From an optimization exercise on the open Yosys and OpenROAD flow, aimed at small area; shortcuts taken in it are not production practice.
At most, simulation tests tie the RTL to the original design; equivalence was not proved.
Not every run is shown, and edits may drop behaviour that the tests do not exercise.
For runs 4, 8 and 9, only the layout was checked, not whether the RTL still works.
Power and IR drop assume default switching activity.

$ cat flow/run.sh
#!/bin/bash
# synth_recipe.tcl (not shown) runs the flow's synth.tcl, then flattens the netlist and writes it again
# the make line also repeats each setting of config.mk as NAME=value (left out here)
make -C /OpenROAD-flow-scripts/flow DESIGN_CONFIG=/design/flow/config.mk WORK_HOME=/design/flow/orfs CLKGATE_MAP_FILE= SYNTH_SCRIPT=/design/flow/synth_recipe.tcl finish
$ cat flow/config.mk
export PLATFORM = sky130hd
export DESIGN_NAME = atm_code
export DESIGN_NICKNAME = atm_code
export VERILOG_FILES = /design/flow/design.v
export SDC_FILE = /design/flow/constraint.sdc
export NUM_CORES = 4
export LEC_CHECK = 0
export CAP_MARGIN = 20
export CORE_MARGIN = 2
export CORE_UTILIZATION = 40
export SLEW_MARGIN = 20
$ cat flow/constraint.sdc
create_clock -name core_clock -period 5.0 [get_ports {clk}]
set_input_delay 1.0000 -clock core_clock [delete_from_list [all_inputs] [get_ports {clk}]]
set_output_delay 1.0000 -clock core_clock [all_outputs]
set_load 0.01 [all_outputs]
$ cat flow/design.v
`timescale 1ns / 1ps
 module atm_code(input clk, input rst, input BTN3, BTN2, BTN1,input [3:0] SW,  
                     output reg [7:0] LED, output reg [6:0] digit4, digit3, digit2, digit1); 
	 reg [3:0] password;
    reg [15:0] balance;	
	 reg [3:0] current_state; 
	 reg [3:0] next_state;	
	 reg [31:0] counter; 
	 parameter [3:0] IDLE= 4'b0000;
	 parameter [3:0] PASS_ENT_3= 4'b0001;
	 parameter [3:0] PASS_ENT_2= 4'b0010;
	 parameter [3:0] PASS_ENT_1= 4'b0011;
	 parameter [3:0] LOCK = 4'b0100;
    parameter [3:0] ATM_MENU= 4'b0101;
	 parameter [3:0] MONEY= 4'b0110;
	 parameter [3:0] WARNING= 4'b0111;
	 parameter [3:0] PASS_CHG_3= 4'b1000;
	 parameter [3:0] PASS_CHG_2= 4'b1001;
	 parameter [3:0] PASS_CHG_1= 4'b1010;
	 parameter [3:0] PASS_NEW= 4'b1011;
	 always@ (posedge clk or posedge rst)
	 begin
		if(rst==1)
		begin
			current_state<=IDLE;
		end
		else
			current_state<=next_state; 
	 end
	always @ (*)
	begin
				case(current_state)
					IDLE:
					begin
						if(BTN3==1) next_state=PASS_ENT_3;
						else next_state=IDLE;
					end
					PASS_ENT_3:
					begin
						if (BTN3==1) 
						begin
							if(password==SW) next_state=ATM_MENU;	
							else next_state=PASS_ENT_2;
						end
						else if (BTN1==1) next_state=IDLE;
						else next_state=PASS_ENT_3;
					end
					PASS_ENT_2:
					begin
						if (BTN1==1) next_state=IDLE; 
						else if (BTN1==0 && BTN3==1)
						begin
							if (SW==password) next_state=ATM_MENU;
							else next_state=PASS_ENT_1;
						end
						else next_state=PASS_ENT_2;
					end
					PASS_ENT_1:
					begin
						if(BTN1==1) next_state=IDLE;  
						else if (BTN3==1)
						begin
							if (password==SW) next_state=ATM_MENU;
							else next_state=LOCK;	
						end
						else next_state=PASS_ENT_1;
					end
					LOCK:
					begin
						if(counter==32'd100) next_state=IDLE;
						else next_state=LOCK;
					end
					ATM_MENU:
					begin
						if(BTN1==1) next_state=IDLE;
						else if (BTN3==1) next_state=MONEY;
						else if (BTN2==1) next_state=PASS_CHG_3;
						else next_state=ATM_MENU;
					end
					MONEY:
					begin
						if (BTN1==1) next_state=ATM_MENU;
						else if(BTN2==1)
						begin	
							if (balance>SW) next_state=MONEY;		
							else next_state=WARNING;				
						end
						else if (BTN3==1) next_state=MONEY;
						else next_state=MONEY;
					end
					WARNING:
					begin
						if(counter==32'd50) next_state=MONEY;
						else next_state=WARNING;
					end
					PASS_CHG_3:
					begin
						if (BTN1==1) next_state=ATM_MENU;
						else if (BTN3==1)
						begin
							if (password==SW) next_state=PASS_NEW;
							else next_state=PASS_CHG_2;						
						end
						else next_state=PASS_CHG_3;
					end
					PASS_CHG_2:
					begin
						if(BTN1==1) next_state=ATM_MENU;
						else if(BTN3==1)
						begin
							if(password==SW) next_state=PASS_NEW;
							else next_state=PASS_CHG_1;
						end
						else next_state=PASS_CHG_2;
					end
					PASS_CHG_1:
					begin
						if (BTN1==1) next_state=ATM_MENU;
						else if (BTN3==1)
						begin
							if (password==SW) next_state=PASS_NEW;
							else next_state=LOCK;
						end	
						else next_state=PASS_CHG_1;						
					end
					PASS_NEW:
					begin
						if (BTN3==1) next_state=ATM_MENU;
						else next_state=PASS_NEW;
					end
					default: next_state=IDLE;
				endcase
	end
	always @ (posedge clk or posedge rst)
	begin
				if (rst) counter<=0;
				else
				begin
					case (current_state)
						LOCK:
						begin
							if(counter==32'd100) counter<=32'd0;
							else counter<=counter+1;
						end
						WARNING:
						begin
							if(counter==32'd50) counter<=32'd0;
							else counter<=counter+1;
						end
					endcase
				end
	end 	
	always @ (posedge clk or posedge rst)
	begin
			if(rst==1) 
			begin 
				balance<=16'b0000000000000000;  
				password<=4'b0000; 
				LED<=8'b10101010;
			end
			else
			begin
				case(current_state)
					IDLE: 
					begin
						LED <= 8'b00000001; 
						digit4<=7'b0110001;  
						digit3<=7'b0001000;  
						digit2<=7'b1111010;  
						digit1<=7'b1000010;  
					end
					PASS_ENT_3:
					begin
						LED <= 8'b10000000; 
						digit4<=7'b0011000;  
						digit3<=7'b0110000;  
						digit2<=7'b1111110;  
						digit1<=7'b0000110;  
					end
					PASS_ENT_2: 
					begin
						LED <= 8'b11000000;
						digit4<=7'b0011000;  
						digit3<=7'b0110000;  
						digit2<=7'b1111110;  
						digit1<=7'b0010010;  
					end
					PASS_ENT_1: 
					begin
						LED <= 8'b11100000;
						digit4<=7'b0011000;  
						digit3<=7'b0110000;  
						digit2<=7'b1111110;  
						digit1<=7'b1001111;  
					end
					LOCK:
					begin
						LED <= 8'b11111111; 
						digit4<=7'b0111000;  
						digit3<=7'b0001000;  
						digit2<=7'b1111001;  
						digit1<=7'b1110001;  
					end
					ATM_MENU: 
					begin
						LED <= 8'b00010000; 
						digit4<=7'b0000001;  
						digit3<=7'b0011000;  
						digit2<=7'b0110000;  
						digit1<=7'b1101010;  
					end
					MONEY: 
					begin
						if (BTN3==1) balance<=balance+SW; 
						else if (BTN2==1) 
						begin
							if(balance> SW) balance<=balance-SW;  
							else if (balance==SW) balance<=balance-SW;
							else balance<=balance;
						end
						LED <= 8'b00001000; 
						if (balance[15:12]==4'b0000) digit4<=7'b0000001;  
						else if (balance[15:12]==4'b0001) digit4<=7'b1001111;  
						else if (balance[15:12]==4'b0010) digit4<=7'b0010010;  
						else if (balance[15:12]==4'b0011) digit4<=7'b0000110;  
						else if (balance[15:12]==4'b0100) digit4<=7'b1001100;  
						else if (balance[15:12]==4'b0101) digit4<=7'b0100100;  
						else if (balance[15:12]==4'b0110) digit4<=7'b0100000;  
						else if (balance[15:12]==4'b0111) digit4<=7'b0001101;  
						else if (balance[15:12]==4'b1000) digit4<=7'b0000000;  
						else if (balance[15:12]==4'b1001) digit4<=7'b0000100;  
						else if (balance[15:12]==4'b1010) digit4<=7'b0001000;  
						else if (balance[15:12]==4'b1011) digit4<=7'b1100000;  
						else if (balance[15:12]==4'b1100) digit4<=7'b0110001;  
						else if (balance[15:12]==4'b1101) digit4<=7'b1000010;  
						else if (balance[15:12]==4'b1110) digit4<=7'b0110000;  
						else if (balance[15:12]==4'b1111) digit4<=7'b0111000;  
						if (balance[11:8]==4'b0000) digit3<=7'b0000001;  
						else if (balance[11:8]==4'b0001) digit3<=7'b1001111;  
						else if (balance[11:8]==4'b0010) digit3<=7'b0010010;  
						else if (balance[11:8]==4'b0011) digit3<=7'b0000110;  
						else if (balance[11:8]==4'b0100) digit3<=7'b1001100;  
						else if (balance[11:8]==4'b0101) digit3<=7'b0100100;  
						else if (balance[11:8]==4'b0110) digit3<=7'b0100000;  
						else if (balance[11:8]==4'b0111) digit3<=7'b0001101;  
						else if (balance[11:8]==4'b1000) digit3<=7'b0000000;  
						else if (balance[11:8]==4'b1001) digit3<=7'b0000100;  
						else if (balance[11:8]==4'b1010) digit3<=7'b0001000;  
						else if (balance[11:8]==4'b1011) digit3<=7'b1100000;  
						else if (balance[11:8]==4'b1100) digit3<=7'b0110001;  
						else if (balance[11:8]==4'b1101) digit3<=7'b1000010;  
						else if (balance[11:8]==4'b1110) digit3<=7'b0110000;  
						else if (balance[11:8]==4'b1111) digit3<=7'b0111000;  
						if (balance[7:4]==4'b0000) digit2<=7'b0000001;  
						else if (balance[7:4]==4'b0001) digit2<=7'b1001111;  
						else if (balance[7:4]==4'b0010) digit2<=7'b0010010;  
						else if (balance[7:4]==4'b0011) digit2<=7'b0000110;  
						else if (balance[7:4]==4'b0100) digit2<=7'b1001100;  
						else if (balance[7:4]==4'b0101) digit2<=7'b0100100;  
						else if (balance[7:4]==4'b0110) digit2<=7'b0100000;  
						else if (balance[7:4]==4'b0111) digit2<=7'b0001101;  
						else if (balance[7:4]==4'b1000) digit2<=7'b0000000;  
						else if (balance[7:4]==4'b1001) digit2<=7'b0000100;  
						else if (balance[7:4]==4'b1010) digit2<=7'b0001000;  
						else if (balance[7:4]==4'b1011) digit2<=7'b1100000;  
						else if (balance[7:4]==4'b1100) digit2<=7'b0110001;  
						else if (balance[7:4]==4'b1101) digit2<=7'b1000010;  
						else if (balance[7:4]==4'b1110) digit2<=7'b0110000;  
						else if (balance[7:4]==4'b1111) digit2<=7'b0111000;  
						if (balance[3:0]==4'b0000) digit1<=7'b0000001;  
						else if (balance[3:0]==4'b0001) digit1<=7'b1001111;  
						else if (balance[3:0]==4'b0010) digit1<=7'b0010010;  
						else if (balance[3:0]==4'b0011) digit1<=7'b0000110;  
						else if (balance[3:0]==4'b0100) digit1<=7'b1001100;  
						else if (balance[3:0]==4'b0101) digit1<=7'b0100100;  
						else if (balance[3:0]==4'b0110) digit1<=7'b0100000;  
						else if (balance[3:0]==4'b0111) digit1<=7'b0001101;  
						else if (balance[3:0]==4'b1000) digit1<=7'b0000000;  
						else if (balance[3:0]==4'b1001) digit1<=7'b0000100;  
						else if (balance[3:0]==4'b1010) digit1<=7'b0001000;  
						else if (balance[3:0]==4'b1011) digit1<=7'b1100000;  
						else if (balance[3:0]==4'b1100) digit1<=7'b0110001;  
						else if (balance[3:0]==4'b1101) digit1<=7'b1000010;  
						else if (balance[3:0]==4'b1110) digit1<=7'b0110000;  
						else if (balance[3:0]==4'b1111) digit1<=7'b0111000;  
					end
					WARNING:
					begin
						LED <= 8'b11111111; 
						digit4<=7'b1111110;  
						digit3<=7'b1101010;  
						digit2<=7'b0001000;  
						digit1<=7'b1111110;  
					end
					PASS_CHG_3:
					begin
						LED <= 8'b00000100;
						digit4<=7'b0011000;  
						digit3<=7'b0110001;  
						digit2<=7'b1111110;  
						digit1<=7'b0000110;  
					end
					PASS_CHG_2:
					begin
						LED <= 8'b00000110; 
						digit4<=7'b0011000;  
						digit3<=7'b0110001;  
						digit2<=7'b1111110;  
						digit1<=7'b0010010;  
					end
					PASS_CHG_1: 
					begin
						LED <= 8'b00000111; 
						digit4<=7'b0011000;  
						digit3<=7'b0110001;  
						digit2<=7'b1111110;  
						digit1<=7'b1001111;  
					end
					PASS_NEW: 
					begin
					if(BTN3==1)password<=SW;
					LED <= 8'b00000010; 
					digit4<=7'b0011000;  
					digit3<=7'b0001000;  
					digit2<=7'b0100100;  
					digit1<=7'b0100100;  
					end				
				endcase
			end
	end
endmodule
==> impl_metrics.yaml, run 1 <==
finish:
  final_cell_mix: "nand2_1 (82), nor2_1 (77), dfrtp_1 (60), o21ai_0 (58), a21oi_1 (50)"
  multi_input_area_share_pct: 47.1
  design.seq.count: 92
  final_cell_area_um2: 6730
  nClkBuffers: 9
  nNetsFinal: 726
  multi_input_area_um2: 3170
  multi_input_cells: 528
  drive_gt1_share_pct: 7.19
  final_cell_count_no_fill: 893
  seq_share_pct: 36.4
status:
  status: "timing/DRC/antenna clean"
critical_path:
  crit_path_max_fanout: 24
  critical_path.top_delay_family: "buffers and inverters"
  cp_data_required_time_ps: 5270
  critPathCapture: "balance[15]"
  cp_cell_sequence: "clkdlybuf4s50_1 > nand3_1 > a2111oi_0 > a2bb2oi_1 > nor3_2 > xor2_1"
  critPathLaunch: "BTN3"
power_and_ir_drop:
  power.density_nw_per_um2: 507
min_path:
  hold_class: "reg2reg"
  hold_start: "counter[25]"
  min_to: "counter[25]"
timing:
  setup_tns_ps: 0
  drv_slew: 0
  finalCritPeriodShare_pct: 63.8
  whs_ps: 492
global_route:
  overflow: 0
  grt_antenna_before_repair: 0
  grt_pass1_wl_mm: 25.3
drt:
  remaining_drc_errors: 0
  dr.pass1.iters: 5
  drt-vias-per-instance: 5.77
placed_design:
  place_inst: 877
  dpl_cell_area_um2: 6410
  dp_slack_ps: 1480
  gp_congestion: 0.862
floorplanning:
  well_tap_count: 184
  die_h_um: 126
synth:
  async_reset_ff_share_pct: 69.6
  synthTopCellsByCount: "nand2_1 (82), nor2_1 (77), dfrtp_1 (60)"
  synth_edf_count: 28
  yosys.area_share.simple_pct: 23.4
  synth_area_leaders: "dfrtp_1 (25%), edfxtp_1 (14%), nand2_1 (5.2%), o21ai_0 (4.9%), nor2_1 (4.9%)"
  synth_fp_nets: 717
  ys_seq_area_share_pct: 41.2
  ys_seq_elements: 92
  synthFlopType: "dfrtp_1"
clocking:
  cts.path.max_buffers: 2
  clk_pin_slew_ps: 60
  cts.repair.resized: 0
  cts_hold_buf: 0
## run 1: metal layers
layer | routed length (µm) | vias up
li1 | - | 2476
met1 | 7410 | 2503
met2 | 6620 | 155
met3 | 763 | 22
met4 | 246 | 0
met5 | 0 | -
## run 1: sequential cells by signal (all words and copies together), names as in the netlist
name	flops
counter	32
balance	16
LED	8
digit1	7
digit2	7
digit3	7
digit4	7
current_state	4
password	4
## run 1: cell families after synthesis
family / count (synthesis)
muxes: 6
AOI/OAI and AO/OA: 179
DFF: 92
xor gates and xnor gates: 50
buffers and inverters: 75
and+or+nand+nor: 280
adders and majority gates: 13
## run 1: power breakdown
| part | internal (mW) | leakage, nW | switching (mW) |
|---|---|---|---|
| Combinational | 0.588 | 1.39 | 0.864 |
| Clock | 0.435 | 0.151 | 0.291 |
| Sequential | 0.986 | 1.11 | 0.248 |
| Total | 2.01 | 2.65 | 1.40 |
## run 1: worst reg2reg max path: cells and delay by family, from the launching register on
kind / cells / cell delay, ps
simple gates: 5 / 1680
buf+inv: 1 / 380
mux: 1 / 350
flops: 1 / 320
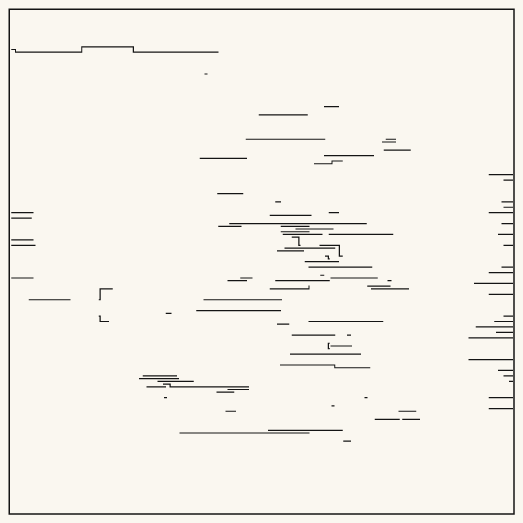
run_1/m3.png
Scale: 4 px per µm.
The layer carries 764 µm of wire. The wires run mostly horizontal.
met3 Track Usage GR: 3.31%
via count: 5156
total wire length: 15.0 mm

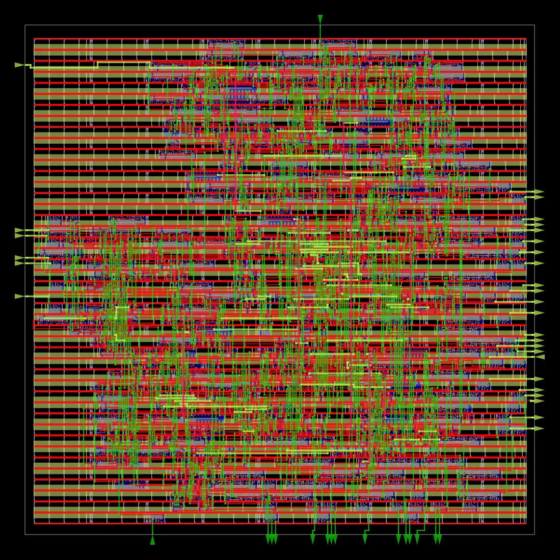
run_1/routed.png
drt wl/cell: 16.8 µm
Total Routing Usage GR: 19.4%
routed wl met2: 6.62 mm
DRT met1 WL: 7.41 mm

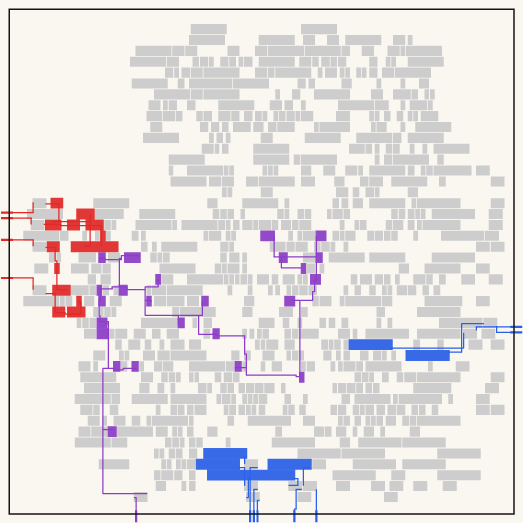
run_1/port_trees.png
Scale: 4 px per µm.
Key: purple = BTN3 [bits 1, direction input, end cells 24, buffers 1, wire 256 µm]; blue = digit3 [bits 7, direction output, end cells 7, buffers 7, wire 114 µm]; red = SW [bits 4, direction input, end cells 14, buffers 4, wire 109 µm]
IO Pins: 45
IO buf count: 44

run_1/pinout.png
Scale: 3 px per µm. Pins as bars across the die edge, other pins in gray.
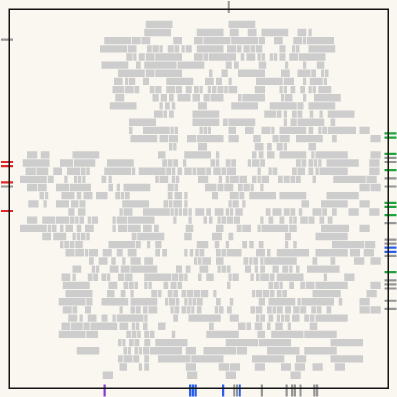

--- run 2 (changed files replaced; the others as in run 1) ---
removed: flow/run.sh
==> flow/design.v <==
module atm_code(input clk, input rst, input BTN3, BTN2, BTN1, input [3:0] SW,
                output reg [7:0] LED, output reg [6:0] digit4, digit3, digit2, digit1);
  localparam [3:0] IDLE = 4'd0;
  localparam [3:0] PE3 = 4'd1;
  localparam [3:0] PE2 = 4'd2;
  localparam [3:0] PE1 = 4'd3;
  localparam [3:0] LOCK = 4'd4;
  localparam [3:0] MENU = 4'd5;
  localparam [3:0] MONEY = 4'd6;
  localparam [3:0] WARN = 4'd7;
  localparam [3:0] PC3 = 4'd8;
  localparam [3:0] PC2 = 4'd9;
  localparam [3:0] PC1 = 4'd10;
  localparam [3:0] NEW = 4'd11;
  localparam [3:0] RSTC = 4'd12;
  reg [3:0] st, disp;
  reg [3:0] pin;
  reg [15:0] bal_d;   
  reg [4:0] pend;     
  reg [6:0] cnt;      
  reg [3:0] st_n;
  reg [4:0] pend_n;
  wire [15:0] addb = {{12{pend[4]}}, pend[3:0]};
  wire [16:0] c;
  assign c[0] = pend[4];
  genvar i;
  generate for (i = 0; i < 16; i = i + 1) begin : rca
    assign c[i+1] = (bal_d[i] & addb[i]) | (c[i] & (bal_d[i] ^ addb[i]));
  end endgenerate
  wire [15:0] bal = bal_d ^ addb ^ c[15:0];
  wire hi_nz = |bal[15:4];
  wire [4:0] g1, g0;
  assign g1[0] = 1'b1; assign g0[0] = 1'b0;
  generate for (i = 0; i < 4; i = i + 1) begin : cmp
    assign g1[i+1] = (bal[i] & ~SW[i]) | (g1[i] & (bal[i] | ~SW[i]));
    assign g0[i+1] = (bal[i] & ~SW[i]) | (g0[i] & (bal[i] | ~SW[i]));
  end endgenerate
  wire gt = hi_nz | g0[4];
  wire ge = hi_nz | g1[4];
  wire ok = (pin == SW);
  wire t100 = (cnt == 7'd22);
  wire t50 = (cnt == 7'd86);
  wire run = (st == LOCK) ? !t100 : (st == WARN) ? !t50 : 1'b0;
  wire [6:0] cnt_step = {cnt[5:0], ~(cnt[6] ^ cnt[5])};
  always @(*) begin
    pend_n = 5'd0;
    if (st == MONEY) begin
      if (BTN3) pend_n = {1'b0, SW};
      else if (BTN2 && ge) pend_n = {1'b1, ~SW};
    end
  end
  always @(*) begin
    st_n = st;
    case (st)
      IDLE: if (BTN3) st_n = PE3;
      PE3: if (BTN3) st_n = ok ? MENU : PE2; else if (BTN1) st_n = IDLE;
      PE2: if (BTN1) st_n = IDLE; else if (BTN3) st_n = ok ? MENU : PE1;
      PE1: if (BTN1) st_n = IDLE; else if (BTN3) st_n = ok ? MENU : LOCK;
      LOCK: if (t100) st_n = IDLE;
      MENU: if (BTN1) st_n = IDLE; else if (BTN3) st_n = MONEY; else if (BTN2) st_n = PC3;
      MONEY: if (BTN1) st_n = MENU; else if (BTN2 && !gt) st_n = WARN;
      WARN: if (t50) st_n = MONEY;
      PC3: if (BTN1) st_n = MENU; else if (BTN3) st_n = ok ? NEW : PC2;
      PC2: if (BTN1) st_n = MENU; else if (BTN3) st_n = ok ? NEW : PC1;
      PC1: if (BTN1) st_n = MENU; else if (BTN3) st_n = ok ? NEW : LOCK;
      NEW: if (BTN3) st_n = MENU;
      default: st_n = 4'bxxxx;
    endcase
  end
  always @(posedge clk or posedge rst) begin
    if (rst) begin
      st <= IDLE; disp <= RSTC; pin <= 4'd0; bal_d <= 16'd0; pend <= 5'd0;
    end else begin
      st <= st_n; disp <= st; bal_d <= bal; pend <= pend_n;
      if (st == NEW && BTN3) pin <= SW;
    end
  end
  always @(posedge clk) cnt <= run ? cnt_step : 7'd0;
  function [6:0] hex7(input [3:0] v);
    case (v)
      4'd0: hex7 = 7'b0000001;
      4'd1: hex7 = 7'b1001111;
      4'd2: hex7 = 7'b0010010;
      4'd3: hex7 = 7'b0000110;
      4'd4: hex7 = 7'b1001100;
      4'd5: hex7 = 7'b0100100;
      4'd6: hex7 = 7'b0100000;
      4'd7: hex7 = 7'b0001101;
      4'd8: hex7 = 7'b0000000;
      4'd9: hex7 = 7'b0000100;
      4'd10: hex7 = 7'b0001000;
      4'd11: hex7 = 7'b1100000;
      4'd12: hex7 = 7'b0110001;
      4'd13: hex7 = 7'b1000010;
      4'd14: hex7 = 7'b0110000;
      4'd15: hex7 = 7'b0111000;
    endcase
  endfunction
  always @(*) begin
    case (disp)
      IDLE: begin LED = 8'b00000001; digit4 = 7'b0110001; digit3 = 7'b0001000; digit2 = 7'b1111010; digit1 = 7'b1000010; end
      PE3: begin LED = 8'b10000000; digit4 = 7'b0011000; digit3 = 7'b0110000; digit2 = 7'b1111110; digit1 = 7'b0000110; end
      PE2: begin LED = 8'b11000000; digit4 = 7'b0011000; digit3 = 7'b0110000; digit2 = 7'b1111110; digit1 = 7'b0010010; end
      PE1: begin LED = 8'b11100000; digit4 = 7'b0011000; digit3 = 7'b0110000; digit2 = 7'b1111110; digit1 = 7'b1001111; end
      LOCK: begin LED = 8'b11111111; digit4 = 7'b0111000; digit3 = 7'b0001000; digit2 = 7'b1111001; digit1 = 7'b1110001; end
      MENU: begin LED = 8'b00010000; digit4 = 7'b0000001; digit3 = 7'b0011000; digit2 = 7'b0110000; digit1 = 7'b1101010; end
      MONEY: begin LED = 8'b00001000; digit4 = hex7(bal_d[15:12]); digit3 = hex7(bal_d[11:8]); digit2 = hex7(bal_d[7:4]); digit1 = hex7(bal_d[3:0]); end
      WARN: begin LED = 8'b11111111; digit4 = 7'b1111110; digit3 = 7'b1101010; digit2 = 7'b0001000; digit1 = 7'b1111110; end
      PC3: begin LED = 8'b00000100; digit4 = 7'b0011000; digit3 = 7'b0110001; digit2 = 7'b1111110; digit1 = 7'b0000110; end
      PC2: begin LED = 8'b00000110; digit4 = 7'b0011000; digit3 = 7'b0110001; digit2 = 7'b1111110; digit1 = 7'b0010010; end
      PC1: begin LED = 8'b00000111; digit4 = 7'b0011000; digit3 = 7'b0110001; digit2 = 7'b1111110; digit1 = 7'b1001111; end
      NEW: begin LED = 8'b00000010; digit4 = 7'b0011000; digit3 = 7'b0001000; digit2 = 7'b0100100; digit1 = 7'b0100100; end
      RSTC: begin LED = 8'b10101010; digit4 = 7'bx; digit3 = 7'bx; digit2 = 7'bx; digit1 = 7'bx; end
      default: begin LED = 8'bx; digit4 = 7'bx; digit3 = 7'bx; digit2 = 7'bx; digit1 = 7'bx; end
    endcase
  end
endmodule
==> flow/flow/run.sh <==
#!/bin/bash
set -e
bash standard.sh > standard.log 2>&1
==> flow/standard.sh <==
#!/bin/bash
# synth_recipe.tcl (not shown) runs the flow's synth.tcl, then flattens the netlist and writes it again
# the make line also repeats each setting of config.mk as NAME=value (left out here)
make -C /OpenROAD-flow-scripts/flow DESIGN_CONFIG=/design/flow/config.mk WORK_HOME=/design/flow/orfs CLKGATE_MAP_FILE= SYNTH_SCRIPT=/design/flow/synth_recipe.tcl "${@:-finish}"
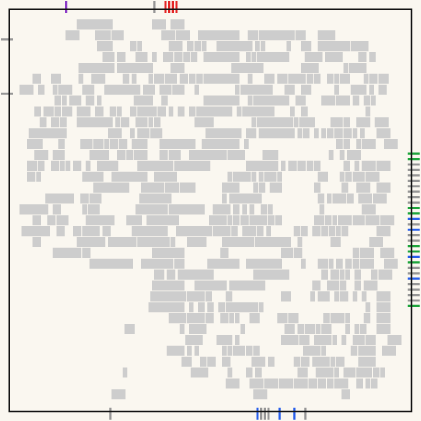
run_2/pinout.png
Scale: 4 px per µm. Pins as bars across the die edge, other pins in gray.
Key: red = SW [pins 4, direction input, edge top]; purple = BTN3 [pins 1, direction input, edge top]; blue = digit3 [pins 7, direction output, edge 4 right, 3 bottom]; green = LED [pins 8, direction output, edge right]
Die H: 100 µm
die width: 100 µm

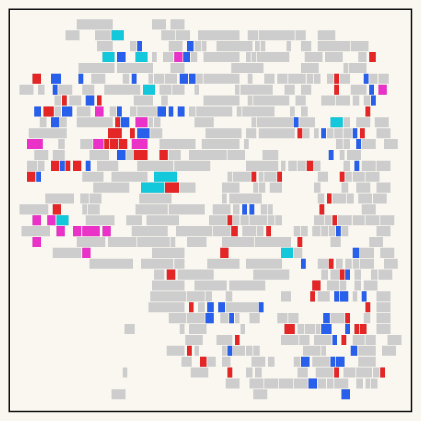
run_2/gates.png
Scale: 4 px per µm.
Key: red = nor cells [cells 54]; cyan = xor and xnor cells [cells 9]; blue = nand cells [cells 58, where widely spread]; magenta = and/or cells [cells 15, where middle left]
commonest non-fill, non-tap cell in the layout: clkdlybuf4s50_1
Finished Layout Cells: 583
multi-input combinational area share: 56.3%

==> impl_metrics.yaml, run 2 <==
floorplanning:
  pin_count: 45
drt:
  drt-vias-per-instance: 5.44
  num_vias: 3173
  dr.pass1.iters: 4
  wirelength_mm: 8.31
  wire_per_inst_um: 14.3
  drtIter0Drc: 143
  remaining_drc_errors: 0
power_and_ir_drop:
  fin_total_pwr_mw: 2.73
  power.density_nw_per_um2: 615
critical_path:
  critPathLaunch: "pend[4]"
  crit_path_max_fanout: 3
  critPathCapture: "st[0]"
  cp_data_required_time_ps: 5170
  critical_path.top_delay_family: "adder cells"
finish:
  seq_area_um2: 972
  drive_gt1_share_pct: 16.5
  nClkBuffers: 6
  regMostFlops: "bal_d"
  design.seq.count: 40
  multi_input_cells: 325
  multi_input_area_um2: 2500
  seq_share_pct: 21.9
  largest_reg_flops: 16
  nNetsFinal: 523
  inv_count: 37
  layout.area.top_class: "multi-input gates"
  largestRegisters: "bal_d (16), cnt (7), pend (5)"
  final_cell_mix: "clkdlybuf4s50_1 (44), nor2_1 (33), a21oi_1 (32), nand2_1 (31), dfrtp_1 (30)"
clocking:
  cts.path.max_buffers: 2
  clk_pin_slew_ps: 80
  cts.repair.resized: 9
placed_design:
  place_inst: 574
  portBuffers: 44
  gp_congestion: 0.836
global_route:
  grt_max_degree: 34
  overflow: 0
  gr-usage-all-layers_pct: 17.3
  grt_pass1_wl_mm: 14.4
min_path:
  min_to: "cnt[2]"
  hold_start: "cnt[1]"
  hold_class: "reg2reg"
timing:
  setup_viol: 13
  finalCritPeriodShare_pct: 131
  finalHoldViolCount: 0
  setup_slack_ps: -1530
synth:
  synthFlopType: "dfrtp_1"
  synthTopCellsByCount: "nor2_1 (33), a21oi_1 (32), dfrtp_1 (31), nand2_1 (31), inv_1 (30)"
  async_reset_ff_share_pct: 82.5
  synth_area_leaders: "dfrtp_1 (21%), ha_1 (9.5%), fa_1 (8.1%), a21oi_1 (4.3%), dfxtp_1 (3.8%)"
  synth_fp_nets: 484
  synth_edf_count: 0
  ys_seq_area_share_pct: 26.2
  ys_seq_elements: 40
  yosys.area_share.simple_pct: 17.6
status:
  status: "complete, but fails checks"
  so.violations: "setup timing"
## run 2: changes by cell type in the layout (fill, tap and decap cells not counted), moves of 18 or more
cell and delta:
nand2_1 -51, nor2_1 -44, o21ai_0 -33, dfrtp_1 -30
edfxtp_1 -28, xnor2_1 -24, xor2_1 -19, a21oi_1 -18
## run 2: through the flow
stage          cell area [µm²]  hold WS [ps]  setup TNS [ps]  utilization [%]  worst slack [ps]
2_1_floorplan             3730           374          -13460                -             -1480
3_3_place_gp              4290           426          -13650             47.1             -1500
3_5_place_dp              4290           444          -14420             47.1             -1560
4_1_cts                   4430           451          -14080             48.7             -1530
5_1_grt                   4440           454          -16930             48.8             -1780
6_report                  4440           444          -14070             48.8             -1530
## run 2: where the power goes
group | internal (mW) | switching (mW)
logic | 0.910 | 0.872
clock network | 0.148 | 0.112
registers | 0.431 | 0.261
total | 1.49 | 1.24
## run 2: per-layer routing
metal,part of all wire [%],vias up,global-route usage (%)
met1,49,1483,25.2
met3,3.7,6,1.81
met5,0,-,0
li1,-,1607,-
met2,47,77,27.8
met4,0.71,0,3.90
## Run 3: what changed since run 2
==> flow/run.sh (new file) <==
#!/bin/bash
# synth_recipe.tcl (not shown) runs the flow's synth.tcl, then flattens the netlist and writes it again
# the make line also repeats each setting of config.mk as NAME=value (left out here)
make -C /OpenROAD-flow-scripts/flow DESIGN_CONFIG=/design/flow/config.mk WORK_HOME=/design/flow/orfs CLKGATE_MAP_FILE= SYNTH_SCRIPT=/design/flow/synth_recipe.tcl finish
removed: flow/flow/run.sh
removed: flow/standard.sh
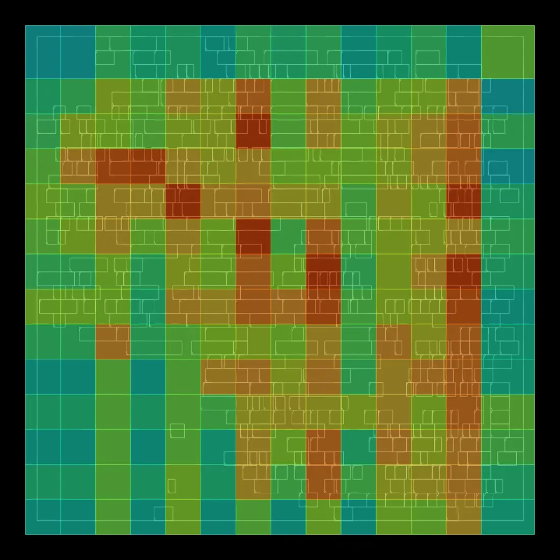
run_3/congestion_map.png
met3 Track Usage GR: 1.81%
Total Routing Usage GR: 17.3%
drt wl/cell: 14.3 µm
final core occ: 48.8%
gr busiest metal: met2

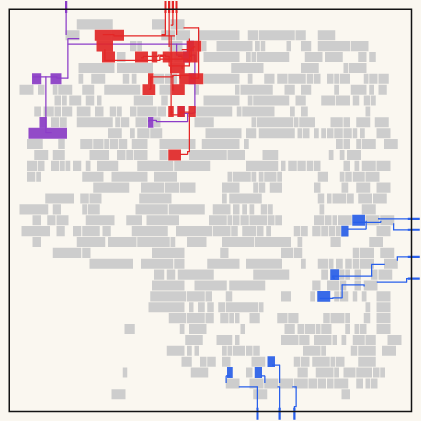
run_3/port_trees.png
Scale: 4 px per µm.
Key: blue = digit3 [bits 7, direction output, end cells 7, buffers 7, wire 106 µm]; red = SW [bits 4, direction input, end cells 23, buffers 4, wire 178 µm]; purple = BTN3 [bits 1, direction input, end cells 9, buffers 1, wire 113 µm]

==> impl_metrics.yaml, run 3 <==
finish:
  largestRegisters: "bal_d (16), cnt (7), pend (5)"
  nNetsFinal: 523
  drive_gt1_share_pct: 16.5
  regMostFlops: "bal_d"
  final_common_cell: "clkdlybuf4s50_1"
  final_cell_count_no_fill: 583
synth:
  ys_seq_elements: 40
  synth_edf_count: 0
  ys_seq_area_share_pct: 26.2
  synth.top_cell.area_share_pct: 21.0
  synthFlopType: "dfrtp_1"
  synth_area_leaders: "dfrtp_1 (21%), ha_1 (9.5%), fa_1 (8.1%), a21oi_1 (4.3%), dfxtp_1 (3.8%)"
  yosys.area_share.simple_pct: 17.6
  synth_fp_nets: 484
drt:
  maxUsedRoutingLayer: "met4"
  remaining_drc_errors: 0
  wl_met1_mm: 4.04
  dr.pass1.iters: 4
  drt-vias-per-instance: 5.44
  num_vias: 3173
  drtIter0Drc: 143
  wl_met3_um: 306
clocking:
  cts.repair.resized: 9
  cts_hold_buf: 0
  clk_pin_slew_ps: 80
timing:
  setup_slack_ps: -1530
  setup_viol: 13
  drv_slew: 0
  finalHoldViolCount: 0
  finalCritPeriodShare_pct: 131
  slew_headroom_pct: 47.6
power_and_ir_drop:
  p_comb_share_pct: 65.2
  power.density_nw_per_um2: 615
  pwr-share-seq_pct: 25.3
  maxPowerGroup: "combinational cells"
  clkPwrFrac_pct: 9.5
  fin_total_pwr_mw: 2.73
  pg_comb_mw: 1.78
  switching_share_pct: 45.5
  power.switching_mw: 1.24
  power_clock_mw: 0.260
placed_design:
  gp_congestion: 0.836
  place_inst: 574
  portBuffers: 44
global_route:
  use_met2_pct: 27.8
  grt_pass1_wl_mm: 14.4
  grt_antenna_before_repair: 0
  grt_max_degree: 34
  overflow: 0
  met1_usage_pct: 25.2
floorplanning:
  die_h_um: 100
  pin_count: 45
  die_width_um: 100
min_path:
  hold_class: "reg2reg"
critical_path:
  cp_data_required_time_ps: 5170
  critical_path.top_delay_family: "adder cells"
  crit_path_max_fanout: 3
  cp_common_cell: "fa_2"
status:
  status: "complete, but fails checks"
  so.violations: "setup timing"
==> run 3: cell counts after synthesis <==
Identical to the previous run, type by type.
==> run 3: per-stage QoR <==
stage	setup slack [ps]	cell area, µm²	util, %	setup TNS, ps
after floorplan	-1480	3730	-	-13460
after global placement	-1500	4290	47.1	-13650
after detailed placement	-1560	4290	47.1	-14420
after CTS	-1530	4430	48.7	-14080
after global routing	-1780	4440	48.8	-16930
final	-1530	4440	48.8	-14070
==> run 3: worst paths after layout <==
path,start,endpoint,slack (ps),cells after the start
hold / removal,cnt[1],cnt[2],440,1
setup reg to reg,pend[4],st[0],-1530,25
min in group asynchronous,rst,bal_d[10],1100,3
setup / recovery,pend[4],st[0],-1530,25
max in group asynchronous,rst,pend[4],3560,3
hold reg to reg,cnt[1],cnt[2],440,1
==> run 3: layout make-up <==
type | count | area (µm²)
fillers | 876 | 4670
clock inverters | 2 | 35.0
repair buffers | 62 | 583
inverters | 37 | 139
clock buffers | 6 | 72.6
multi-input cells | 325 | 2500
flip-flops and latches | 40 | 972
well taps | 111 | 139
run_3/routed.png
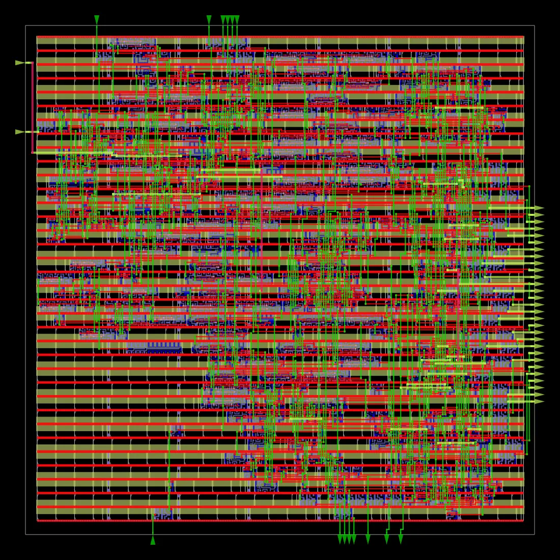

## Run 4: what changed since run 3
--- a/flow/design.v
+++ b/flow/design.v
@@ -22,10 +22,17 @@
   reg [4:0] pend_n;
-  wire [15:0] addb = {{12{pend[4]}}, pend[3:0]};
-  wire [16:0] c;
-  assign c[0] = pend[4];
+  wire s = pend[4];
+  wire [4:0] c;
+  assign c[0] = s;
   genvar i;
-  generate for (i = 0; i < 16; i = i + 1) begin : rca
-    assign c[i+1] = (bal_d[i] & addb[i]) | (c[i] & (bal_d[i] ^ addb[i]));
+  generate for (i = 0; i < 4; i = i + 1) begin : rca
+    assign c[i+1] = (bal_d[i] & pend[i]) | (c[i] & (bal_d[i] ^ pend[i]));
   end endgenerate
-  wire [15:0] bal = bal_d ^ addb ^ c[15:0];
+  wire [15:0] bal;
+  assign bal[3:0] = bal_d[3:0] ^ pend[3:0] ^ c[3:0];
+  wire [16:4] k;
+  assign k[4] = c[4] ^ s;
+  generate for (i = 4; i < 16; i = i + 1) begin : incdec
+    assign k[i+1] = k[i] & (bal_d[i] ^ s);
+  end endgenerate
+  assign bal[15:4] = bal_d[15:4] ^ k[15:4];
   wire hi_nz = |bal[15:4];
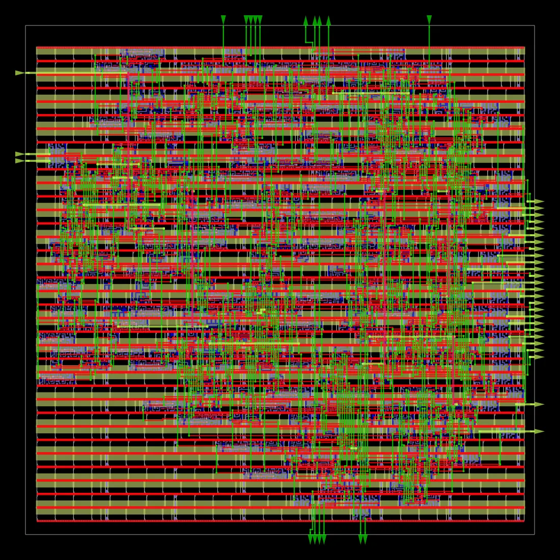
run_4/routed.png
total wire length: 9.34 mm
via count: 3464

==> impl_metrics.yaml, run 4 <==
status:
  status: "timing/DRC/antenna clean"
drt:
  wire_per_inst_um: 14.6
  remaining_drc_errors: 0
  dr.pass1.iters: 4
  drtIter0Drc: 175
timing:
  finalCritPeriodShare_pct: 86.7
min_path:
  min_to: "disp[3]"
placed_design:
  dpl_cell_area_um2: 4350
  place_inst: 633
  portBuffers: 44
  gp_congestion: 0.841
critical_path:
  crit_path_max_fanout: 11
  r2r-end: "st[1]"
  critical_path.top_delay_family: "adder cells"
  r2r_start: "bal_d[0]"
  critPathLaunch: "bal_d[0]"
synth:
  async_reset_ff_share_pct: 82.5
  synthFlopType: "dfrtp_1"
  ys_seq_area_share_pct: 25.0
  synth_area_leaders: "dfrtp_1 (20%), ha_1 (9.7%), a21oi_1 (5.9%), nor2_1 (5.5%), o21ai_0 (4.9%)"
  yosys.area_share.simple_pct: 21.8
global_route:
  grt_max_degree: 34
clocking:
  clk_pin_slew_ps: 80
finish:
  final_cell_area_um2: 4440
power_and_ir_drop:
  power.density_nw_per_um2: 347
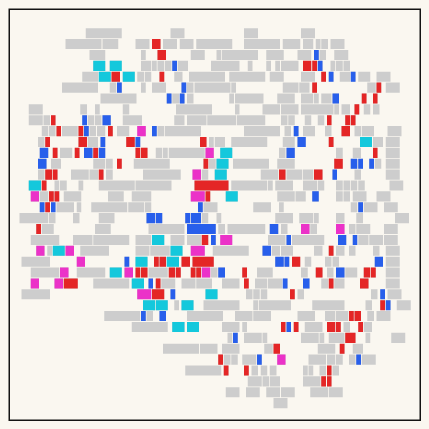
run_4/gates.png
Scale: 4 px per µm.
Key: red = nor cells [cells 87]; cyan = xor and xnor cells [cells 23]; magenta = and/or cells [cells 19]; blue = nand cells [cells 61]
commonest non-fill, non-tap cell in the layout: nor2_1
Finished Layout Cells: 641
multi-input combinational area share: 59.2%

-- run 4: through the flow --
step	total power [mW]	setup WS, ps	hold slack (ps)	utilization (%)
finish	1.54	664	431	47.6
global route	1.66	264	439	47.6
CTS	1.55	646	429	47.6
detailed placement	1.32	650	418	46.6
global placement	1.31	828	428	46.6
floorplan	1.00	1190	352	-
-- run 4: worst reg2reg max path, cell delays in order, from the launching register on --
cell,delay (ps)
dfrtp_1,430
inv_1,170
fa_1,220
fa_1,170
inv_1,50
fa_1,380
fa_1,500
and4b_1,280
mux2i_1,590
o21ai_0,210
a222oi_1,470
nand4_1,200
a21boi_2,240
mux2_1,330
-- run 4: power breakdown --
part	total, mW	internal (mW)	switching (mW)
clock network	0.221	0.110	0.110
registers	0.497	0.360	0.137
logic	0.822	0.407	0.415
total	1.54	0.877	0.662
-- run 4: metal layers --
metal	up-vias	wire length, µm	GRT usage, %
met3	11	233	2.19
li1	1752	-	-
met4	0	127	4.41
met1	1643	4520	25.2
met5	-	0	0
met2	58	4460	30.9
-- run 4: final cells by class --
type,instances,share of cell area (%)
multi-input combinational,383,59.2
sequential,40,21.8
timing repair buffer,47,10.4
tap,129,3.63
inverter,34,2.87
clock buffer,6,1.86
clock inverter,2,0.225
run_4/pinout.png
Scale: 4 px per µm. Pins as bars across the die edge, other pins in gray.
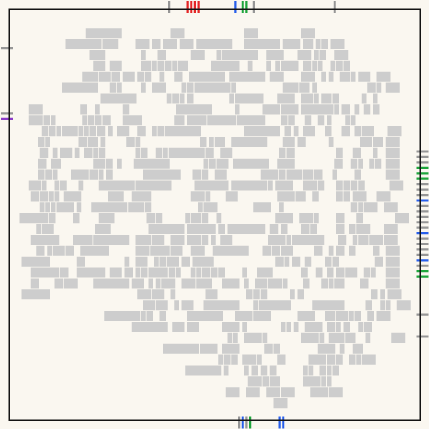

## Run 5: what changed since run 4
--- a/flow/design.v
+++ b/flow/design.v
@@ -37,3 +37,4 @@
   assign bal[15:4] = bal_d[15:4] ^ k[15:4];
-  wire hi_nz = |bal[15:4];
+  wire inc = c[4] & ~s, dec = s & ~c[4];
+  wire hi_nz = ~((bal_d[15:4] == 12'd0 & ~inc & ~dec) | (bal_d[15:4] == 12'hfff & inc) | (bal_d[15:4] == 12'd1 & dec));
   wire [4:0] g1, g0;
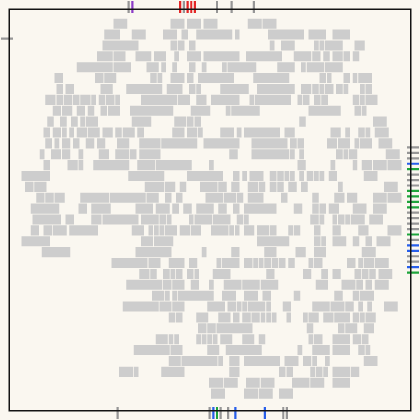
run_5/pinout.png
Scale: 4 px per µm. Pins as bars across the die edge, other pins in gray.
Key: purple = BTN3 [pins 1, direction input, edge top]; green = LED [pins 8, direction output, edge 7 right, 1 bottom]; red = SW [pins 4, direction input, edge top]; blue = digit3 [pins 7, direction output, edge 4 right, 3 bottom]
All pins by edge: 24 right, 10 top, 10 bottom, 1 left.
die width: 100 µm
Die H: 100 µm

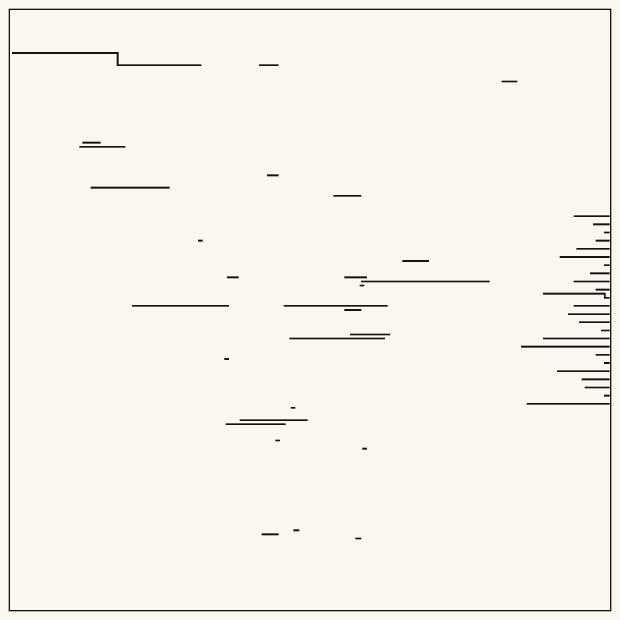
run_5/m3.png
Scale: 6 px per µm.
43 nets have wire on it. The longest straight run is 21.2 µm. The layer holds 3.4% of the routed length.
total wire length: 9.10 mm
met3 Track Usage GR: 2.23%
via count: 3245

==> impl_metrics.yaml, run 5 <==
clocking:
  cts.path.max_buffers: 2
critical_path:
  critPathCapture: "digit3[6]"
  r2r_cells: 15
  rrSetupSlack_ps: 1300
  critical_path.top_delay_family: "buffers and inverters"
  path_depth: 5
  cp_cell_sequence: "inv_1 > nor2_1 > nand2_1 > o31ai_1 > clkdlybuf4s50_1"
  crit_path_max_fanout: 20
placed_design:
  gp_congestion: 0.862
power_and_ir_drop:
  maxPowerGroup: "combinational cells"
  clkPwrFrac_pct: 12.4
  power.switching_mw: 0.927
synth:
  ys_seq_elements: 40
  yosys.area_share.simple_pct: 20.4
  synth_area_leaders: "dfrtp_1 (21%), ha_1 (10%), a21oi_1 (5.2%), o21ai_0 (4.9%), dfxtp_1 (3.8%)"
  synthTopCellsByCount: "a21oi_1 (38), o21ai_0 (36), nor2_1 (34)"
global_route:
  overflow: 0
min_path:
  min_to: "cnt[2]"
  hold_class: "reg2reg"
drt:
  drtIter0Drc: 147
timing:
  finalCritPeriodShare_pct: 76.4
  slew_headroom_pct: 45.1
  setup_viol: 0
finish:
  nFillCells: 913
  final_cell_mix: "clkdlybuf4s50_1 (44), a21oi_1 (38), o21ai_0 (36), nor2_1 (34)"
status:
  status: "timing/DRC/antenna clean"
floorplanning:
  pin_count: 45
==> run 5: cell count changes after synthesis, moves of 5 or more <==
cell	before	now
nand2_1	38	32
a21oi_1	46	38
nor2_1	57	34
nand3_1	8	15
clkbuf_1	22	17
==> run 5: cell type report <==
type	count	area, µm²	share of cell area, %
clock buffer	5	68.8	1.61
clock inverter	3	42.5	0.996
tap	111	139	3.25
multi-input combinational	354	2470	57.9
sequential	40	968	22.7
timing repair buffer	46	455	10.7
inverter	33	124	2.90
==> run 5: per-stage QoR <==
step | worst slack, ps | hold WS (ps) | instance area, µm² | util, % | std cells
finish | 1180 | 452 | 4270 | 46.9 | 592
CTS | 1140 | 457 | 4270 | 46.9 | 592
global placement | 1440 | 431 | 4160 | 45.7 | 584
detailed placement | 1320 | 440 | 4160 | 45.7 | 584
floorplan | 1750 | 362 | 3680 | - | 455
global route | 922 | 474 | 4270 | 46.9 | 592
==> run 5: metal layers <==
layer	track usage [%]	vias to the layer above	wire (µm)
met5	0	-	0
met4	5.27	0	178
met3	2.23	17	306
met2	29.6	66	4180
met1	28.0	1514	4430
li1	-	1648	-
run_5/port_trees.png
Scale: 4 px per µm.
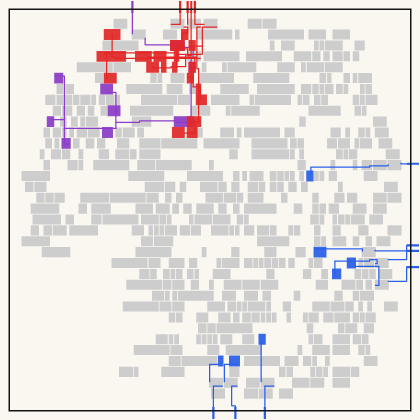

## Run 6: what changed since run 5
==> flow/flow/run.sh (new file) <==
#!/bin/bash
# Own layout flow: the standard synthesis, then the combinational logic between the
# standard synthesis's registers is re-mapped by ABC for area (registers, their names and
# cell types are kept as they are), then the standard layout from floorplan on, with
# the port buffers made of the smallest buffer cell.
set -euo pipefail
W=$(pwd)
R=$W/orfs/results/$FLOW_PLATFORM/atm_code/base
bash standard.sh synth > std_synth.log 2>&1
cp $R/1_2_yosys.v $W/synth_std.v
yosys -c flow/resyn.tcl > resyn.log 2>&1
openroad -no_init -exit flow/mkodb.tcl > mkodb.log 2>&1
bash standard.sh BUFFER_PORTS_ARGS="-buffer_cell sky130_fd_sc_hd__buf_1" CTS_ARGS="-buf_list sky130_fd_sc_hd__clkbuf_4 -root_buf sky130_fd_sc_hd__clkbuf_4 -sink_clustering_enable -sink_clustering_size 40 -sink_clustering_max_diameter 200 -dont_use_dummy_load -repair_clock_nets" finish > std_finish.log 2>&1
==> flow/flow/area.abc (new file) <==
strash
&get -n
&deepsyn -T 20
&put
dch -f
amap
topo
==> flow/flow/mkodb.tcl (new file) <==
# 1_synth.odb from the re-mapped netlist, as ORFS's synth_odb.tcl makes it from 1_2_yosys.v
set p $::env(FLOW_HOME)/platforms/sky130hd
set R orfs/results/$::env(FLOW_PLATFORM)/atm_code/base
read_lef $p/lef/sky130_fd_sc_hd.tlef
read_lef $p/lef/sky130_fd_sc_hd_merged.lef
read_liberty $p/lib/sky130_fd_sc_hd__tt_025C_1v80.lib
read_verilog resyn.v
link_design $::env(FLOW_TOP)
read_sdc $R/1_2_yosys.sdc
write_db $R/1_synth.odb
write_sdc -no_timestamp $R/1_synth.sdc
==> flow/flow/resyn.tcl (new file) <==
# Re-map the combinational logic of the standard synthesis netlist; registers stay.
set lib $::env(FLOW_HOME)/platforms/sky130hd/lib/sky130_fd_sc_hd__tt_025C_1v80.lib
set du {-dont_use *probe* -dont_use *lpflow* -dont_use *clkbuf* -dont_use *clkinv* -dont_use *dlygate* -dont_use *clkdly*}
yosys read_liberty -ignore_miss_func -ignore_miss_dir $lib
yosys read_verilog synth_std.v
yosys hierarchy -top $::env(FLOW_TOP)
yosys blackbox sky130_fd_sc_hd__df* sky130_fd_sc_hd__edf* sky130_fd_sc_hd__sdf* sky130_fd_sc_hd__dl*
yosys flatten
yosys opt -full
yosys read_liberty -lib -overwrite -ignore_miss_func -ignore_miss_dir $lib
yosys abc -liberty $lib {*}$du -script flow/area.abc
yosys setundef -zero
yosys splitnets
yosys opt_clean -purge
yosys hilomap -singleton -hicell sky130_fd_sc_hd__conb_1 HI -locell sky130_fd_sc_hd__conb_1 LO
yosys insbuf -buf sky130_fd_sc_hd__buf_4 A X
yosys check -assert -mapped
yosys stat -liberty $lib
yosys write_verilog -noattr -nohex -nodec resyn.v
==> flow/standard.sh (new file) <==
#!/bin/bash
# synth_recipe.tcl (not shown) runs the flow's synth.tcl, then flattens the netlist and writes it again
# the make line also repeats each setting of config.mk as NAME=value (left out here)
make -C /OpenROAD-flow-scripts/flow DESIGN_CONFIG=/design/flow/config.mk WORK_HOME=/design/flow/orfs CLKGATE_MAP_FILE= SYNTH_SCRIPT=/design/flow/synth_recipe.tcl "${@:-finish}"
removed: flow/run.sh
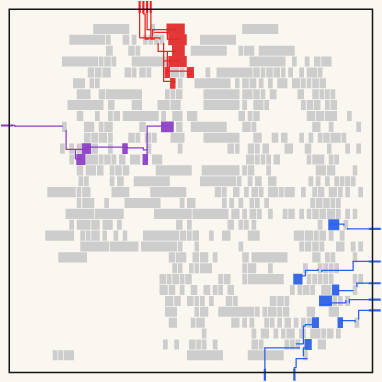
run_6/port_trees.png
Scale: 4 px per µm.
Key: purple = BTN3 [bits 1, direction input, end cells 5, buffers 1, wire 56.9 µm]; blue = digit3 [bits 7, direction output, end cells 7, buffers 7, wire 91.7 µm]; red = SW [bits 4, direction input, end cells 10, buffers 4, wire 85.7 µm]

==> impl_metrics.yaml, run 6 <==
critical_path:
  r2r_cells: 23
  cp_common_cell: "o21ai_0"
  path_depth: 23
  rrSetupSlack_ps: 650
global_route:
  grt_pass1_wl_mm: 12.4
  grt_max_degree: 34
  overflow: 0
  grt_antenna_before_repair: 0
min_path:
  hold_depth: 2
  hold_start: "cnt[4]"
status:
  status: "timing/DRC/antenna clean"
finish:
  seq_share_pct: 31.5
  multi_input_area_um2: 1530
  largestRegisters: "bal_d (16), cnt (7), pend (5)"
  nNetsFinal: 465
  clock_area_share_pct: 1.22
  regMostFlops: "bal_d"
  inv_count: 60
  nFillCells: 791
clocking:
  clk_pin_slew_ps: 110
  cts.repair.resized: 0
  cts_hold_buf: 0
timing:
  drv_slew: 0
  setup_tns_ps: 0
placed_design:
  dp_slack_ps: 746
power_and_ir_drop:
  power.switching_mw: 1.22
  pg_comb_mw: 1.42
floorplanning:
  die_width_um: 90.4
  die_h_um: 90.4
drt:
  remaining_drc_errors: 0
  num_vias: 2985
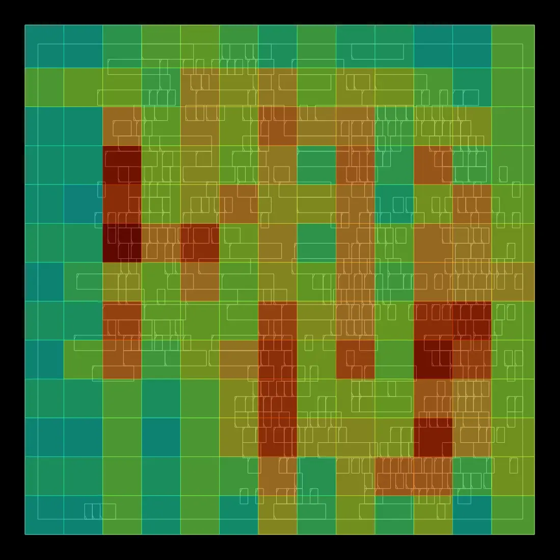
run_6/congestion_map.png
met2 usage: 30.5%
final core occ: 42.3%
GR Layer Usage met1: 24.6%
Total Routing Usage GR: 18.4%

## run 6: cell types whose count changed in the layout (fill, tap and decap cells not counted), sizes merged, moves of 9 or more
cell | before | now
a21oi | 38 | 28
a31oi | 5 | 14
nor2 | 36 | 90
nand2b | 10 | 0
inv | 33 | 60
nor2b | 14 | 2
and2 | 10 | 0
buf | 2 | 47
clkdlybuf4s50 | 44 | 0
xnor2 | 14 | 0
ha | 30 | 0
## run 6: layer usage
metal | GRT usage (%) | share of wire (%) | vias to the layer above
met5 | 0 | 0 | -
met4 | 5.90 | 2.3 | 0
li1 | - | - | 1509
met3 | 3.01 | 6.3 | 17
met2 | 30.5 | 46 | 121
met1 | 24.6 | 45 | 1338
## run 6: through the flow
stage	hold slack (ps)	cells	power [mW]	utilization, %	area [µm²]
floorplan	408	438	1.89	-	2990
global placement	435	548	2.04	41.7	3030
detailed placement	435	548	2.04	41.7	3030
CTS	450	553	2.19	42.3	3070
global route	480	553	2.42	42.3	3070
finish	447	553	2.20	42.3	3070
## run 6: worst max path at each step
stage,slack [ps],end
2_1_floorplan,1280,pend[0]
3_3_place_gp,1000,st[1]
3_5_place_dp,750,st[1]
4_1_cts,670,st[1]
5_1_grt,110,st[1]
6_report,650,st[1]
run_6/routed.png
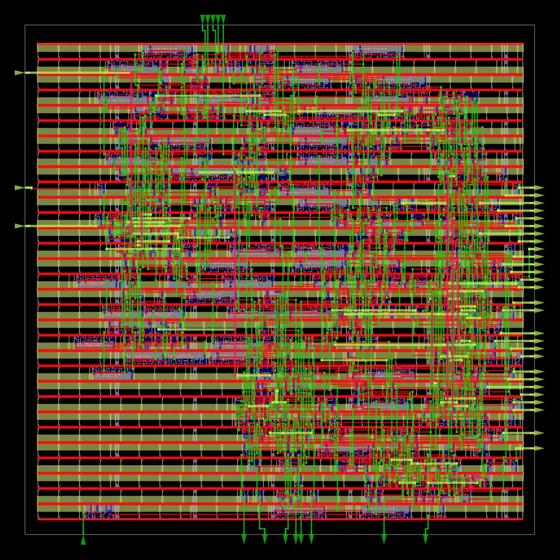

## Run 7: what changed since run 6
--- a/flow/flow/run.sh
+++ b/flow/flow/run.sh
@@ -12,2 +12,2 @@
 openroad -no_init -exit flow/mkodb.tcl > mkodb.log 2>&1
-bash standard.sh BUFFER_PORTS_ARGS="-buffer_cell sky130_fd_sc_hd__buf_1" CTS_ARGS="-buf_list sky130_fd_sc_hd__clkbuf_4 -root_buf sky130_fd_sc_hd__clkbuf_4 -sink_clustering_enable -sink_clustering_size 40 -sink_clustering_max_diameter 200 -dont_use_dummy_load -repair_clock_nets" finish > std_finish.log 2>&1
+bash standard.sh BUFFER_PORTS_ARGS="-buffer_cell sky130_fd_sc_hd__buf_1" finish > std_finish.log 2>&1
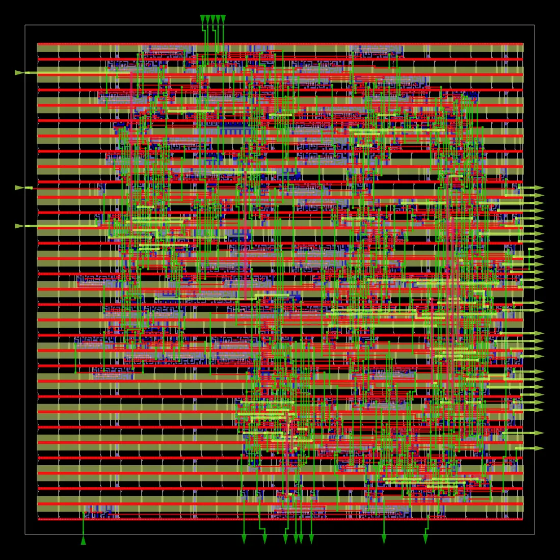
run_7/routed.png
Total Routing Usage GR: 18.2%
Max Used Layer: met4
total wire length: 7.53 mm
via count: 3015
routed wl met2: 3.42 mm

==> impl_metrics.yaml, run 7 <==
floorplanning:
  die_width_um: 90.4
  pin_count: 45
  die_h_um: 90.4
finish:
  largest_reg_flops: 16
  final_cell_mix: "nor2_1 (90), inv_1 (60), o21ai_0 (44), buf_1 (44), nand2_1 (36)"
  nFillCells: 782
critical_path:
  critPathLaunch: "bal_d[0]"
  crit_path_max_fanout: 8
  cp_cell_sequence: "nand2_1 > nand2_1 > o21ai_0 > a21oi_1 > nand2_1 > o21ai_0 > nand2_1 > o21ai_0 > and3_1 > o22ai_1 > inv_1 > o221ai_1 > inv_1 > o21ai_0 > or3_1 > nor2_1 > o21ai_0 > nor3_1 > o311ai_0 > nand3_1 > nand3_1 > a2111oi_0 > a21oi_1"
  rrSetupSlack_ps: 660
  path_depth: 23
  cp_common_cell: "o21ai_0"
  r2r_cells: 23
timing:
  whs_ps: 441
  finalCritPeriodShare_pct: 86.7
  drv_slew: 0
  setup_slack_ps: 664
  slew_headroom_pct: 49.2
  finalHoldViolCount: 0
drt:
  dr.pass1.iters: 6
  wire_per_inst_um: 13.5
  wl_met3_um: 521
  remaining_drc_errors: 0
  drt-vias-per-instance: 5.42
min_path:
  hold_class: "reg2reg"
placed_design:
  portBuffers: 44
  gp_congestion: 0.914
power_and_ir_drop:
  maxPowerGroup: "combinational cells"
  clkPwrFrac_pct: 11.3
  p_comb_share_pct: 61.5
  pwr-share-seq_pct: 27.3
  powerSeq_mw: 0.632
  power.switching_mw: 1.24
global_route:
  busiest_layer: "met2"
  use_met2_pct: 29.8
  grt_antenna_before_repair: 0
  overflow: 0
  met1_usage_pct: 24.8
clocking:
  cts_hold_buf: 0
  cts.repair.resized: 0
  clk_pin_slew_ps: 80
status:
  status: "timing/DRC/antenna clean"
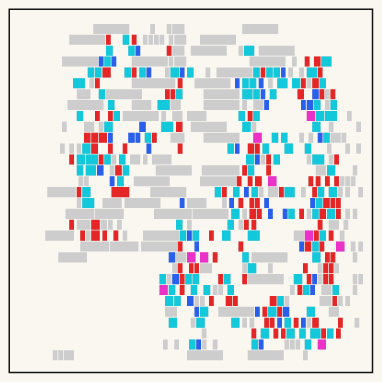
run_7/gates.png
Scale: 4 px per µm.
Key: blue = nand cells [cells 45]; red = nor cells [cells 112, where widely spread]; cyan = aoi and oai cells [cells 116]; magenta = and/or cells [cells 9]
Finished Layout Cells: 556
multi-input combinational area share: 48.6%

==> run 7: cell types whose count changed in the layout (fill, tap and decap cells not counted) <==
cell,delta
clkinvlp_4,+1
clkbuf_4,-5
clkinv_2,+1
bufinv_16,+1
clkbuf_8,+5
==> run 7: area by class of cell <==
class | count | area (µm²) | area share [%]
clock buffer | 5 | 68.8 | 2.19
clock inverter | 3 | 42.5 | 1.35
inverter | 60 | 225 | 7.16
multi-input combinational | 302 | 1530 | 48.6
sequential | 40 | 968 | 30.8
tap | 99 | 124 | 3.94
timing repair buffer | 47 | 188 | 5.97
==> run 7: per-stage QoR <==
stage,instances,area [µm²],utilization [%]
global route,556,3150,43.4
detailed placement,548,3030,41.7
global placement,548,3030,41.7
CTS,556,3140,43.3
finish,556,3150,43.4
floorplan,438,2990,-
==> run 7: worst min path at each step <==
stage	from	to	slack (ps)	depth (start not counted)
floorplan	st[3]	disp[3]	410	0
global placement	cnt[1]	cnt[2]	440	2
detailed placement	cnt[1]	cnt[2]	430	2
CTS	cnt[4]	cnt[5]	450	2
global route	cnt[2]	cnt[3]	480	2
finish	cnt[4]	cnt[5]	440	2
run_7/pinout.png
Scale: 4 px per µm. Pins as bars across the die edge, other pins in gray.
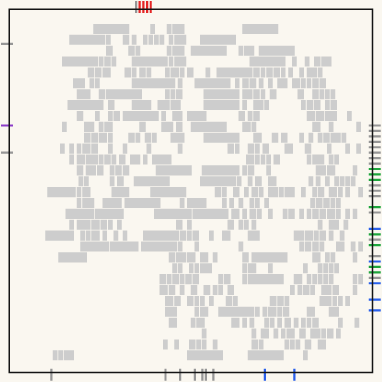

## Run 8: what changed since run 7
--- a/flow/design.v
+++ b/flow/design.v
@@ -18,4 +18,5 @@
   reg [15:0] bal_d;   
-  reg [4:0] pend;     
-  reg [6:0] cnt;      
+  reg [6:0] x;
+  wire isMd = (disp == MONEY);   
+  wire [4:0] pend = isMd ? x[4:0] : 5'd0;
   reg [3:0] st_n;
@@ -48,6 +49,6 @@
   wire ok = (pin == SW);
-  wire t100 = (cnt == 7'd22);
-  wire t50 = (cnt == 7'd86);
-  wire run = (st == LOCK) ? !t100 : (st == WARN) ? !t50 : 1'b0;
-  wire [6:0] cnt_step = {cnt[5:0], ~(cnt[6] ^ cnt[5])};
+  wire t100 = (x == 7'd22);
+  wire t50 = ~isMd & (x == 7'd43);
+  wire run = (st == LOCK) ? !t100 : (st == WARN) ? (!t50 & !isMd) : 1'b0;
+  wire [6:0] x_step = {x[5:0], ~(x[6] ^ x[5])};
   always @(*) begin
@@ -79,5 +80,5 @@
     if (rst) begin
-      st <= IDLE; disp <= RSTC; pin <= 4'd0; bal_d <= 16'd0; pend <= 5'd0;
+      st <= IDLE; disp <= RSTC; pin <= 4'd0; bal_d <= 16'd0;
     end else begin
-      st <= st_n; disp <= st; bal_d <= bal; pend <= pend_n;
+      st <= st_n; disp <= st; bal_d <= bal;
       if (st == NEW && BTN3) pin <= SW;
@@ -85,3 +86,3 @@
   end
-  always @(posedge clk) cnt <= run ? cnt_step : 7'd0;
+  always @(posedge clk) x <= {2'b00, pend_n} | (run ? x_step : 7'd0);
   function [6:0] hex7(input [3:0] v);
--- a/flow/flow/run.sh
+++ b/flow/flow/run.sh
@@ -4,3 +4,3 @@
 # cell types are kept as they are), then the standard layout from floorplan on, with
-# the port buffers made of the smallest buffer cell.
+# the port buffers made of the smallest buffer cell and a clock tree of few, small buffers.
 set -euo pipefail
@@ -12,2 +12,3 @@
 openroad -no_init -exit flow/mkodb.tcl > mkodb.log 2>&1
-bash standard.sh BUFFER_PORTS_ARGS="-buffer_cell sky130_fd_sc_hd__buf_1" finish > std_finish.log 2>&1
+bash standard.sh BUFFER_PORTS_ARGS="-buffer_cell sky130_fd_sc_hd__buf_1" \
+  CTS_ARGS="$(cat flow/cts_args.txt)" finish > std_finish.log 2>&1
==> flow/flow/cts_args.txt (new file) <==
-buf_list sky130_fd_sc_hd__clkbuf_16 -root_buf sky130_fd_sc_hd__clkbuf_16 -sink_clustering_enable -sink_clustering_size 50 -sink_clustering_max_diameter 500 -dont_use_dummy_load
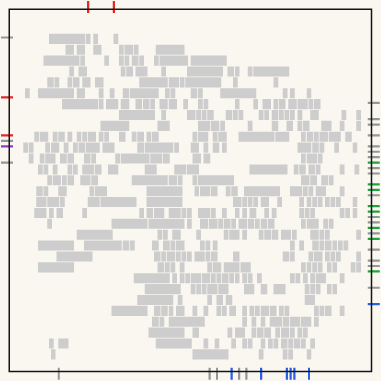
run_8/pinout.png
Scale: 4 px per µm. Pins as bars across the die edge, other pins in gray.
Key: blue = digit3 [pins 7, direction output, edge 6 bottom, 1 right]; red = SW [pins 4, direction input, edge 2 top, 2 left]; green = LED [pins 8, direction output, edge right]; purple = BTN3 [pins 1, direction input, edge left]
die width: 90.2 µm
Die H: 90.2 µm

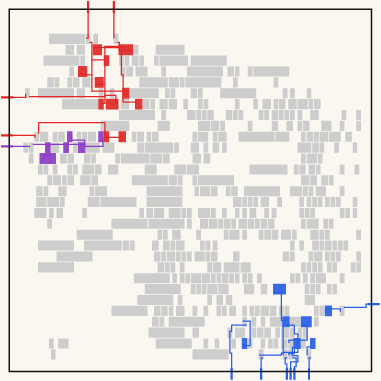
run_8/port_trees.png
Scale: 4 px per µm.
Key: purple = BTN3 [bits 1, direction input, end cells 7, buffers 1, wire 36.2 µm]; blue = digit3 [bits 7, direction output, end cells 7, buffers 7, wire 115 µm]; red = SW [bits 4, direction input, end cells 12, buffers 4, wire 158 µm]

==> impl_metrics.yaml, run 8 <==
timing:
  finalHoldViolCount: 0
  slew_headroom_pct: 51.9
  setup_tns_ps: 0
  max_freq_ghz: 0.247
  finalCritPeriodShare_pct: 81.1
  whs_ps: 500
  drv_slew: 0
placed_design:
  portBuffers: 44
  place_inst: 560
  gp_congestion: 1.00
drt:
  wire_per_inst_um: 14.8
  num_vias: 3187
  dr.pass1.iters: 6
  drtIter0Drc: 352
  drt-vias-per-instance: 5.64
  wirelength_mm: 8.34
critical_path:
  critPathLaunch: "disp[1]"
  r2r_cells: 15
  crit_path_max_fanout: 9
  cp_data_required_time_ps: 5150
  critPathCapture: "x[2]"
  rrSetupSlack_ps: 950
  r2r_start: "disp[1]"
synth:
  synth_fp_nets: 461
finish:
  final_cell_mix: "nor2_1 (105), inv_1 (70), buf_1 (44), o21ai_0 (42), nand2_1 (37)"
  drive_gt1_share_pct: 1.72
  largest_reg_flops: 16
  largestRegisters: "bal_d (16), x (7)"
  final_cell_count_no_fill: 565
  nNetsFinal: 477
  final_common_cell: "nor2_1"
  regMostFlops: "bal_d"
clocking:
  cts.path.max_buffers: 2
  clk_pin_slew_ps: 50
  cts.repair.resized: 0
  cts_hold_buf: 0
min_path:
  hold_depth: 0
  hold_start: "st[3]"
  min_to: "disp[3]"
status:
  status: "timing/DRC/antenna clean"
global_route:
  grt_pass1_wl_mm: 14.0
  grt_max_degree: 29
  gr-usage-all-layers_pct: 20.8
  overflow: 0
  grt_antenna_before_repair: 0
power_and_ir_drop:
  power.density_nw_per_um2: 642
flow_run:
  cap_violations: 0
==> run 8: where the power goes <==
group | internal [mW] | switching [mW]
clock network | 0.175 | 0.0999
logic | 0.413 | 0.806
registers | 0.373 | 0.135
total | 0.961 | 1.04
==> run 8: cell type report <==
cell class              count  area [µm²]
repair buffers             45         173
fillers                   789        4090
multi-input cells         311        1590
clock buffers               5         125
flip-flops and latches     35         843
well taps                  99         124
inverters                  70         263
==> run 8: layer usage <==
layer	up-vias	global-route usage, %	part of all wire [%]
met5	-	0	0
met1	1453	29.3	47
li1	1555	-	-
met2	165	32.8	44
met3	14	3.02	7.2
met4	0	6.67	1.7
==> run 8: stage by stage <==
step	power [mW]	setup slack (ps)	instance area (µm²)
after floorplan	1.59	1650	2970
after global placement	1.70	1180	3000
after detailed placement	1.70	951	3000
after CTS	1.99	973	3120
after global routing	2.18	250	3120
final	2.00	946	3120
==> run 8: critical path, cell delays in order, from the launching register on <==
cell	delay (ps)
dfrtp_1	510
inv_1	210
nor2_1	340
inv_1	140
nor2_1	450
o221ai_1	260
inv_1	120
o221ai_1	170
inv_1	110
o21ai_0	180
nor2_1	220
a21boi_0	120
a2111oi_0	480
inv_1	90
o2111ai_1	370
o221ai_1	150
run_8/m3.png
Scale: 6 px per µm.
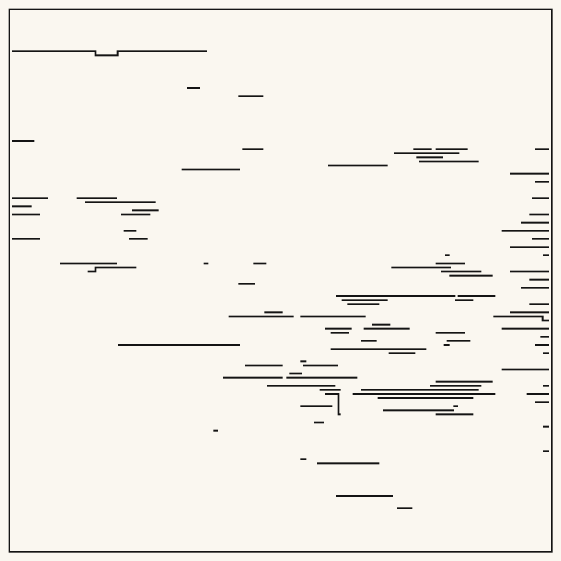

## Run 9: what changed since run 8
==> flow/flow/cts_args.txt (replaced) <==
-buf_list sky130_fd_sc_hd__clkbuf_8 -root_buf sky130_fd_sc_hd__clkbuf_8 -dont_use_dummy_load
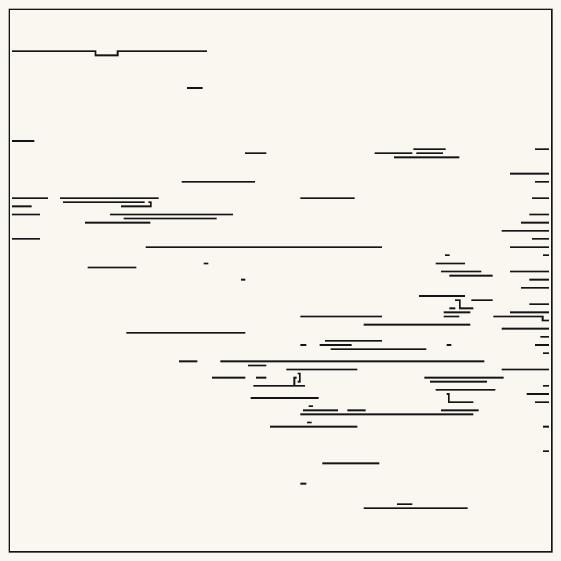
run_9/m3.png
Scale: 6 px per µm.
The longest straight run is 43.7 µm. 80 nets have wire on it. The layer carries 667 µm of wire. The wires run mostly horizontal. The layer holds 8.1% of the routed length.
total wire length: 8.26 mm
via count: 3180
met3 Track Usage GR: 3.27%

==> impl_metrics.yaml, run 9 <==
flow_run:
  cap_violations: 0
global_route:
  gr-usage-all-layers_pct: 20.4
  grt_antenna_before_repair: 0
  overflow: 0
  grt_pass1_wl_mm: 13.8
  grt_max_degree: 29
drt:
  remaining_drc_errors: 0
  wire_per_inst_um: 14.6
  dr.pass1.iters: 6
  drt-vias-per-instance: 5.63
finish:
  multi_input_area_um2: 1590
  largest_reg_flops: 16
  nNetsFinal: 477
  nFillCells: 788
  seq_area_um2: 843
critical_path:
  cp_cell_sequence: "inv_1 > o22ai_1 > nor2_1 > o21ai_0 > nor2_1 > a21oi_1 > nor2b_1 > o22ai_1 > inv_1 > o221ai_1 > inv_1 > o221ai_1 > inv_1 > o21ai_0 > nor2_1 > a21boi_0 > a2111oi_0 > inv_1 > o2111ai_1 > o221ai_1"
  slowest_stage: "dfxtp_1"
  r2r_cells: 20
  r2r_start: "x[4]"
  cp_common_cell: "inv_1"
  rrSetupSlack_ps: 950
  cp_data_required_time_ps: 5160
  crit_path_max_fanout: 8
  critical_path.top_delay_family: "compound AO/OA/AOI/OAI gates"
  r2r-end: "x[2]"
timing:
  setup_tns_ps: 0
  finalHoldViolCount: 0
  whs_ps: 495
  slew_headroom_pct: 53.3
floorplanning:
  die_h_um: 90.2
  pin_count: 45
placed_design:
  portBuffers: 44
  gp_congestion: 1.00
  place_inst: 560
clocking:
  cts.path.max_buffers: 2
  clk_pin_slew_ps: 70
status:
  status: "timing/DRC/antenna clean"
min_path:
  min_to: "disp[2]"
  hold_start: "st[2]"
  hold_depth: 0
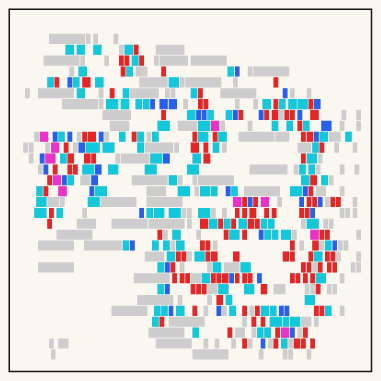
run_9/gates.png
Scale: 4 px per µm.
Key: cyan = aoi and oai cells [cells 117, where widely spread]; blue = nand cells [cells 45]; red = nor cells [cells 126]; magenta = and/or cells [cells 10]
multi-input combinational area share: 52.0%
Finished Layout Cells: 565

run 9: report_power, final:
group          switching, mW  internal (mW)  total, mW
sequential             0.135          0.373      0.508
clock                 0.0892         0.0894      0.179
combinational          0.803          0.413       1.22
total                   1.03          0.875       1.90
run 9: how the worst max path moves through the flow:
stage,endpoint,cells after the start,from,slack [ps]
2_1_floorplan,x[2],20,x[4],1650
3_3_place_gp,x[2],20,x[4],1180
3_5_place_dp,x[2],20,x[4],950
4_1_cts,x[2],20,x[4],980
5_1_grt,x[4],20,x[4],280
6_report,x[2],20,x[4],950
run 9: through the flow:
step	worst slack (ps)	util (%)	instance area [µm²]	total power [mW]
finish	951	42.5	3070	1.90
global route	284	42.5	3070	2.08
CTS	982	42.5	3070	1.89
detailed placement	951	41.5	3000	1.70
global placement	1180	41.5	3000	1.70
floorplan	1650	-	2970	1.59
run 9: per-layer routing:
layer	up-vias	GRT usage (%)	wire (µm)
li1	1554	-	-
met1	1462	29.2	3870
met2	150	32.1	3600
met3	14	3.27	666
met4	0	5.64	125
met5	-	0	0
run 9: area by class of cell:
type                       count  area share, %
sequential                    35           27.5
tap                           99           4.04
inverter                      70           8.57
timing repair buffer          45           5.63
clock buffer                   5           2.24
multi-input combinational    311           52.0
run_9/congestion_map.png
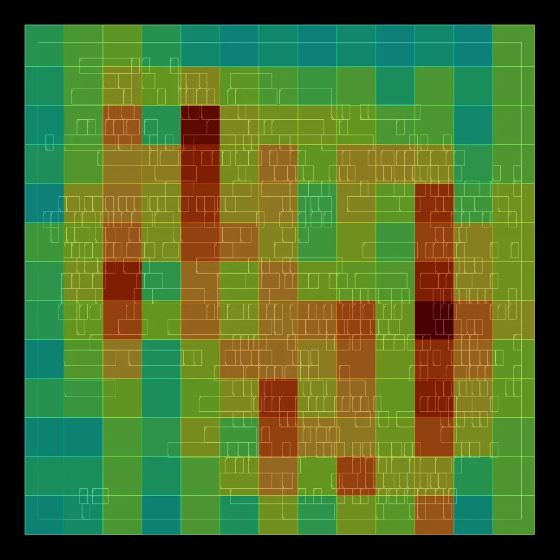

## Run 10: what changed since run 9
--- a/flow/design.v
+++ b/flow/design.v
@@ -6,6 +6,6 @@
   localparam [3:0] PE1 = 4'd3;
-  localparam [3:0] LOCK = 4'd4;
+  localparam [3:0] LOCK = 4'd11;
   localparam [3:0] MENU = 4'd5;
-  localparam [3:0] MONEY = 4'd6;
-  localparam [3:0] WARN = 4'd7;
+  localparam [3:0] MONEY = 4'd15;
+  localparam [3:0] WARN = 4'd12;
   localparam [3:0] PC3 = 4'd8;
@@ -13,4 +13,4 @@
   localparam [3:0] PC1 = 4'd10;
-  localparam [3:0] NEW = 4'd11;
-  localparam [3:0] RSTC = 4'd12;
+  localparam [3:0] NEW = 4'd4;
+  localparam [3:0] RSTC = 4'd7;
   reg [3:0] st, disp;
--- a/flow/flow/run.sh
+++ b/flow/flow/run.sh
@@ -12,3 +12,3 @@
 openroad -no_init -exit flow/mkodb.tcl > mkodb.log 2>&1
-bash standard.sh BUFFER_PORTS_ARGS="-buffer_cell sky130_fd_sc_hd__buf_1" \
+bash standard.sh $(cat flow/make_args.txt) BUFFER_PORTS_ARGS="-buffer_cell sky130_fd_sc_hd__buf_1" \
   CTS_ARGS="$(cat flow/cts_args.txt)" finish > std_finish.log 2>&1
==> flow/flow/cts_args.txt (replaced) <==
-buf_list sky130_fd_sc_hd__clkbuf_4 -root_buf sky130_fd_sc_hd__clkbuf_8 -sink_clustering_enable -sink_clustering_size 10 -dont_use_dummy_load
==> flow/flow/make_args.txt (new file) <==
GPL_TIMING_DRIVEN=0
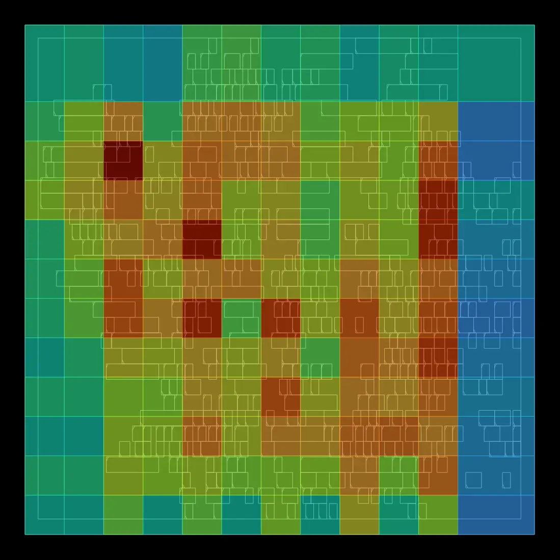
run_10/congestion_map.png
drt wl/cell: 13.4 µm
Total Routing Usage GR: 20.2%

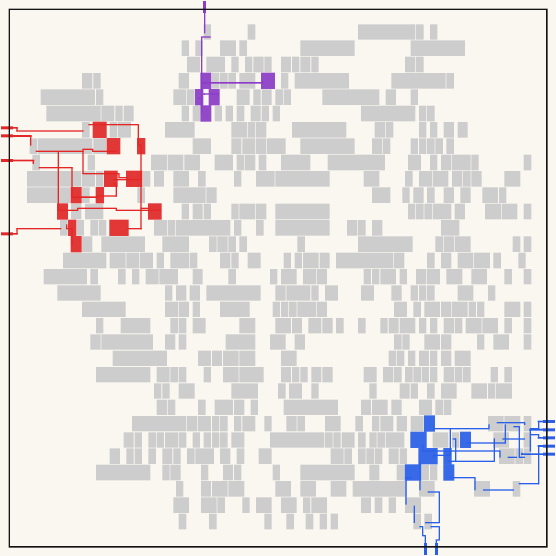
run_10/port_trees.png
Scale: 6 px per µm.
Key: blue = digit3 [bits 7, direction output, end cells 7, buffers 14, wire 142 µm]; red = SW [bits 4, direction input, end cells 13, buffers 4, wire 143 µm]; purple = BTN3 [bits 1, direction input, end cells 5, buffers 1, wire 31.5 µm]

==> impl_metrics.yaml, run 10 <==
status:
  status: "timing/DRC/antenna clean"
clocking:
  cts.path.max_buffers: 2
  clk_pin_slew_ps: 80
  cts_hold_buf: 0
timing:
  setup_slack_ps: 441
  drv_slew: 0
  whs_ps: 450
  setup_tns_ps: 0
  finalCritPeriodShare_pct: 91.2
synth:
  synth_fp_nets: 451
power_and_ir_drop:
  power.density_nw_per_um2: 489
critical_path:
  critical_path.top_delay_family: "compound AO/OA/AOI/OAI gates"
  r2r_cells: 24
  crit_path_max_fanout: 7
  slowest_delay_ps: 450
  cp_common_cell: "o22ai_1"
finish:
  final_cell_count_no_fill: 596
  final_common_cell: "nor2_1"
  nFillCells: 759
  drive_gt1_share_pct: 12.9
  multi_input_area_um2: 1600
  regMostFlops: "bal_d"
global_route:
  overflow: 0
  grt_antenna_before_repair: 0
drt:
  dr.pass1.iters: 5
min_path:
  hold_class: "reg2reg"
  hold_depth: 0
placed_design:
  dpl_cell_area_um2: 3200
## run 10: final cells by class
type,count,area share [%]
multi-input cells,304,47.3
plain buffers,36,7.99
clock buffers,5,2.04
well taps,99,3.66
repair buffers,50,6.22
flip-flops and latches,35,25.1
inverters,67,7.66
## run 10: worst max-delay path by stage
stage / from / to / slack (ps) / depth (start not counted)
detailed placement: disp[1] / st[1] / -820 / 21
global placement: disp[1] / st[1] / -840 / 21
finish: bal_d[0] / st[1] / 440 / 24
CTS: x[4] / st[1] / 40 / 24
floorplan: disp[1] / st[1] / 500 / 21
global route: bal_d[0] / st[1] / -10 / 24
## run 10: where the power goes
part	internal (mW)	total [mW]	switching, mW	leakage [nW]
sequential	0.345	0.425	0.0794	0.421
clock	0.0895	0.182	0.0929	0.0359
combinational	0.482	1.05	0.566	0.923
## run 10: what timing repair did
action                     in CTS  in global routing
gates cloned                    0                  0
setup buffers                   1                  5
setup endpoints to repair       7                  7
gates resized for setup         7                 11
pin swaps                       0                  3
## run 10: layer usage
layer | global-route usage, % | routed length, µm
met5 | 0 | 0
met4 | 6.65 | 96
met3 | 3.32 | 498
met2 | 32.1 | 3630
met1 | 27.9 | 3750
run_10/m3.png
Scale: 6 px per µm.
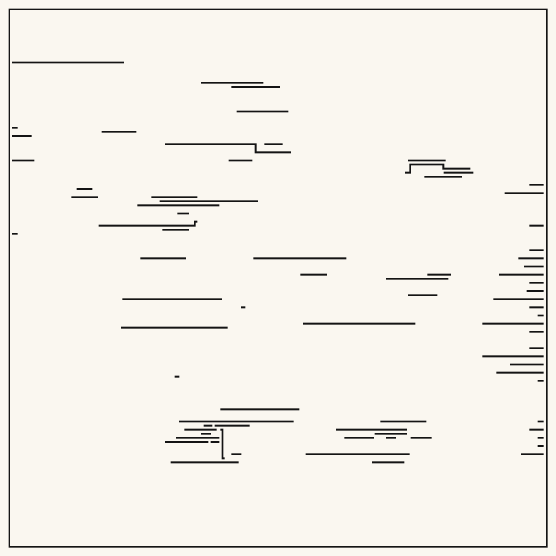

## Run 11: what changed since run 10
==> flow/flow/cts_args.txt (replaced) <==
-buf_list sky130_fd_sc_hd__clkbuf_4 -root_buf sky130_fd_sc_hd__clkbuf_4 -sink_clustering_enable -sink_clustering_max_diameter 40 -dont_use_dummy_load
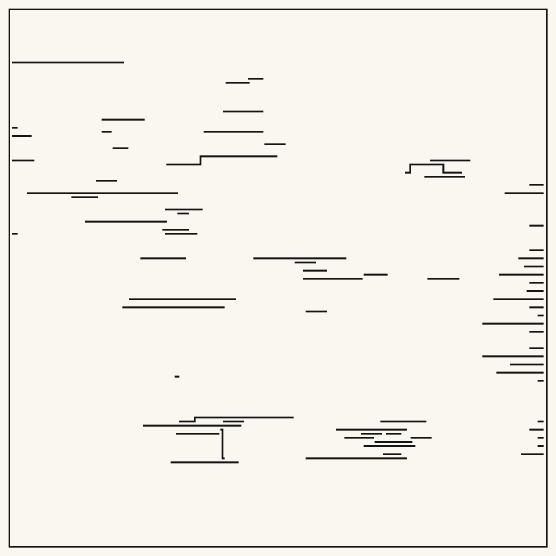
run_11/m3.png
Scale: 6 px per µm.
The layer holds 5.9% of the routed length. The layer carries 469 µm of wire. The wires run mostly horizontal. The longest straight run is 24.8 µm.
total wire length: 7.96 mm
via count: 3196
met3 Track Usage GR: 3.32%

==> impl_metrics.yaml, run 11 <==
timing:
  finalHoldViolCount: 0
  setup_viol: 0
  whs_ps: 463
  slew_headroom_pct: 41.7
  max_freq_ghz: 0.220
  finalCritPeriodShare_pct: 90.9
  drv_slew: 0
floorplanning:
  die_width_um: 89.3
  pin_count: 45
  die_h_um: 89.3
finish:
  regMostFlops: "bal_d"
  final_cell_mix: "nor2_1 (86), inv_1 (63), buf_1 (44), buf_4 (42), o21ai_0 (40)"
  largest_reg_flops: 16
  nNetsFinal: 508
  final_common_cell: "nor2_1"
  drive_gt1_share_pct: 12.9
drt:
  wl_met1_mm: 3.77
  dr.pass1.iters: 5
  remaining_drc_errors: 0
  drt-vias-per-instance: 5.36
  maxUsedRoutingLayer: "met4"
  drtIter0Drc: 208
critical_path:
  rrSetupSlack_ps: 460
  cp_common_cell: "o22ai_1"
  r2r-end: "st[1]"
  r2r_start: "bal_d[0]"
  cp_cell_sequence: "inv_2 > o22ai_1 > nor2_1 > o21ai_1 > nor2b_2 > o22ai_2 > nor2b_1 > o22ai_1 > nor3_1 > a31oi_1 > nor4_2 > o22ai_1 > nor2_1 > inv_1 > nor2_2 > nand2_2 > a221oi_4 > a41oi_1 > a2111oi_2 > o211ai_1 > a41oi_1 > nand2_1 > o21ai_0 > a32oi_1"
  slowest_stage: "dfrtp_1"
  r2r_cells: 24
  crit_path_max_fanout: 7
  slowest_delay_ps: 460
global_route:
  grt_pass1_wl_mm: 12.6
  grt_max_degree: 29
  busiest_layer: "met2"
  gr-usage-all-layers_pct: 20.1
  grt_antenna_before_repair: 0
  overflow: 0
  use_met2_pct: 32.1
  met1_usage_pct: 27.8
synth:
  synth_fp_nets: 451
flow_run:
  cap_violations: 0
power_and_ir_drop:
  power.density_nw_per_um2: 480
  fin_total_pwr_mw: 1.61
clocking:
  clk_pin_slew_ps: 120
  cts.path.max_buffers: 2
  cts_hold_buf: 0
min_path:
  hold_class: "reg2reg"
  hold_depth: 0
status:
  status: "timing/DRC/antenna clean"
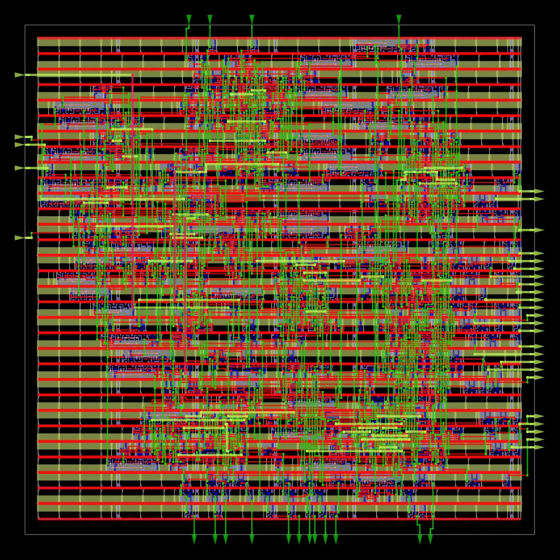
run_11/routed.png
drt wl/cell: 13.4 µm
routed wl met2: 3.63 mm
met3 WL: 469 µm

[run 11: final cells by class]
cell class | instances | area, µm²
plain buffers | 36 | 270
clock buffers | 5 | 37.5
fillers | 763 | 3790
inverters | 67 | 259
multi-input cells | 304 | 1600
flip-flops and latches | 35 | 848
well taps | 99 | 124
repair buffers | 50 | 210
[run 11: timing repair]
| item | CTS | global route |
|---|---|---|
| endpoints found under the setup margin | 7 | 7 |
| gates resized for setup | 7 | 11 |
| buffers inserted | 1 | 5 |
| pin swaps | 0 | 3 |
[run 11: through the flow]
step	utilization, %	area, µm²	setup slack, ps	setup TNS (ps)	cells
floorplan	-	2910	499	0	442
detailed placement	44.9	3200	-821	-3980	585
CTS	45.8	3270	49.1	0	591
global route	46.9	3350	0.930	0	596
finish	46.9	3350	457	0	596
global placement	44.9	3200	-836	-4060	585
[run 11: power by group]
part	switching (mW)	internal, mW
sequential	0.0803	0.345
clock	0.0866	0.0470
combinational	0.566	0.482
[run 11: critical path, delay by kind of cell (launching register included)]
kind / cells / cell delay (ps)
compound gates: 13 / 2170
simple gates: 9 / 1590
flops: 1 / 460
buf+inv: 2 / 220
run_11/port_trees.png
Scale: 6 px per µm.
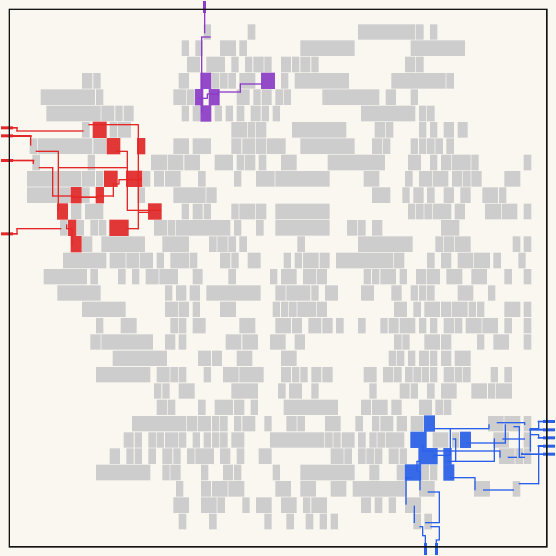

## Run 12: what changed since run 11
==> flow/flow/cts_args.txt (replaced) <==
-buf_list sky130_fd_sc_hd__clkbuf_4 -root_buf sky130_fd_sc_hd__clkbuf_4 -sink_clustering_enable -sink_clustering_size 10 -dont_use_dummy_load
--- a/flow/flow/resyn.tcl
+++ b/flow/flow/resyn.tcl
@@ -8,2 +8,3 @@
 yosys flatten
+yosys rename -hide w:*.*
 yosys opt -full
@@ -13,2 +14,3 @@
 yosys splitnets
+yosys rename -hide w:*.*
 yosys opt_clean -purge
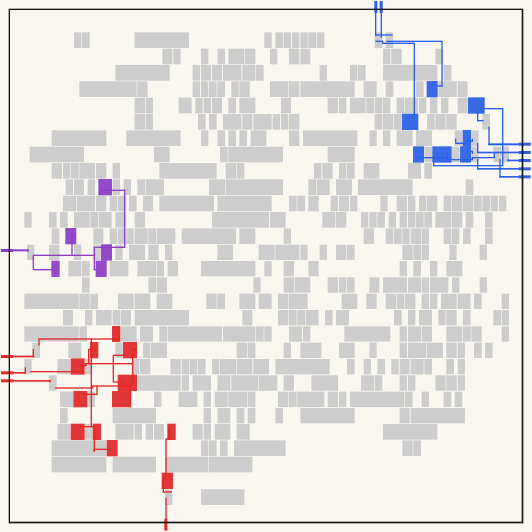
run_12/port_trees.png
Scale: 6 px per µm.
Key: blue = digit3 [bits 7, direction output, end cells 7, buffers 7, wire 129 µm]; purple = BTN3 [bits 1, direction input, end cells 5, buffers 1, wire 45.7 µm]; red = SW [bits 4, direction input, end cells 13, buffers 4, wire 128 µm]

==> impl_metrics.yaml, run 12 <==
floorplanning:
  die_width_um: 85.3
  die_h_um: 85.3
critical_path:
  cp_cell_sequence: "nand2_1 > nor2_1 > inv_1 > nor2_4 > clkinvlp_4 > nor3_2 > a31oi_2 > nor4_4 > o22ai_2 > nor2_1 > inv_1 > nor2_1 > nand2_1 > a221oi_4 > a41oi_1 > a2111oi_2 > o211ai_1 > a41oi_1 > nand2_1 > o21ai_0 > a32oi_1"
  rrSetupSlack_ps: 400
  cp_data_required_time_ps: 5230
  r2r_start: "disp[0]"
  crit_path_max_fanout: 10
global_route:
  grt_max_degree: 29
  use_met2_pct: 34.1
  busiest_layer: "met2"
  gr-usage-all-layers_pct: 21.3
finish:
  largest_reg_flops: 16
  final_cell_area_um2: 3110
  fin_util_pct: 48.6
  final_cell_mix: "nor2_1 (88), inv_1 (63), buf_1 (44), o21ai_0 (40), nand2_1 (39)"
  nNetsFinal: 475
clocking:
  post_cts_buffers: 1
  cts_hold_buf: 0
placed_design:
  dpl_cell_area_um2: 2900
  dp_slack_ps: -1200
synth:
  synth_fp_nets: 415
drt:
  wire_per_inst_um: 14.6
  remaining_drc_errors: 0
status:
  status: "timing/DRC/antenna clean"
timing:
  setup_slack_ps: 398
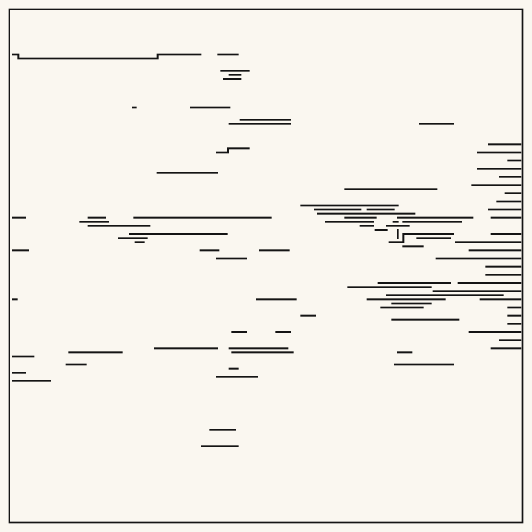
run_12/m3.png
Scale: 6 px per µm.
The wires run mostly horizontal. The layer holds 8.0% of the routed length. The longest straight run is 23.2 µm. 76 nets have wire on it.
via count: 3121
met3 Track Usage GR: 3.50%
total wire length: 7.89 mm

==> run 12: layout make-up <==
class                           instances  area, µm²
Inverter                               67        259
Timing Repair Buffer                   53        233
Fill cell                             661       3280
Multi-Input combinational cell        304       1630
Sequential cell                        35        848
Tap cell                               77       96.3
Clock buffer                            5       37.5
==> run 12: worst max path at each step <==
stage	startpoint	end	slack (ps)	cells after the start
final	disp[0]	st[1]	400	21
after global routing	bal_d[0]	st[1]	-70	24
after CTS	x[4]	st[1]	70	23
after detailed placement	disp[0]	st[1]	-1200	21
after global placement	disp[0]	st[1]	-1140	21
after floorplan	disp[1]	st[1]	500	21
==> run 12: layer usage <==
metal | share of wire [%] | vias up | wire length [µm]
met4 | 1.4 | 0 | 110
met1 | 45 | 1410 | 3580
li1 | - | 1550 | -
met5 | 0 | - | 0
met3 | 8.0 | 15 | 629
met2 | 45 | 146 | 3570
==> run 12: worst max-delay path: cells and delay by family (launching register included) <==
| family | cells | cell delay (ps) |
|---|---|---|
| flops | 1 | 590 |
| simple gates | 9 | 1720 |
| buf+inv | 3 | 470 |
| compound gates | 9 | 1690 |
==> run 12: power by group <==
group,switching (mW),internal [mW]
sequential,0.0751,0.345
combinational,0.537,0.284
clock,0.0875,0.0470
run_12/pinout.png
Scale: 4 px per µm. Pins as bars across the die edge, other pins in gray.
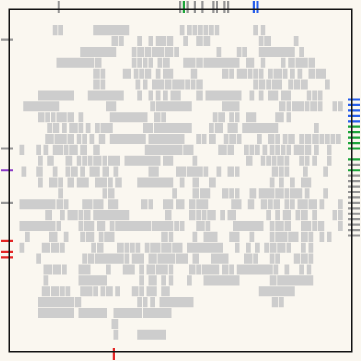

## Run 13: what changed since run 12
==> flow/flow/make_args.txt (replaced) <==
GPL_TIMING_DRIVEN=1
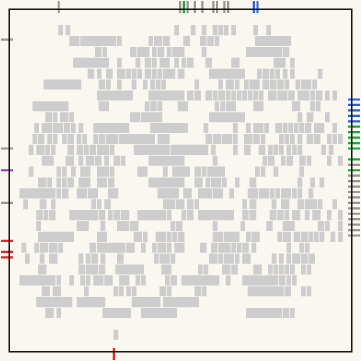
run_13/pinout.png
Scale: 4 px per µm. Pins as bars across the die edge, other pins in gray.
Key: blue = digit3 [pins 7, direction output, edge 5 right, 2 top]; red = SW [pins 4, direction input, edge 3 left, 1 bottom]; purple = BTN3 [pins 1, direction input, edge left]; green = LED [pins 8, direction output, edge 7 right, 1 top]
Die H: 85.3 µm
die width: 85.3 µm

==> impl_metrics.yaml, run 13 <==
timing:
  whs_ps: 451
  setup_viol: 0
  finalCritPeriodShare_pct: 90.5
  max_freq_ghz: 0.221
  setup_tns_ps: 0
finish:
  final_cell_mix: "nor2_1 (89), inv_1 (66), buf_1 (44), o21ai_0 (40), nand2_1 (39)"
  drive_gt1_share_pct: 5.18
  final_common_cell: "nor2_1"
  largestRegisters: "bal_d (16), x (7)"
  final_cell_area_um2: 3040
critical_path:
  crit_path_max_fanout: 4
  cp_data_required_time_ps: 5210
  slowest_stage: "a2111oi_2"
  critical_path.top_delay_family: "compound AO/OA/AOI/OAI gates"
drt:
  remaining_drc_errors: 0
  wirelength_mm: 7.95
  drt-vias-per-instance: 5.78
  num_vias: 3121
  drtIter0Drc: 210
  dr.pass1.iters: 5
global_route:
  grt_max_degree: 29
  grt_antenna_before_repair: 0
  gr-usage-all-layers_pct: 22.1
  overflow: 0
floorplanning:
  pin_count: 45
placed_design:
  place_inst: 534
  dp_slack_ps: 37.2
  dpl_cell_area_um2: 2960
  portBuffers: 44
  gp_congestion: 1.00
clocking:
  cts.path.max_buffers: 2
min_path:
  hold_class: "reg2reg"
  hold_start: "st[1]"
status:
  status: "timing/DRC/antenna clean"
power_and_ir_drop:
  power.density_nw_per_um2: 453
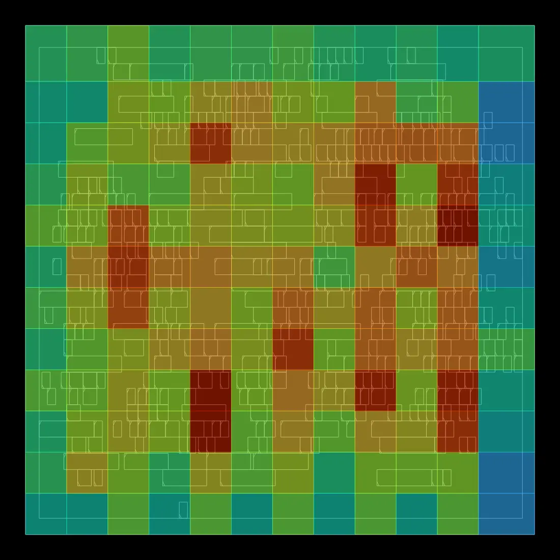
run_13/congestion_map.png
met3 Track Usage GR: 3.02%
met2 usage: 36.4%
GR Layer Usage met1: 30.4%

[run 13: final timing paths]
kind,cells past startpoint,to
setup / recovery,23,st[1]
hold / removal,0,disp[1]
setup reg to reg,23,st[1]
hold reg to reg,0,disp[1]
max in group asynchronous,3,disp[2]
min in group asynchronous,3,bal_d[4]
[run 13: power by group]
part / internal, mW / total (mW) / switching [mW]
Clock: 0.0470 / 0.135 / 0.0876
Combinational: 0.286 / 0.818 / 0.532
Sequential: 0.346 / 0.422 / 0.0764
Total: 0.678 / 1.37 / 0.696
[run 13: final cells by class]
class / count / area [µm²]
fill: 683 / 3350
sequential: 35 / 846
inverter: 67 / 251
timing repair buffer: 52 / 225
tap: 77 / 96.3
clock buffer: 5 / 37.5
multi-input combinational: 304 / 1580
[run 13: what timing repair did]
item                       in CTS  in global routing
gates resized for setup         1                  9
buffers inserted                0                  1
pin swaps                       0                  1
hold buffers                    0                  0
gates cloned                    0                  0
setup endpoints to repair       1                  7
[run 13: routing by layer]
layer	track usage, %	wire length (µm)
met5	0	0
met1	30.4	3720
met2	36.4	3700
met3	3.02	444
met4	6.49	85
run_13/port_trees.png
Scale: 6 px per µm.
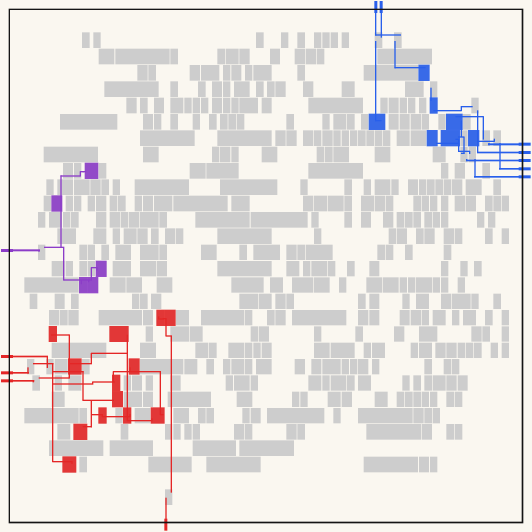

## Run 14: what changed since run 13
--- a/flow/flow/run.sh
+++ b/flow/flow/run.sh
@@ -12,3 +12,3 @@
 openroad -no_init -exit flow/mkodb.tcl > mkodb.log 2>&1
-bash standard.sh $(cat flow/make_args.txt) BUFFER_PORTS_ARGS="-buffer_cell sky130_fd_sc_hd__buf_1" \
+bash standard.sh BUFFER_PORTS_ARGS="-buffer_cell sky130_fd_sc_hd__buf_1" \
   CTS_ARGS="$(cat flow/cts_args.txt)" finish > std_finish.log 2>&1
==> flow/flow/cts_args.txt (replaced) <==
-buf_list sky130_fd_sc_hd__clkbuf_4 -root_buf sky130_fd_sc_hd__clkbuf_4 -sink_clustering_enable -dont_use_dummy_load
--- a/flow/flow/resyn.tcl
+++ b/flow/flow/resyn.tcl
@@ -8,3 +8,2 @@
 yosys flatten
-yosys rename -hide w:*.*
 yosys opt -full
@@ -14,3 +13,2 @@
 yosys splitnets
-yosys rename -hide w:*.*
 yosys opt_clean -purge
removed: flow/flow/make_args.txt
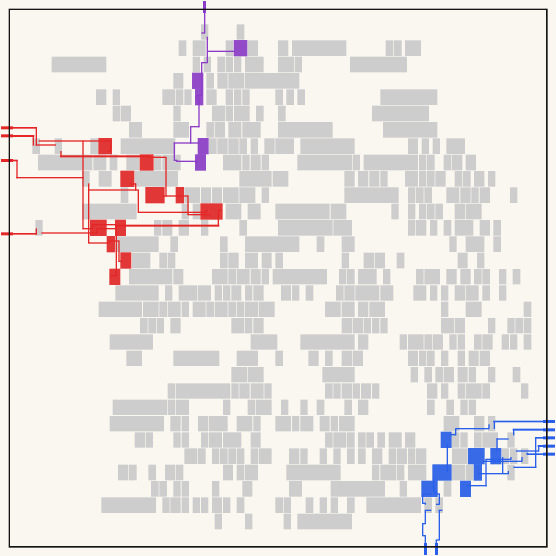
run_14/port_trees.png
Scale: 6 px per µm.
Key: red = SW [bits 4, direction input, end cells 13, buffers 4, wire 193 µm]; purple = BTN3 [bits 1, direction input, end cells 5, buffers 1, wire 41.4 µm]; blue = digit3 [bits 7, direction output, end cells 7, buffers 7, wire 99.7 µm]

==> impl_metrics.yaml, run 14 <==
status:
  status: "timing/DRC/antenna clean"
drt:
  wirelength_mm: 7.87
  wl_met1_mm: 3.67
  drt-vias-per-instance: 5.45
  drtIter0Drc: 156
  remaining_drc_errors: 0
  num_vias: 3057
  maxUsedRoutingLayer: "met4"
  dr.pass1.iters: 5
timing:
  max_freq_ghz: 0.220
  slew_headroom_pct: 46.5
  setup_viol: 0
  setup_tns_ps: 0
  whs_ps: 451
finish:
  final_cell_area_um2: 3050
  final_common_cell: "nor2_1"
  drive_gt1_share_pct: 4.55
  seq_area_um2: 846
  largestRegisters: "bal_d (16), x (7)"
  nNetsFinal: 473
  multi_input_area_um2: 1570
  final_cell_mix: "nor2_1 (89), inv_1 (66), buf_1 (44), o21ai_0 (41), nand2_1 (39)"
  fin_util_pct: 42.7
global_route:
  grt_antenna_before_repair: 0
  grt_pass1_wl_mm: 12.2
  grt_max_degree: 29
  overflow: 0
  gr-usage-all-layers_pct: 19.6
placed_design:
  portBuffers: 44
  dp_slack_ps: -10.7
  dpl_cell_area_um2: 2980
  gp_congestion: 0.956
power_and_ir_drop:
  switching_share_pct: 50.5
  power.switching_mw: 0.689
  power_clock_mw: 0.138
  maxPowerGroup: "combinational cells"
  power.density_nw_per_um2: 448
  clkPwrFrac_pct: 10.1
clocking:
  clk_pin_slew_ps: 120
  cts.path.max_buffers: 2
  cts_hold_buf: 0
  cts.repair.resized: 1
floorplanning:
  pin_count: 45
  die_h_um: 89.3
  die_width_um: 89.3
critical_path:
  crit_path_max_fanout: 7
  r2r-end: "st[1]"
  cp_data_required_time_ps: 5250
flow_run:
  cap_violations: 0
min_path:
  min_to: "disp[1]"
  hold_class: "reg2reg"
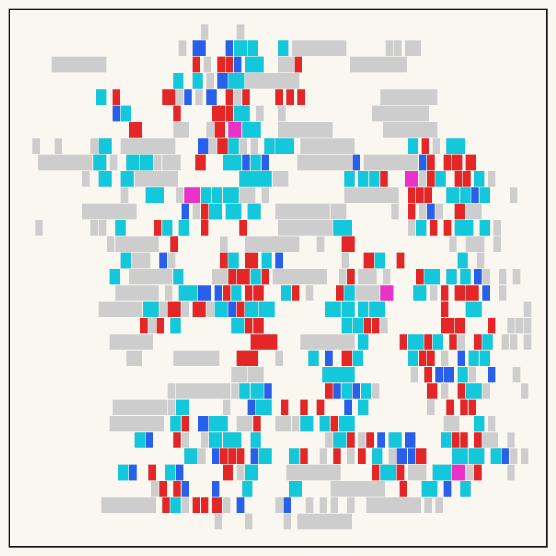
run_14/gates.png
Scale: 6 px per µm.
Key: magenta = and/or cells [cells 5]; blue = nand cells [cells 48]; cyan = aoi and oai cells [cells 125]; red = nor cells [cells 117]
Finished Layout Cells: 561
multi-input combinational area share: 51.5%

[run 14: worst max-delay path: stages, from the launching register on]
cell	delay [ps]
dfxtp_2	420
inv_1	160
o22ai_1	230
nor2_1	80
o21ai_0	260
nor2b_1	210
o22ai_1	120
nor2b_1	180
o22ai_1	220
a31oi_1	220
nor4_2	250
o22ai_1	150
nor2_1	140
inv_1	70
nor2_1	150
nand2_1	120
a221oi_2	260
a41oi_1	110
a2111oi_2	360
o211ai_1	150
a41oi_1	220
nand2_1	110
o21ai_0	170
a32oi_1	110
[run 14: final cells by class]
class                   instances  area share (%)
well taps                      99            4.07
repair buffers                 51            7.15
clock buffers                   5            1.23
flip-flops and latches         35            27.8
inverters                      67            8.25
multi-input cells             304            51.5
[run 14: worst max path at each step]
stage	startpoint	to	slack (ps)	cells after the start
detailed placement	bal_d[0]	st[1]	-10	24
finish	x[4]	st[1]	450	23
global placement	bal_d[0]	st[1]	250	24
CTS	bal_d[0]	st[1]	70	24
floorplan	disp[1]	st[1]	500	21
global route	x[4]	st[1]	40	23
[run 14: metal layers]
layer	vias up	GRT usage (%)
met1	1354	27.7
met4	0	7.87
met5	-	0
met2	143	30.2
li1	1539	-
met3	21	2.86
run_14/m3.png
Scale: 6 px per µm.
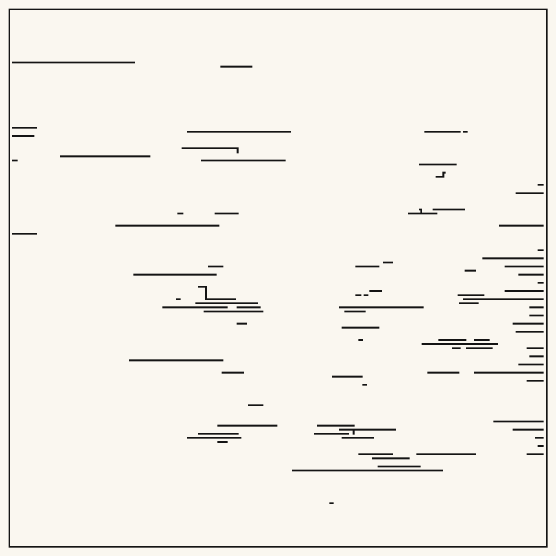

## Run 15: what changed since run 14
==> flow/flow/run.sh (replaced) <==
#!/bin/bash
# Own layout flow: the standard synthesis, then the combinational logic between the
# standard synthesis's registers is re-mapped by ABC for area (registers, their names and
# cell types are kept as they are; three ABC runs with different seeds, the smallest is
# kept), then the standard layout from floorplan on, with the port buffers made of the
# smallest buffer cell and a clock tree of few, small buffers.
set -euo pipefail
W=$(pwd)
R=$W/orfs/results/$FLOW_PLATFORM/atm_code/base
bash standard.sh synth > std_synth.log 2>&1
cp $R/1_2_yosys.v $W/synth_std.v
for S in 1 2 3; do
  printf 'strash\n&get -n\n&deepsyn -T 30 -S %s\n&put\ndch -f\namap\ntopo\n' $S > area_$S.abc
  ABC_SCRIPT=$W/area_$S.abc RESYN_OUT=resyn_$S.v yosys -c flow/resyn.tcl > resyn_$S.log 2>&1 &
done
wait
best=$(for S in 1 2 3; do echo "$(grep 'Chip area' resyn_$S.log | tail -1 | awk '{print $NF}') $S"; done | sort -g | head -1 | awk '{print $2}')
echo "kept seed $best" > resyn_choice.txt
cp resyn_$best.v resyn.v
openroad -no_init -exit flow/mkodb.tcl > mkodb.log 2>&1
bash standard.sh $(cat flow/make_args.txt) BUFFER_PORTS_ARGS="-buffer_cell sky130_fd_sc_hd__buf_1" \
  CTS_ARGS="$(cat flow/cts_args.txt)" finish > std_finish.log 2>&1
==> flow/flow/cts_args.txt (replaced) <==
-buf_list sky130_fd_sc_hd__clkbuf_4 -root_buf sky130_fd_sc_hd__clkbuf_8 -sink_clustering_enable -dont_use_dummy_load
==> flow/flow/make_args.txt (new file) <==
GPL_TIMING_DRIVEN=1 CORE_UTILIZATION=55 PLACE_DENSITY=0.75
--- a/flow/flow/resyn.tcl
+++ b/flow/flow/resyn.tcl
@@ -8,7 +8,9 @@
 yosys flatten
+yosys rename -hide w:*.*
 yosys opt -full
 yosys read_liberty -lib -overwrite -ignore_miss_func -ignore_miss_dir $lib
-yosys abc -liberty $lib {*}$du -script flow/area.abc
+yosys abc -liberty $lib {*}$du -script $::env(ABC_SCRIPT)
 yosys setundef -zero
 yosys splitnets
+yosys rename -hide w:*.*
 yosys opt_clean -purge
@@ -18,2 +20,2 @@
 yosys stat -liberty $lib
-yosys write_verilog -noattr -nohex -nodec resyn.v
+yosys write_verilog -noattr -nohex -nodec $::env(RESYN_OUT)
removed: flow/flow/area.abc
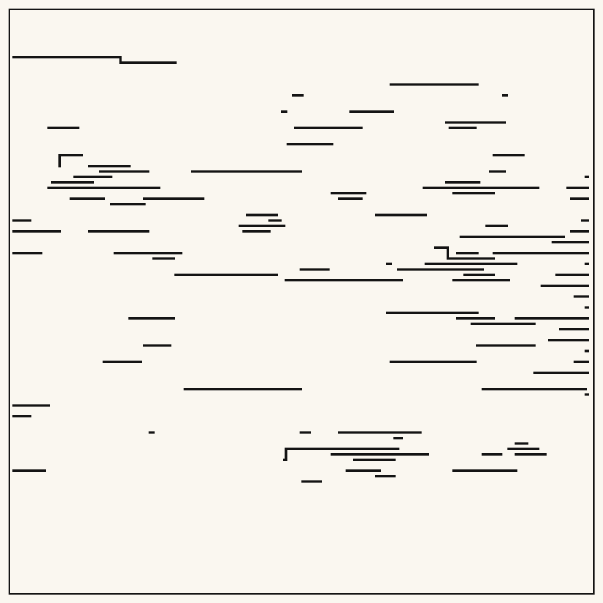
run_15/m3.png
Scale: 8 px per µm.
The layer carries 536 µm of wire. The layer holds 7.0% of the routed length.
total wire length: 7.66 mm
met3 Track Usage GR: 5.11%
via count: 3150

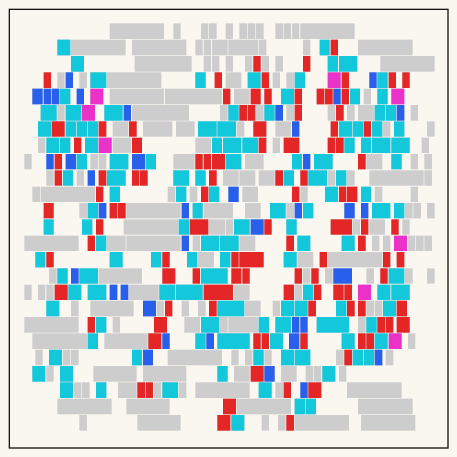
run_15/gates.png
Scale: 6 px per µm.
Key: blue = nand cells [cells 38]; red = nor cells [cells 107]; cyan = aoi and oai cells [cells 129]; magenta = and/or cells [cells 8]
Finished Layout Cells: 514
multi-input combinational area share: 51.3%

==> impl_metrics.yaml, run 15 <==
status:
  status: "timing/DRC/antenna clean"
floorplanning:
  pin_count: 45
finish:
  design.seq.count: 35
  final_cell_area_um2: 3130
  nNetsFinal: 471
  drive_gt1_share_pct: 10.2
  nFillCells: 416
  buffers_excl_clock: 62
  seq_share_pct: 27.0
power_and_ir_drop:
  power.switching_mw: 0.544
  clkPwrFrac_pct: 15.9
  power_clock_mw: 0.190
  pwr-share-seq_pct: 31.9
  pg_comb_mw: 0.623
  p_comb_share_pct: 52.2
clocking:
  clk_pin_slew_ps: 60
  cts.path.max_buffers: 2
critical_path:
  slowest_stage: "dfstp_2"
  cp_data_required_time_ps: 5160
  critical_path.top_delay_family: "simple AND/OR/NAND/NOR gates"
  worstPathBufferInverterCount: 8
timing:
  setup_viol: 0
  max_freq_ghz: 0.209
  whs_ps: 458
  slew_headroom_pct: 59.2
  drv_slew: 0
  setup_tns_ps: 0
drt:
  dr.pass1.iters: 5
  drtIter0Drc: 351
global_route:
  grt_pass1_wl_mm: 12.4
  gr-usage-all-layers_pct: 29.7
  overflow: 0
flow_run:
  cap_violations: 0
placed_design:
  gp_congestion: 0.995
==> run 15: changes by cell type in the layout (fill, tap and decap cells not counted), sizes merged, moves of 5 or more <==
| cell | change |
|---|---|
| o31ai | -5 |
| o22ai | +6 |
| buf | +11 |
| o221ai | +5 |
| nand2 | -11 |
| nor3 | -8 |
==> run 15: metal layers <==
| metal | wire (µm) | share of wire, % |
|---|---|---|
| met1 | 3170 | 41 |
| met2 | 3760 | 49 |
| met3 | 536 | 7.0 |
| met4 | 188 | 2.5 |
| met5 | 0 | 0 |
==> run 15: path summary, 6_finish.rpt <==
path / from / end / cells past startpoint
setup / recovery: disp[1] / st[1] / 35
hold / removal: st[1] / disp[1] / 0
setup reg to reg: disp[1] / st[1] / 35
hold reg to reg: st[1] / disp[1] / 0
max in group asynchronous: rst / disp[1] / 3
min in group asynchronous: rst / bal_d[2] / 3
==> run 15: repair_timing <==
item	in CTS	in global routing
buffers inserted	3	6
hold endpoints to repair	0	0
setup endpoints to repair	7	8
gates resized for setup	4	22
pin swaps	2	9
run_15/congestion_map.png
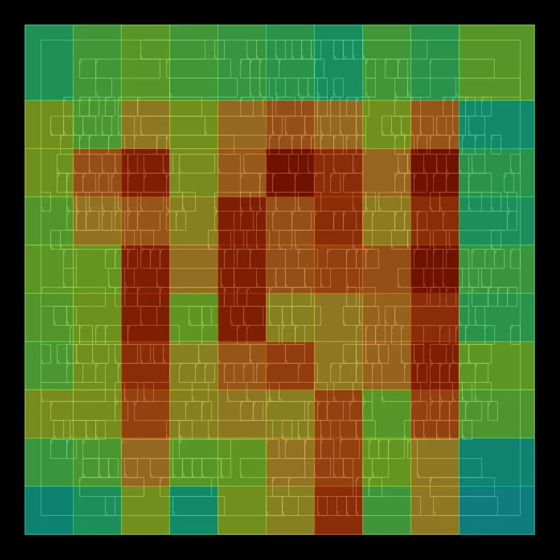

## Run 16: what changed since run 15
==> flow/flow/make_args.txt (replaced) <==
GPL_TIMING_DRIVEN=1
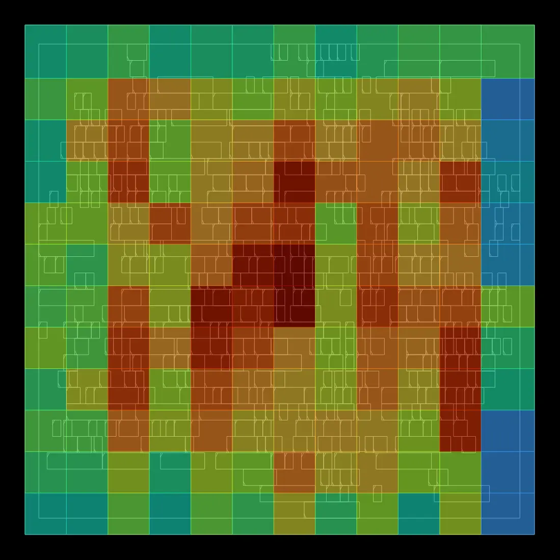
run_16/congestion_map.png
met3 Track Usage GR: 4.52%
met2 usage: 42.7%
final core occ: 55.4%

==> impl_metrics.yaml, run 16 <==
status:
  status: "timing/DRC/antenna clean"
power_and_ir_drop:
  power.density_nw_per_um2: 342
  clkPwrFrac_pct: 16.1
  p_comb_share_pct: 52.0
  pwr-share-seq_pct: 32.0
  p_int_mw: 0.641
  switching_share_pct: 46.4
  maxPowerGroup: "combinational cells"
timing:
  finalHoldViolCount: 0
  setup_viol: 0
  drv_slew: 0
  whs_ps: 462
  slew_headroom_pct: 58.7
  setup_tns_ps: 0
  setup_slack_ps: 166
critical_path:
  crit_path_max_fanout: 4
  worstPathBufferInverterCount: 19
  cp_data_required_time_ps: 5210
  critical_path.top_delay_family: "buffers and inverters"
  slowest_stage: "dfstp_2"
  r2r_cells: 39
  r2r-end: "bal_d[11]"
  slowest_delay_ps: 550
drt:
  num_vias: 3237
  wire_per_inst_um: 15.8
  drtIter0Drc: 250
  remaining_drc_errors: 0
  drt-vias-per-instance: 5.68
global_route:
  grt_pass1_wl_mm: 14.3
  grt_antenna_before_repair: 0
  gr-usage-all-layers_pct: 24.6
clocking:
  cts.path.max_buffers: 2
  cts.repair.resized: 4
  post_cts_buffers: 33
floorplanning:
  pin_count: 45
  die_width_um: 84.8
  die_h_um: 84.8
placed_design:
  dp_slack_ps: -139
  dpl_cell_area_um2: 2950
finish:
  seq_area_um2: 850
  final_common_cell: "nor2_1"
  largest_reg_flops: 16
  multi_input_area_um2: 1690
  drive_gt1_share_pct: 19.7
  nNetsFinal: 504
  regMostFlops: "bal_d"
  final_cell_mix: "nor2_1 (78), inv_1 (62), buf_4 (51), buf_1 (44), o21ai_0 (30)"
  final_cell_area_um2: 3500
synth:
  synth_fp_nets: 402
min_path:
  hold_class: "reg2reg"
flow_run:
  cap_violations: 0
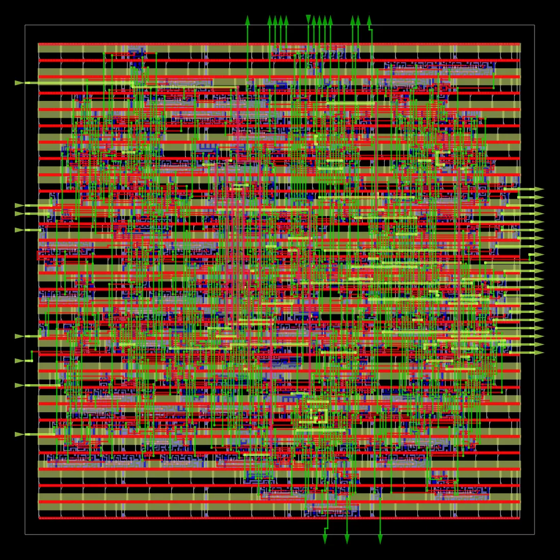
run_16/routed.png
total wire length: 8.98 mm
DRT met1 WL: 3.77 mm

[run 16: cell types whose count changed in the layout (fill, tap and decap cells not counted), sizes merged]
cell	before	now
buf	62	95
[run 16: routing by layer]
metal | up-vias | GRT usage, % | wire [µm] | part of all wire (%)
li1 | 1597 | - | - | -
met5 | - | 0 | 0 | 0
met1 | 1489 | 30.4 | 3770 | 42
met3 | 27 | 4.52 | 502 | 5.6
met4 | 0 | 8.66 | 260 | 2.9
met2 | 124 | 42.7 | 4450 | 50
[run 16: worst max path at each step]
stage	depth (start not counted)	from	slack [ps]	endpoint
3_5_place_dp	34	disp[0]	-140	st[1]
2_1_floorplan	34	disp[0]	50	st[1]
6_report	39	disp[1]	170	bal_d[11]
4_1_cts	34	disp[0]	20	st[1]
3_3_place_gp	34	disp[0]	30	st[1]
5_1_grt	34	disp[0]	-120	st[1]
[run 16: layout make-up]
| cell class | instances | share of cell area, % |
|---|---|---|
| clock buffer | 5 | 1.97 |
| timing repair buffer | 95 | 15.7 |
| tap | 77 | 2.75 |
| multi-input combinational | 293 | 48.4 |
| sequential | 35 | 24.3 |
| inverter | 65 | 6.97 |

==> screenshots <==
M3 wires.
Scale: 6 px per µm.
picture 1
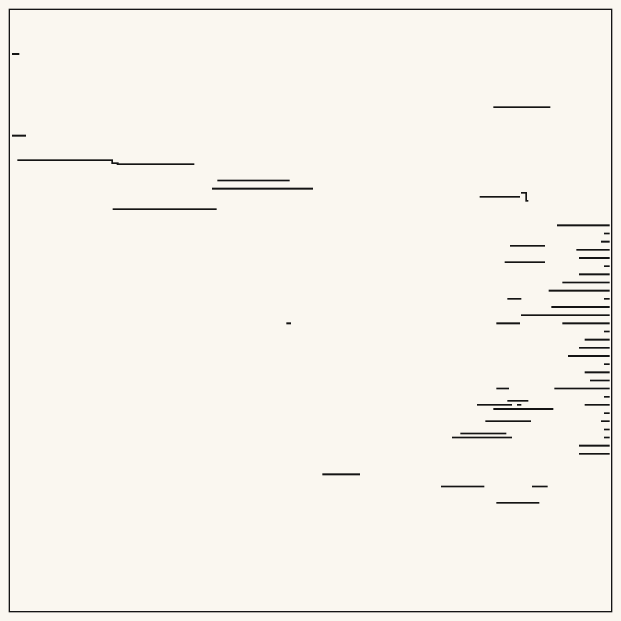
picture 2
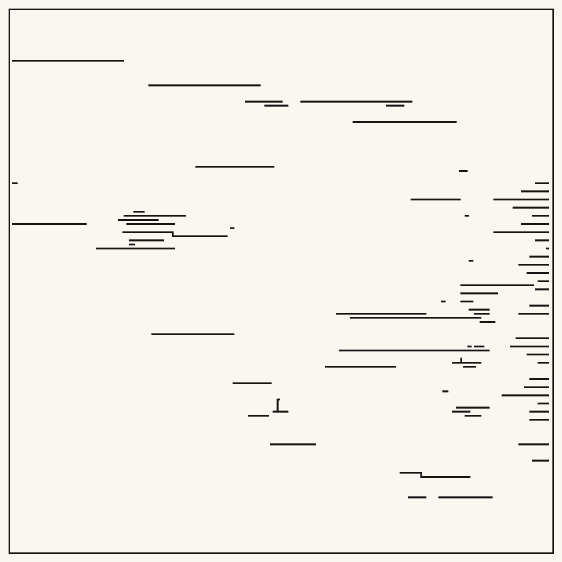
picture 3
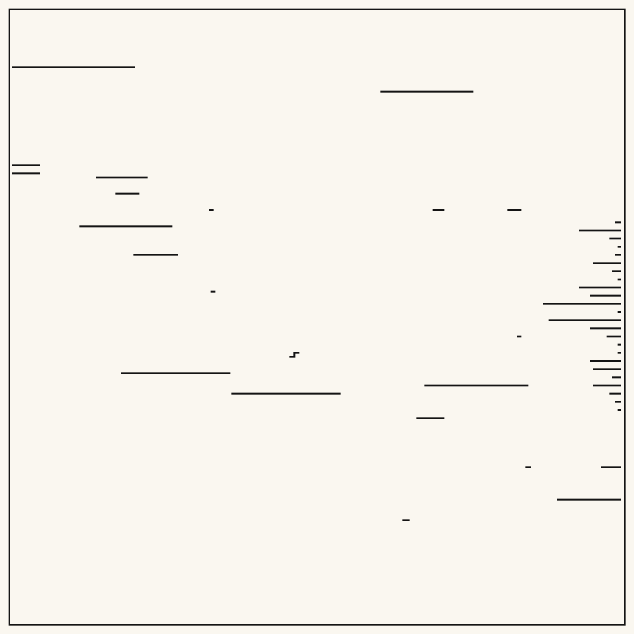
Picture 3 comes from run 4.
Picture 2 comes from run 6.
Picture 1 comes from run 3.
Of these, smallest die: picture 2


## Gallery

Track usage over the die.
Plate I
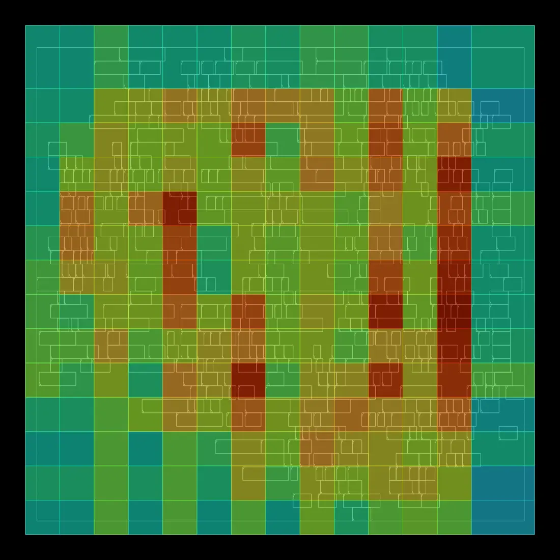
Plate II
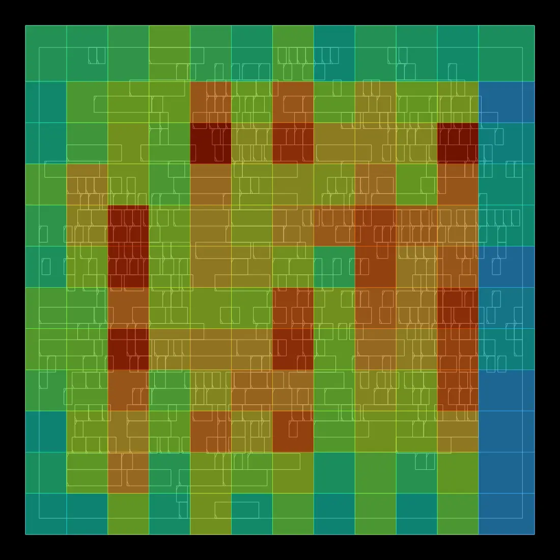
Plate III
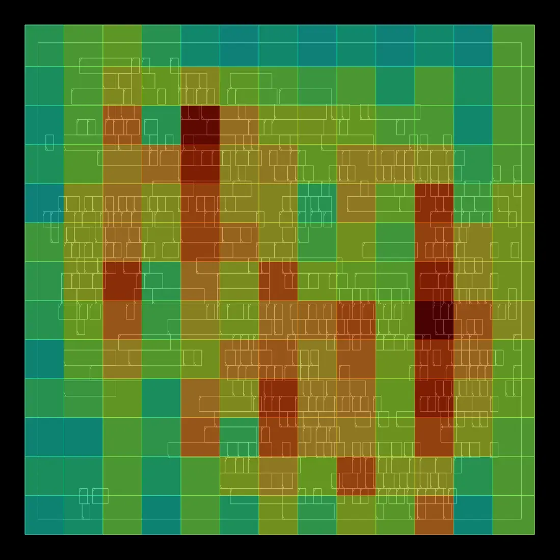
Plate IV
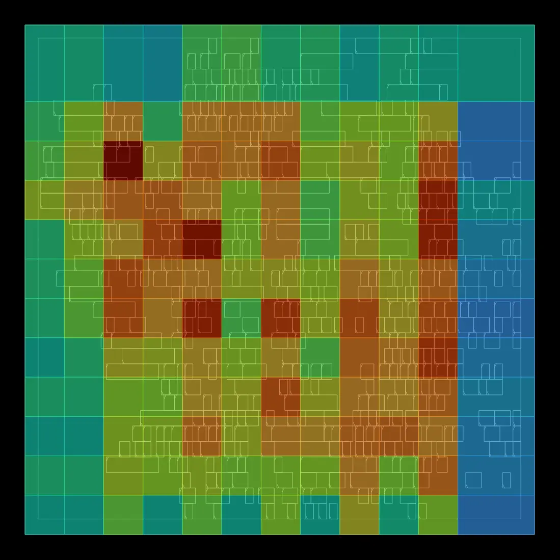
Plate V
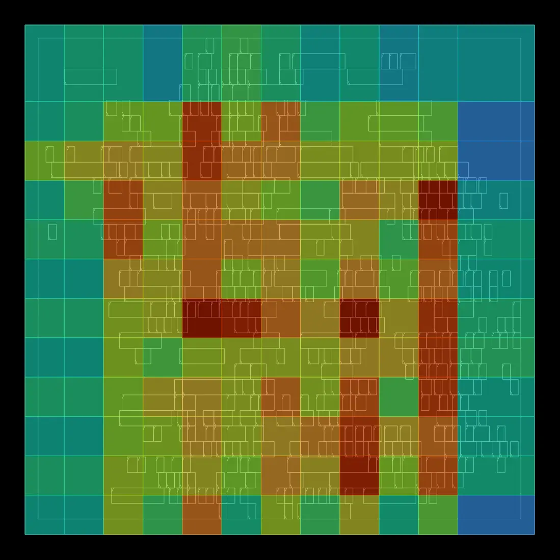
Plate VI
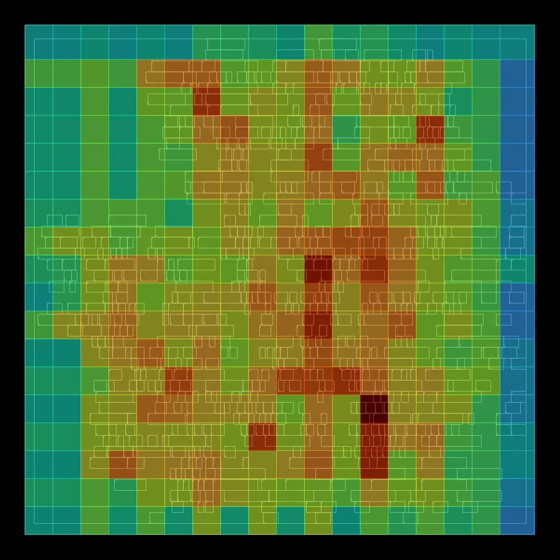
| from | picture |
|---|---|
| run 14 | Plate V |
| run 1 | Plate VI |
| run 11 | Plate IV |
| run 12 | Plate II |
| run 4 | Plate I |
| run 8 | Plate III |

==> static timing again, ports no longer ideal <==
How much do the figures lean on ideal ports? The routed layouts below were timed once more, with nothing changed but the port constraints.
Step 1: set_driving_cell puts a clkbuf_16 on clk and a buf_2 on each other input, an assumption about the parent block.
Step 2, shift: input delay + t, output delay - t, t = (earliest + latest rising clock arrival at the registers) / 2. This alone moves slack from input paths to output paths.
Three values: no drivers, after step 1, after step 2; two values: the first two.
run | shift t [ns] | setup slack, ns | worst setup path after step 2 | cell pins on the clock port's net
run 1 | 0.383 | 1.812 / 1.826 / 1.444 | input to register | 1
run 2 | 0.312 | -1.526 / -1.526 / -1.526 | register to register | 1
run 3 | 0.312 | -1.526 / -1.526 / -1.526 | register to register | 1
run 4 | 0.315 | 0.664 / 0.664 / 0.664 | register to register | 1
run 5 | 0.310 | 1.179 / 1.151 / 1.304 | register to register | 1
run 6 | 0.357 | 0.649 / 0.649 / 0.649 | register to register | 1
run 7 | 0.315 | 0.664 / 0.664 / 0.664 | register to register | 1
run 8 | 0.303 | 0.946 / 0.946 / 0.946 | register to register | 1
run 9 | 0.303 | 0.951 / 0.951 / 0.951 | register to register | 1
run 10 | 0.307 | 0.441 / 0.441 / 0.441 | register to register | 1
run 11 | 0.356 | 0.457 / 0.457 / 0.457 | register to register | 1
run 12 | 0.356 | 0.398 / 0.398 / 0.398 | register to register | 1
run 13 | 0.355 | 0.474 / 0.474 / 0.474 | register to register | 1
run 14 | 0.362 | 0.449 / 0.449 / 0.449 | register to register | 1
run 15 | 0.318 | 0.213 / 0.213 / 0.213 | register to register | 1
run 16 | 0.322 | 0.166 / 0.166 / 0.166 | register to register | 1
The setup slack of run 1, which loses most, moves by +0.014 ns with the drivers and by -0.368 ns with both steps.
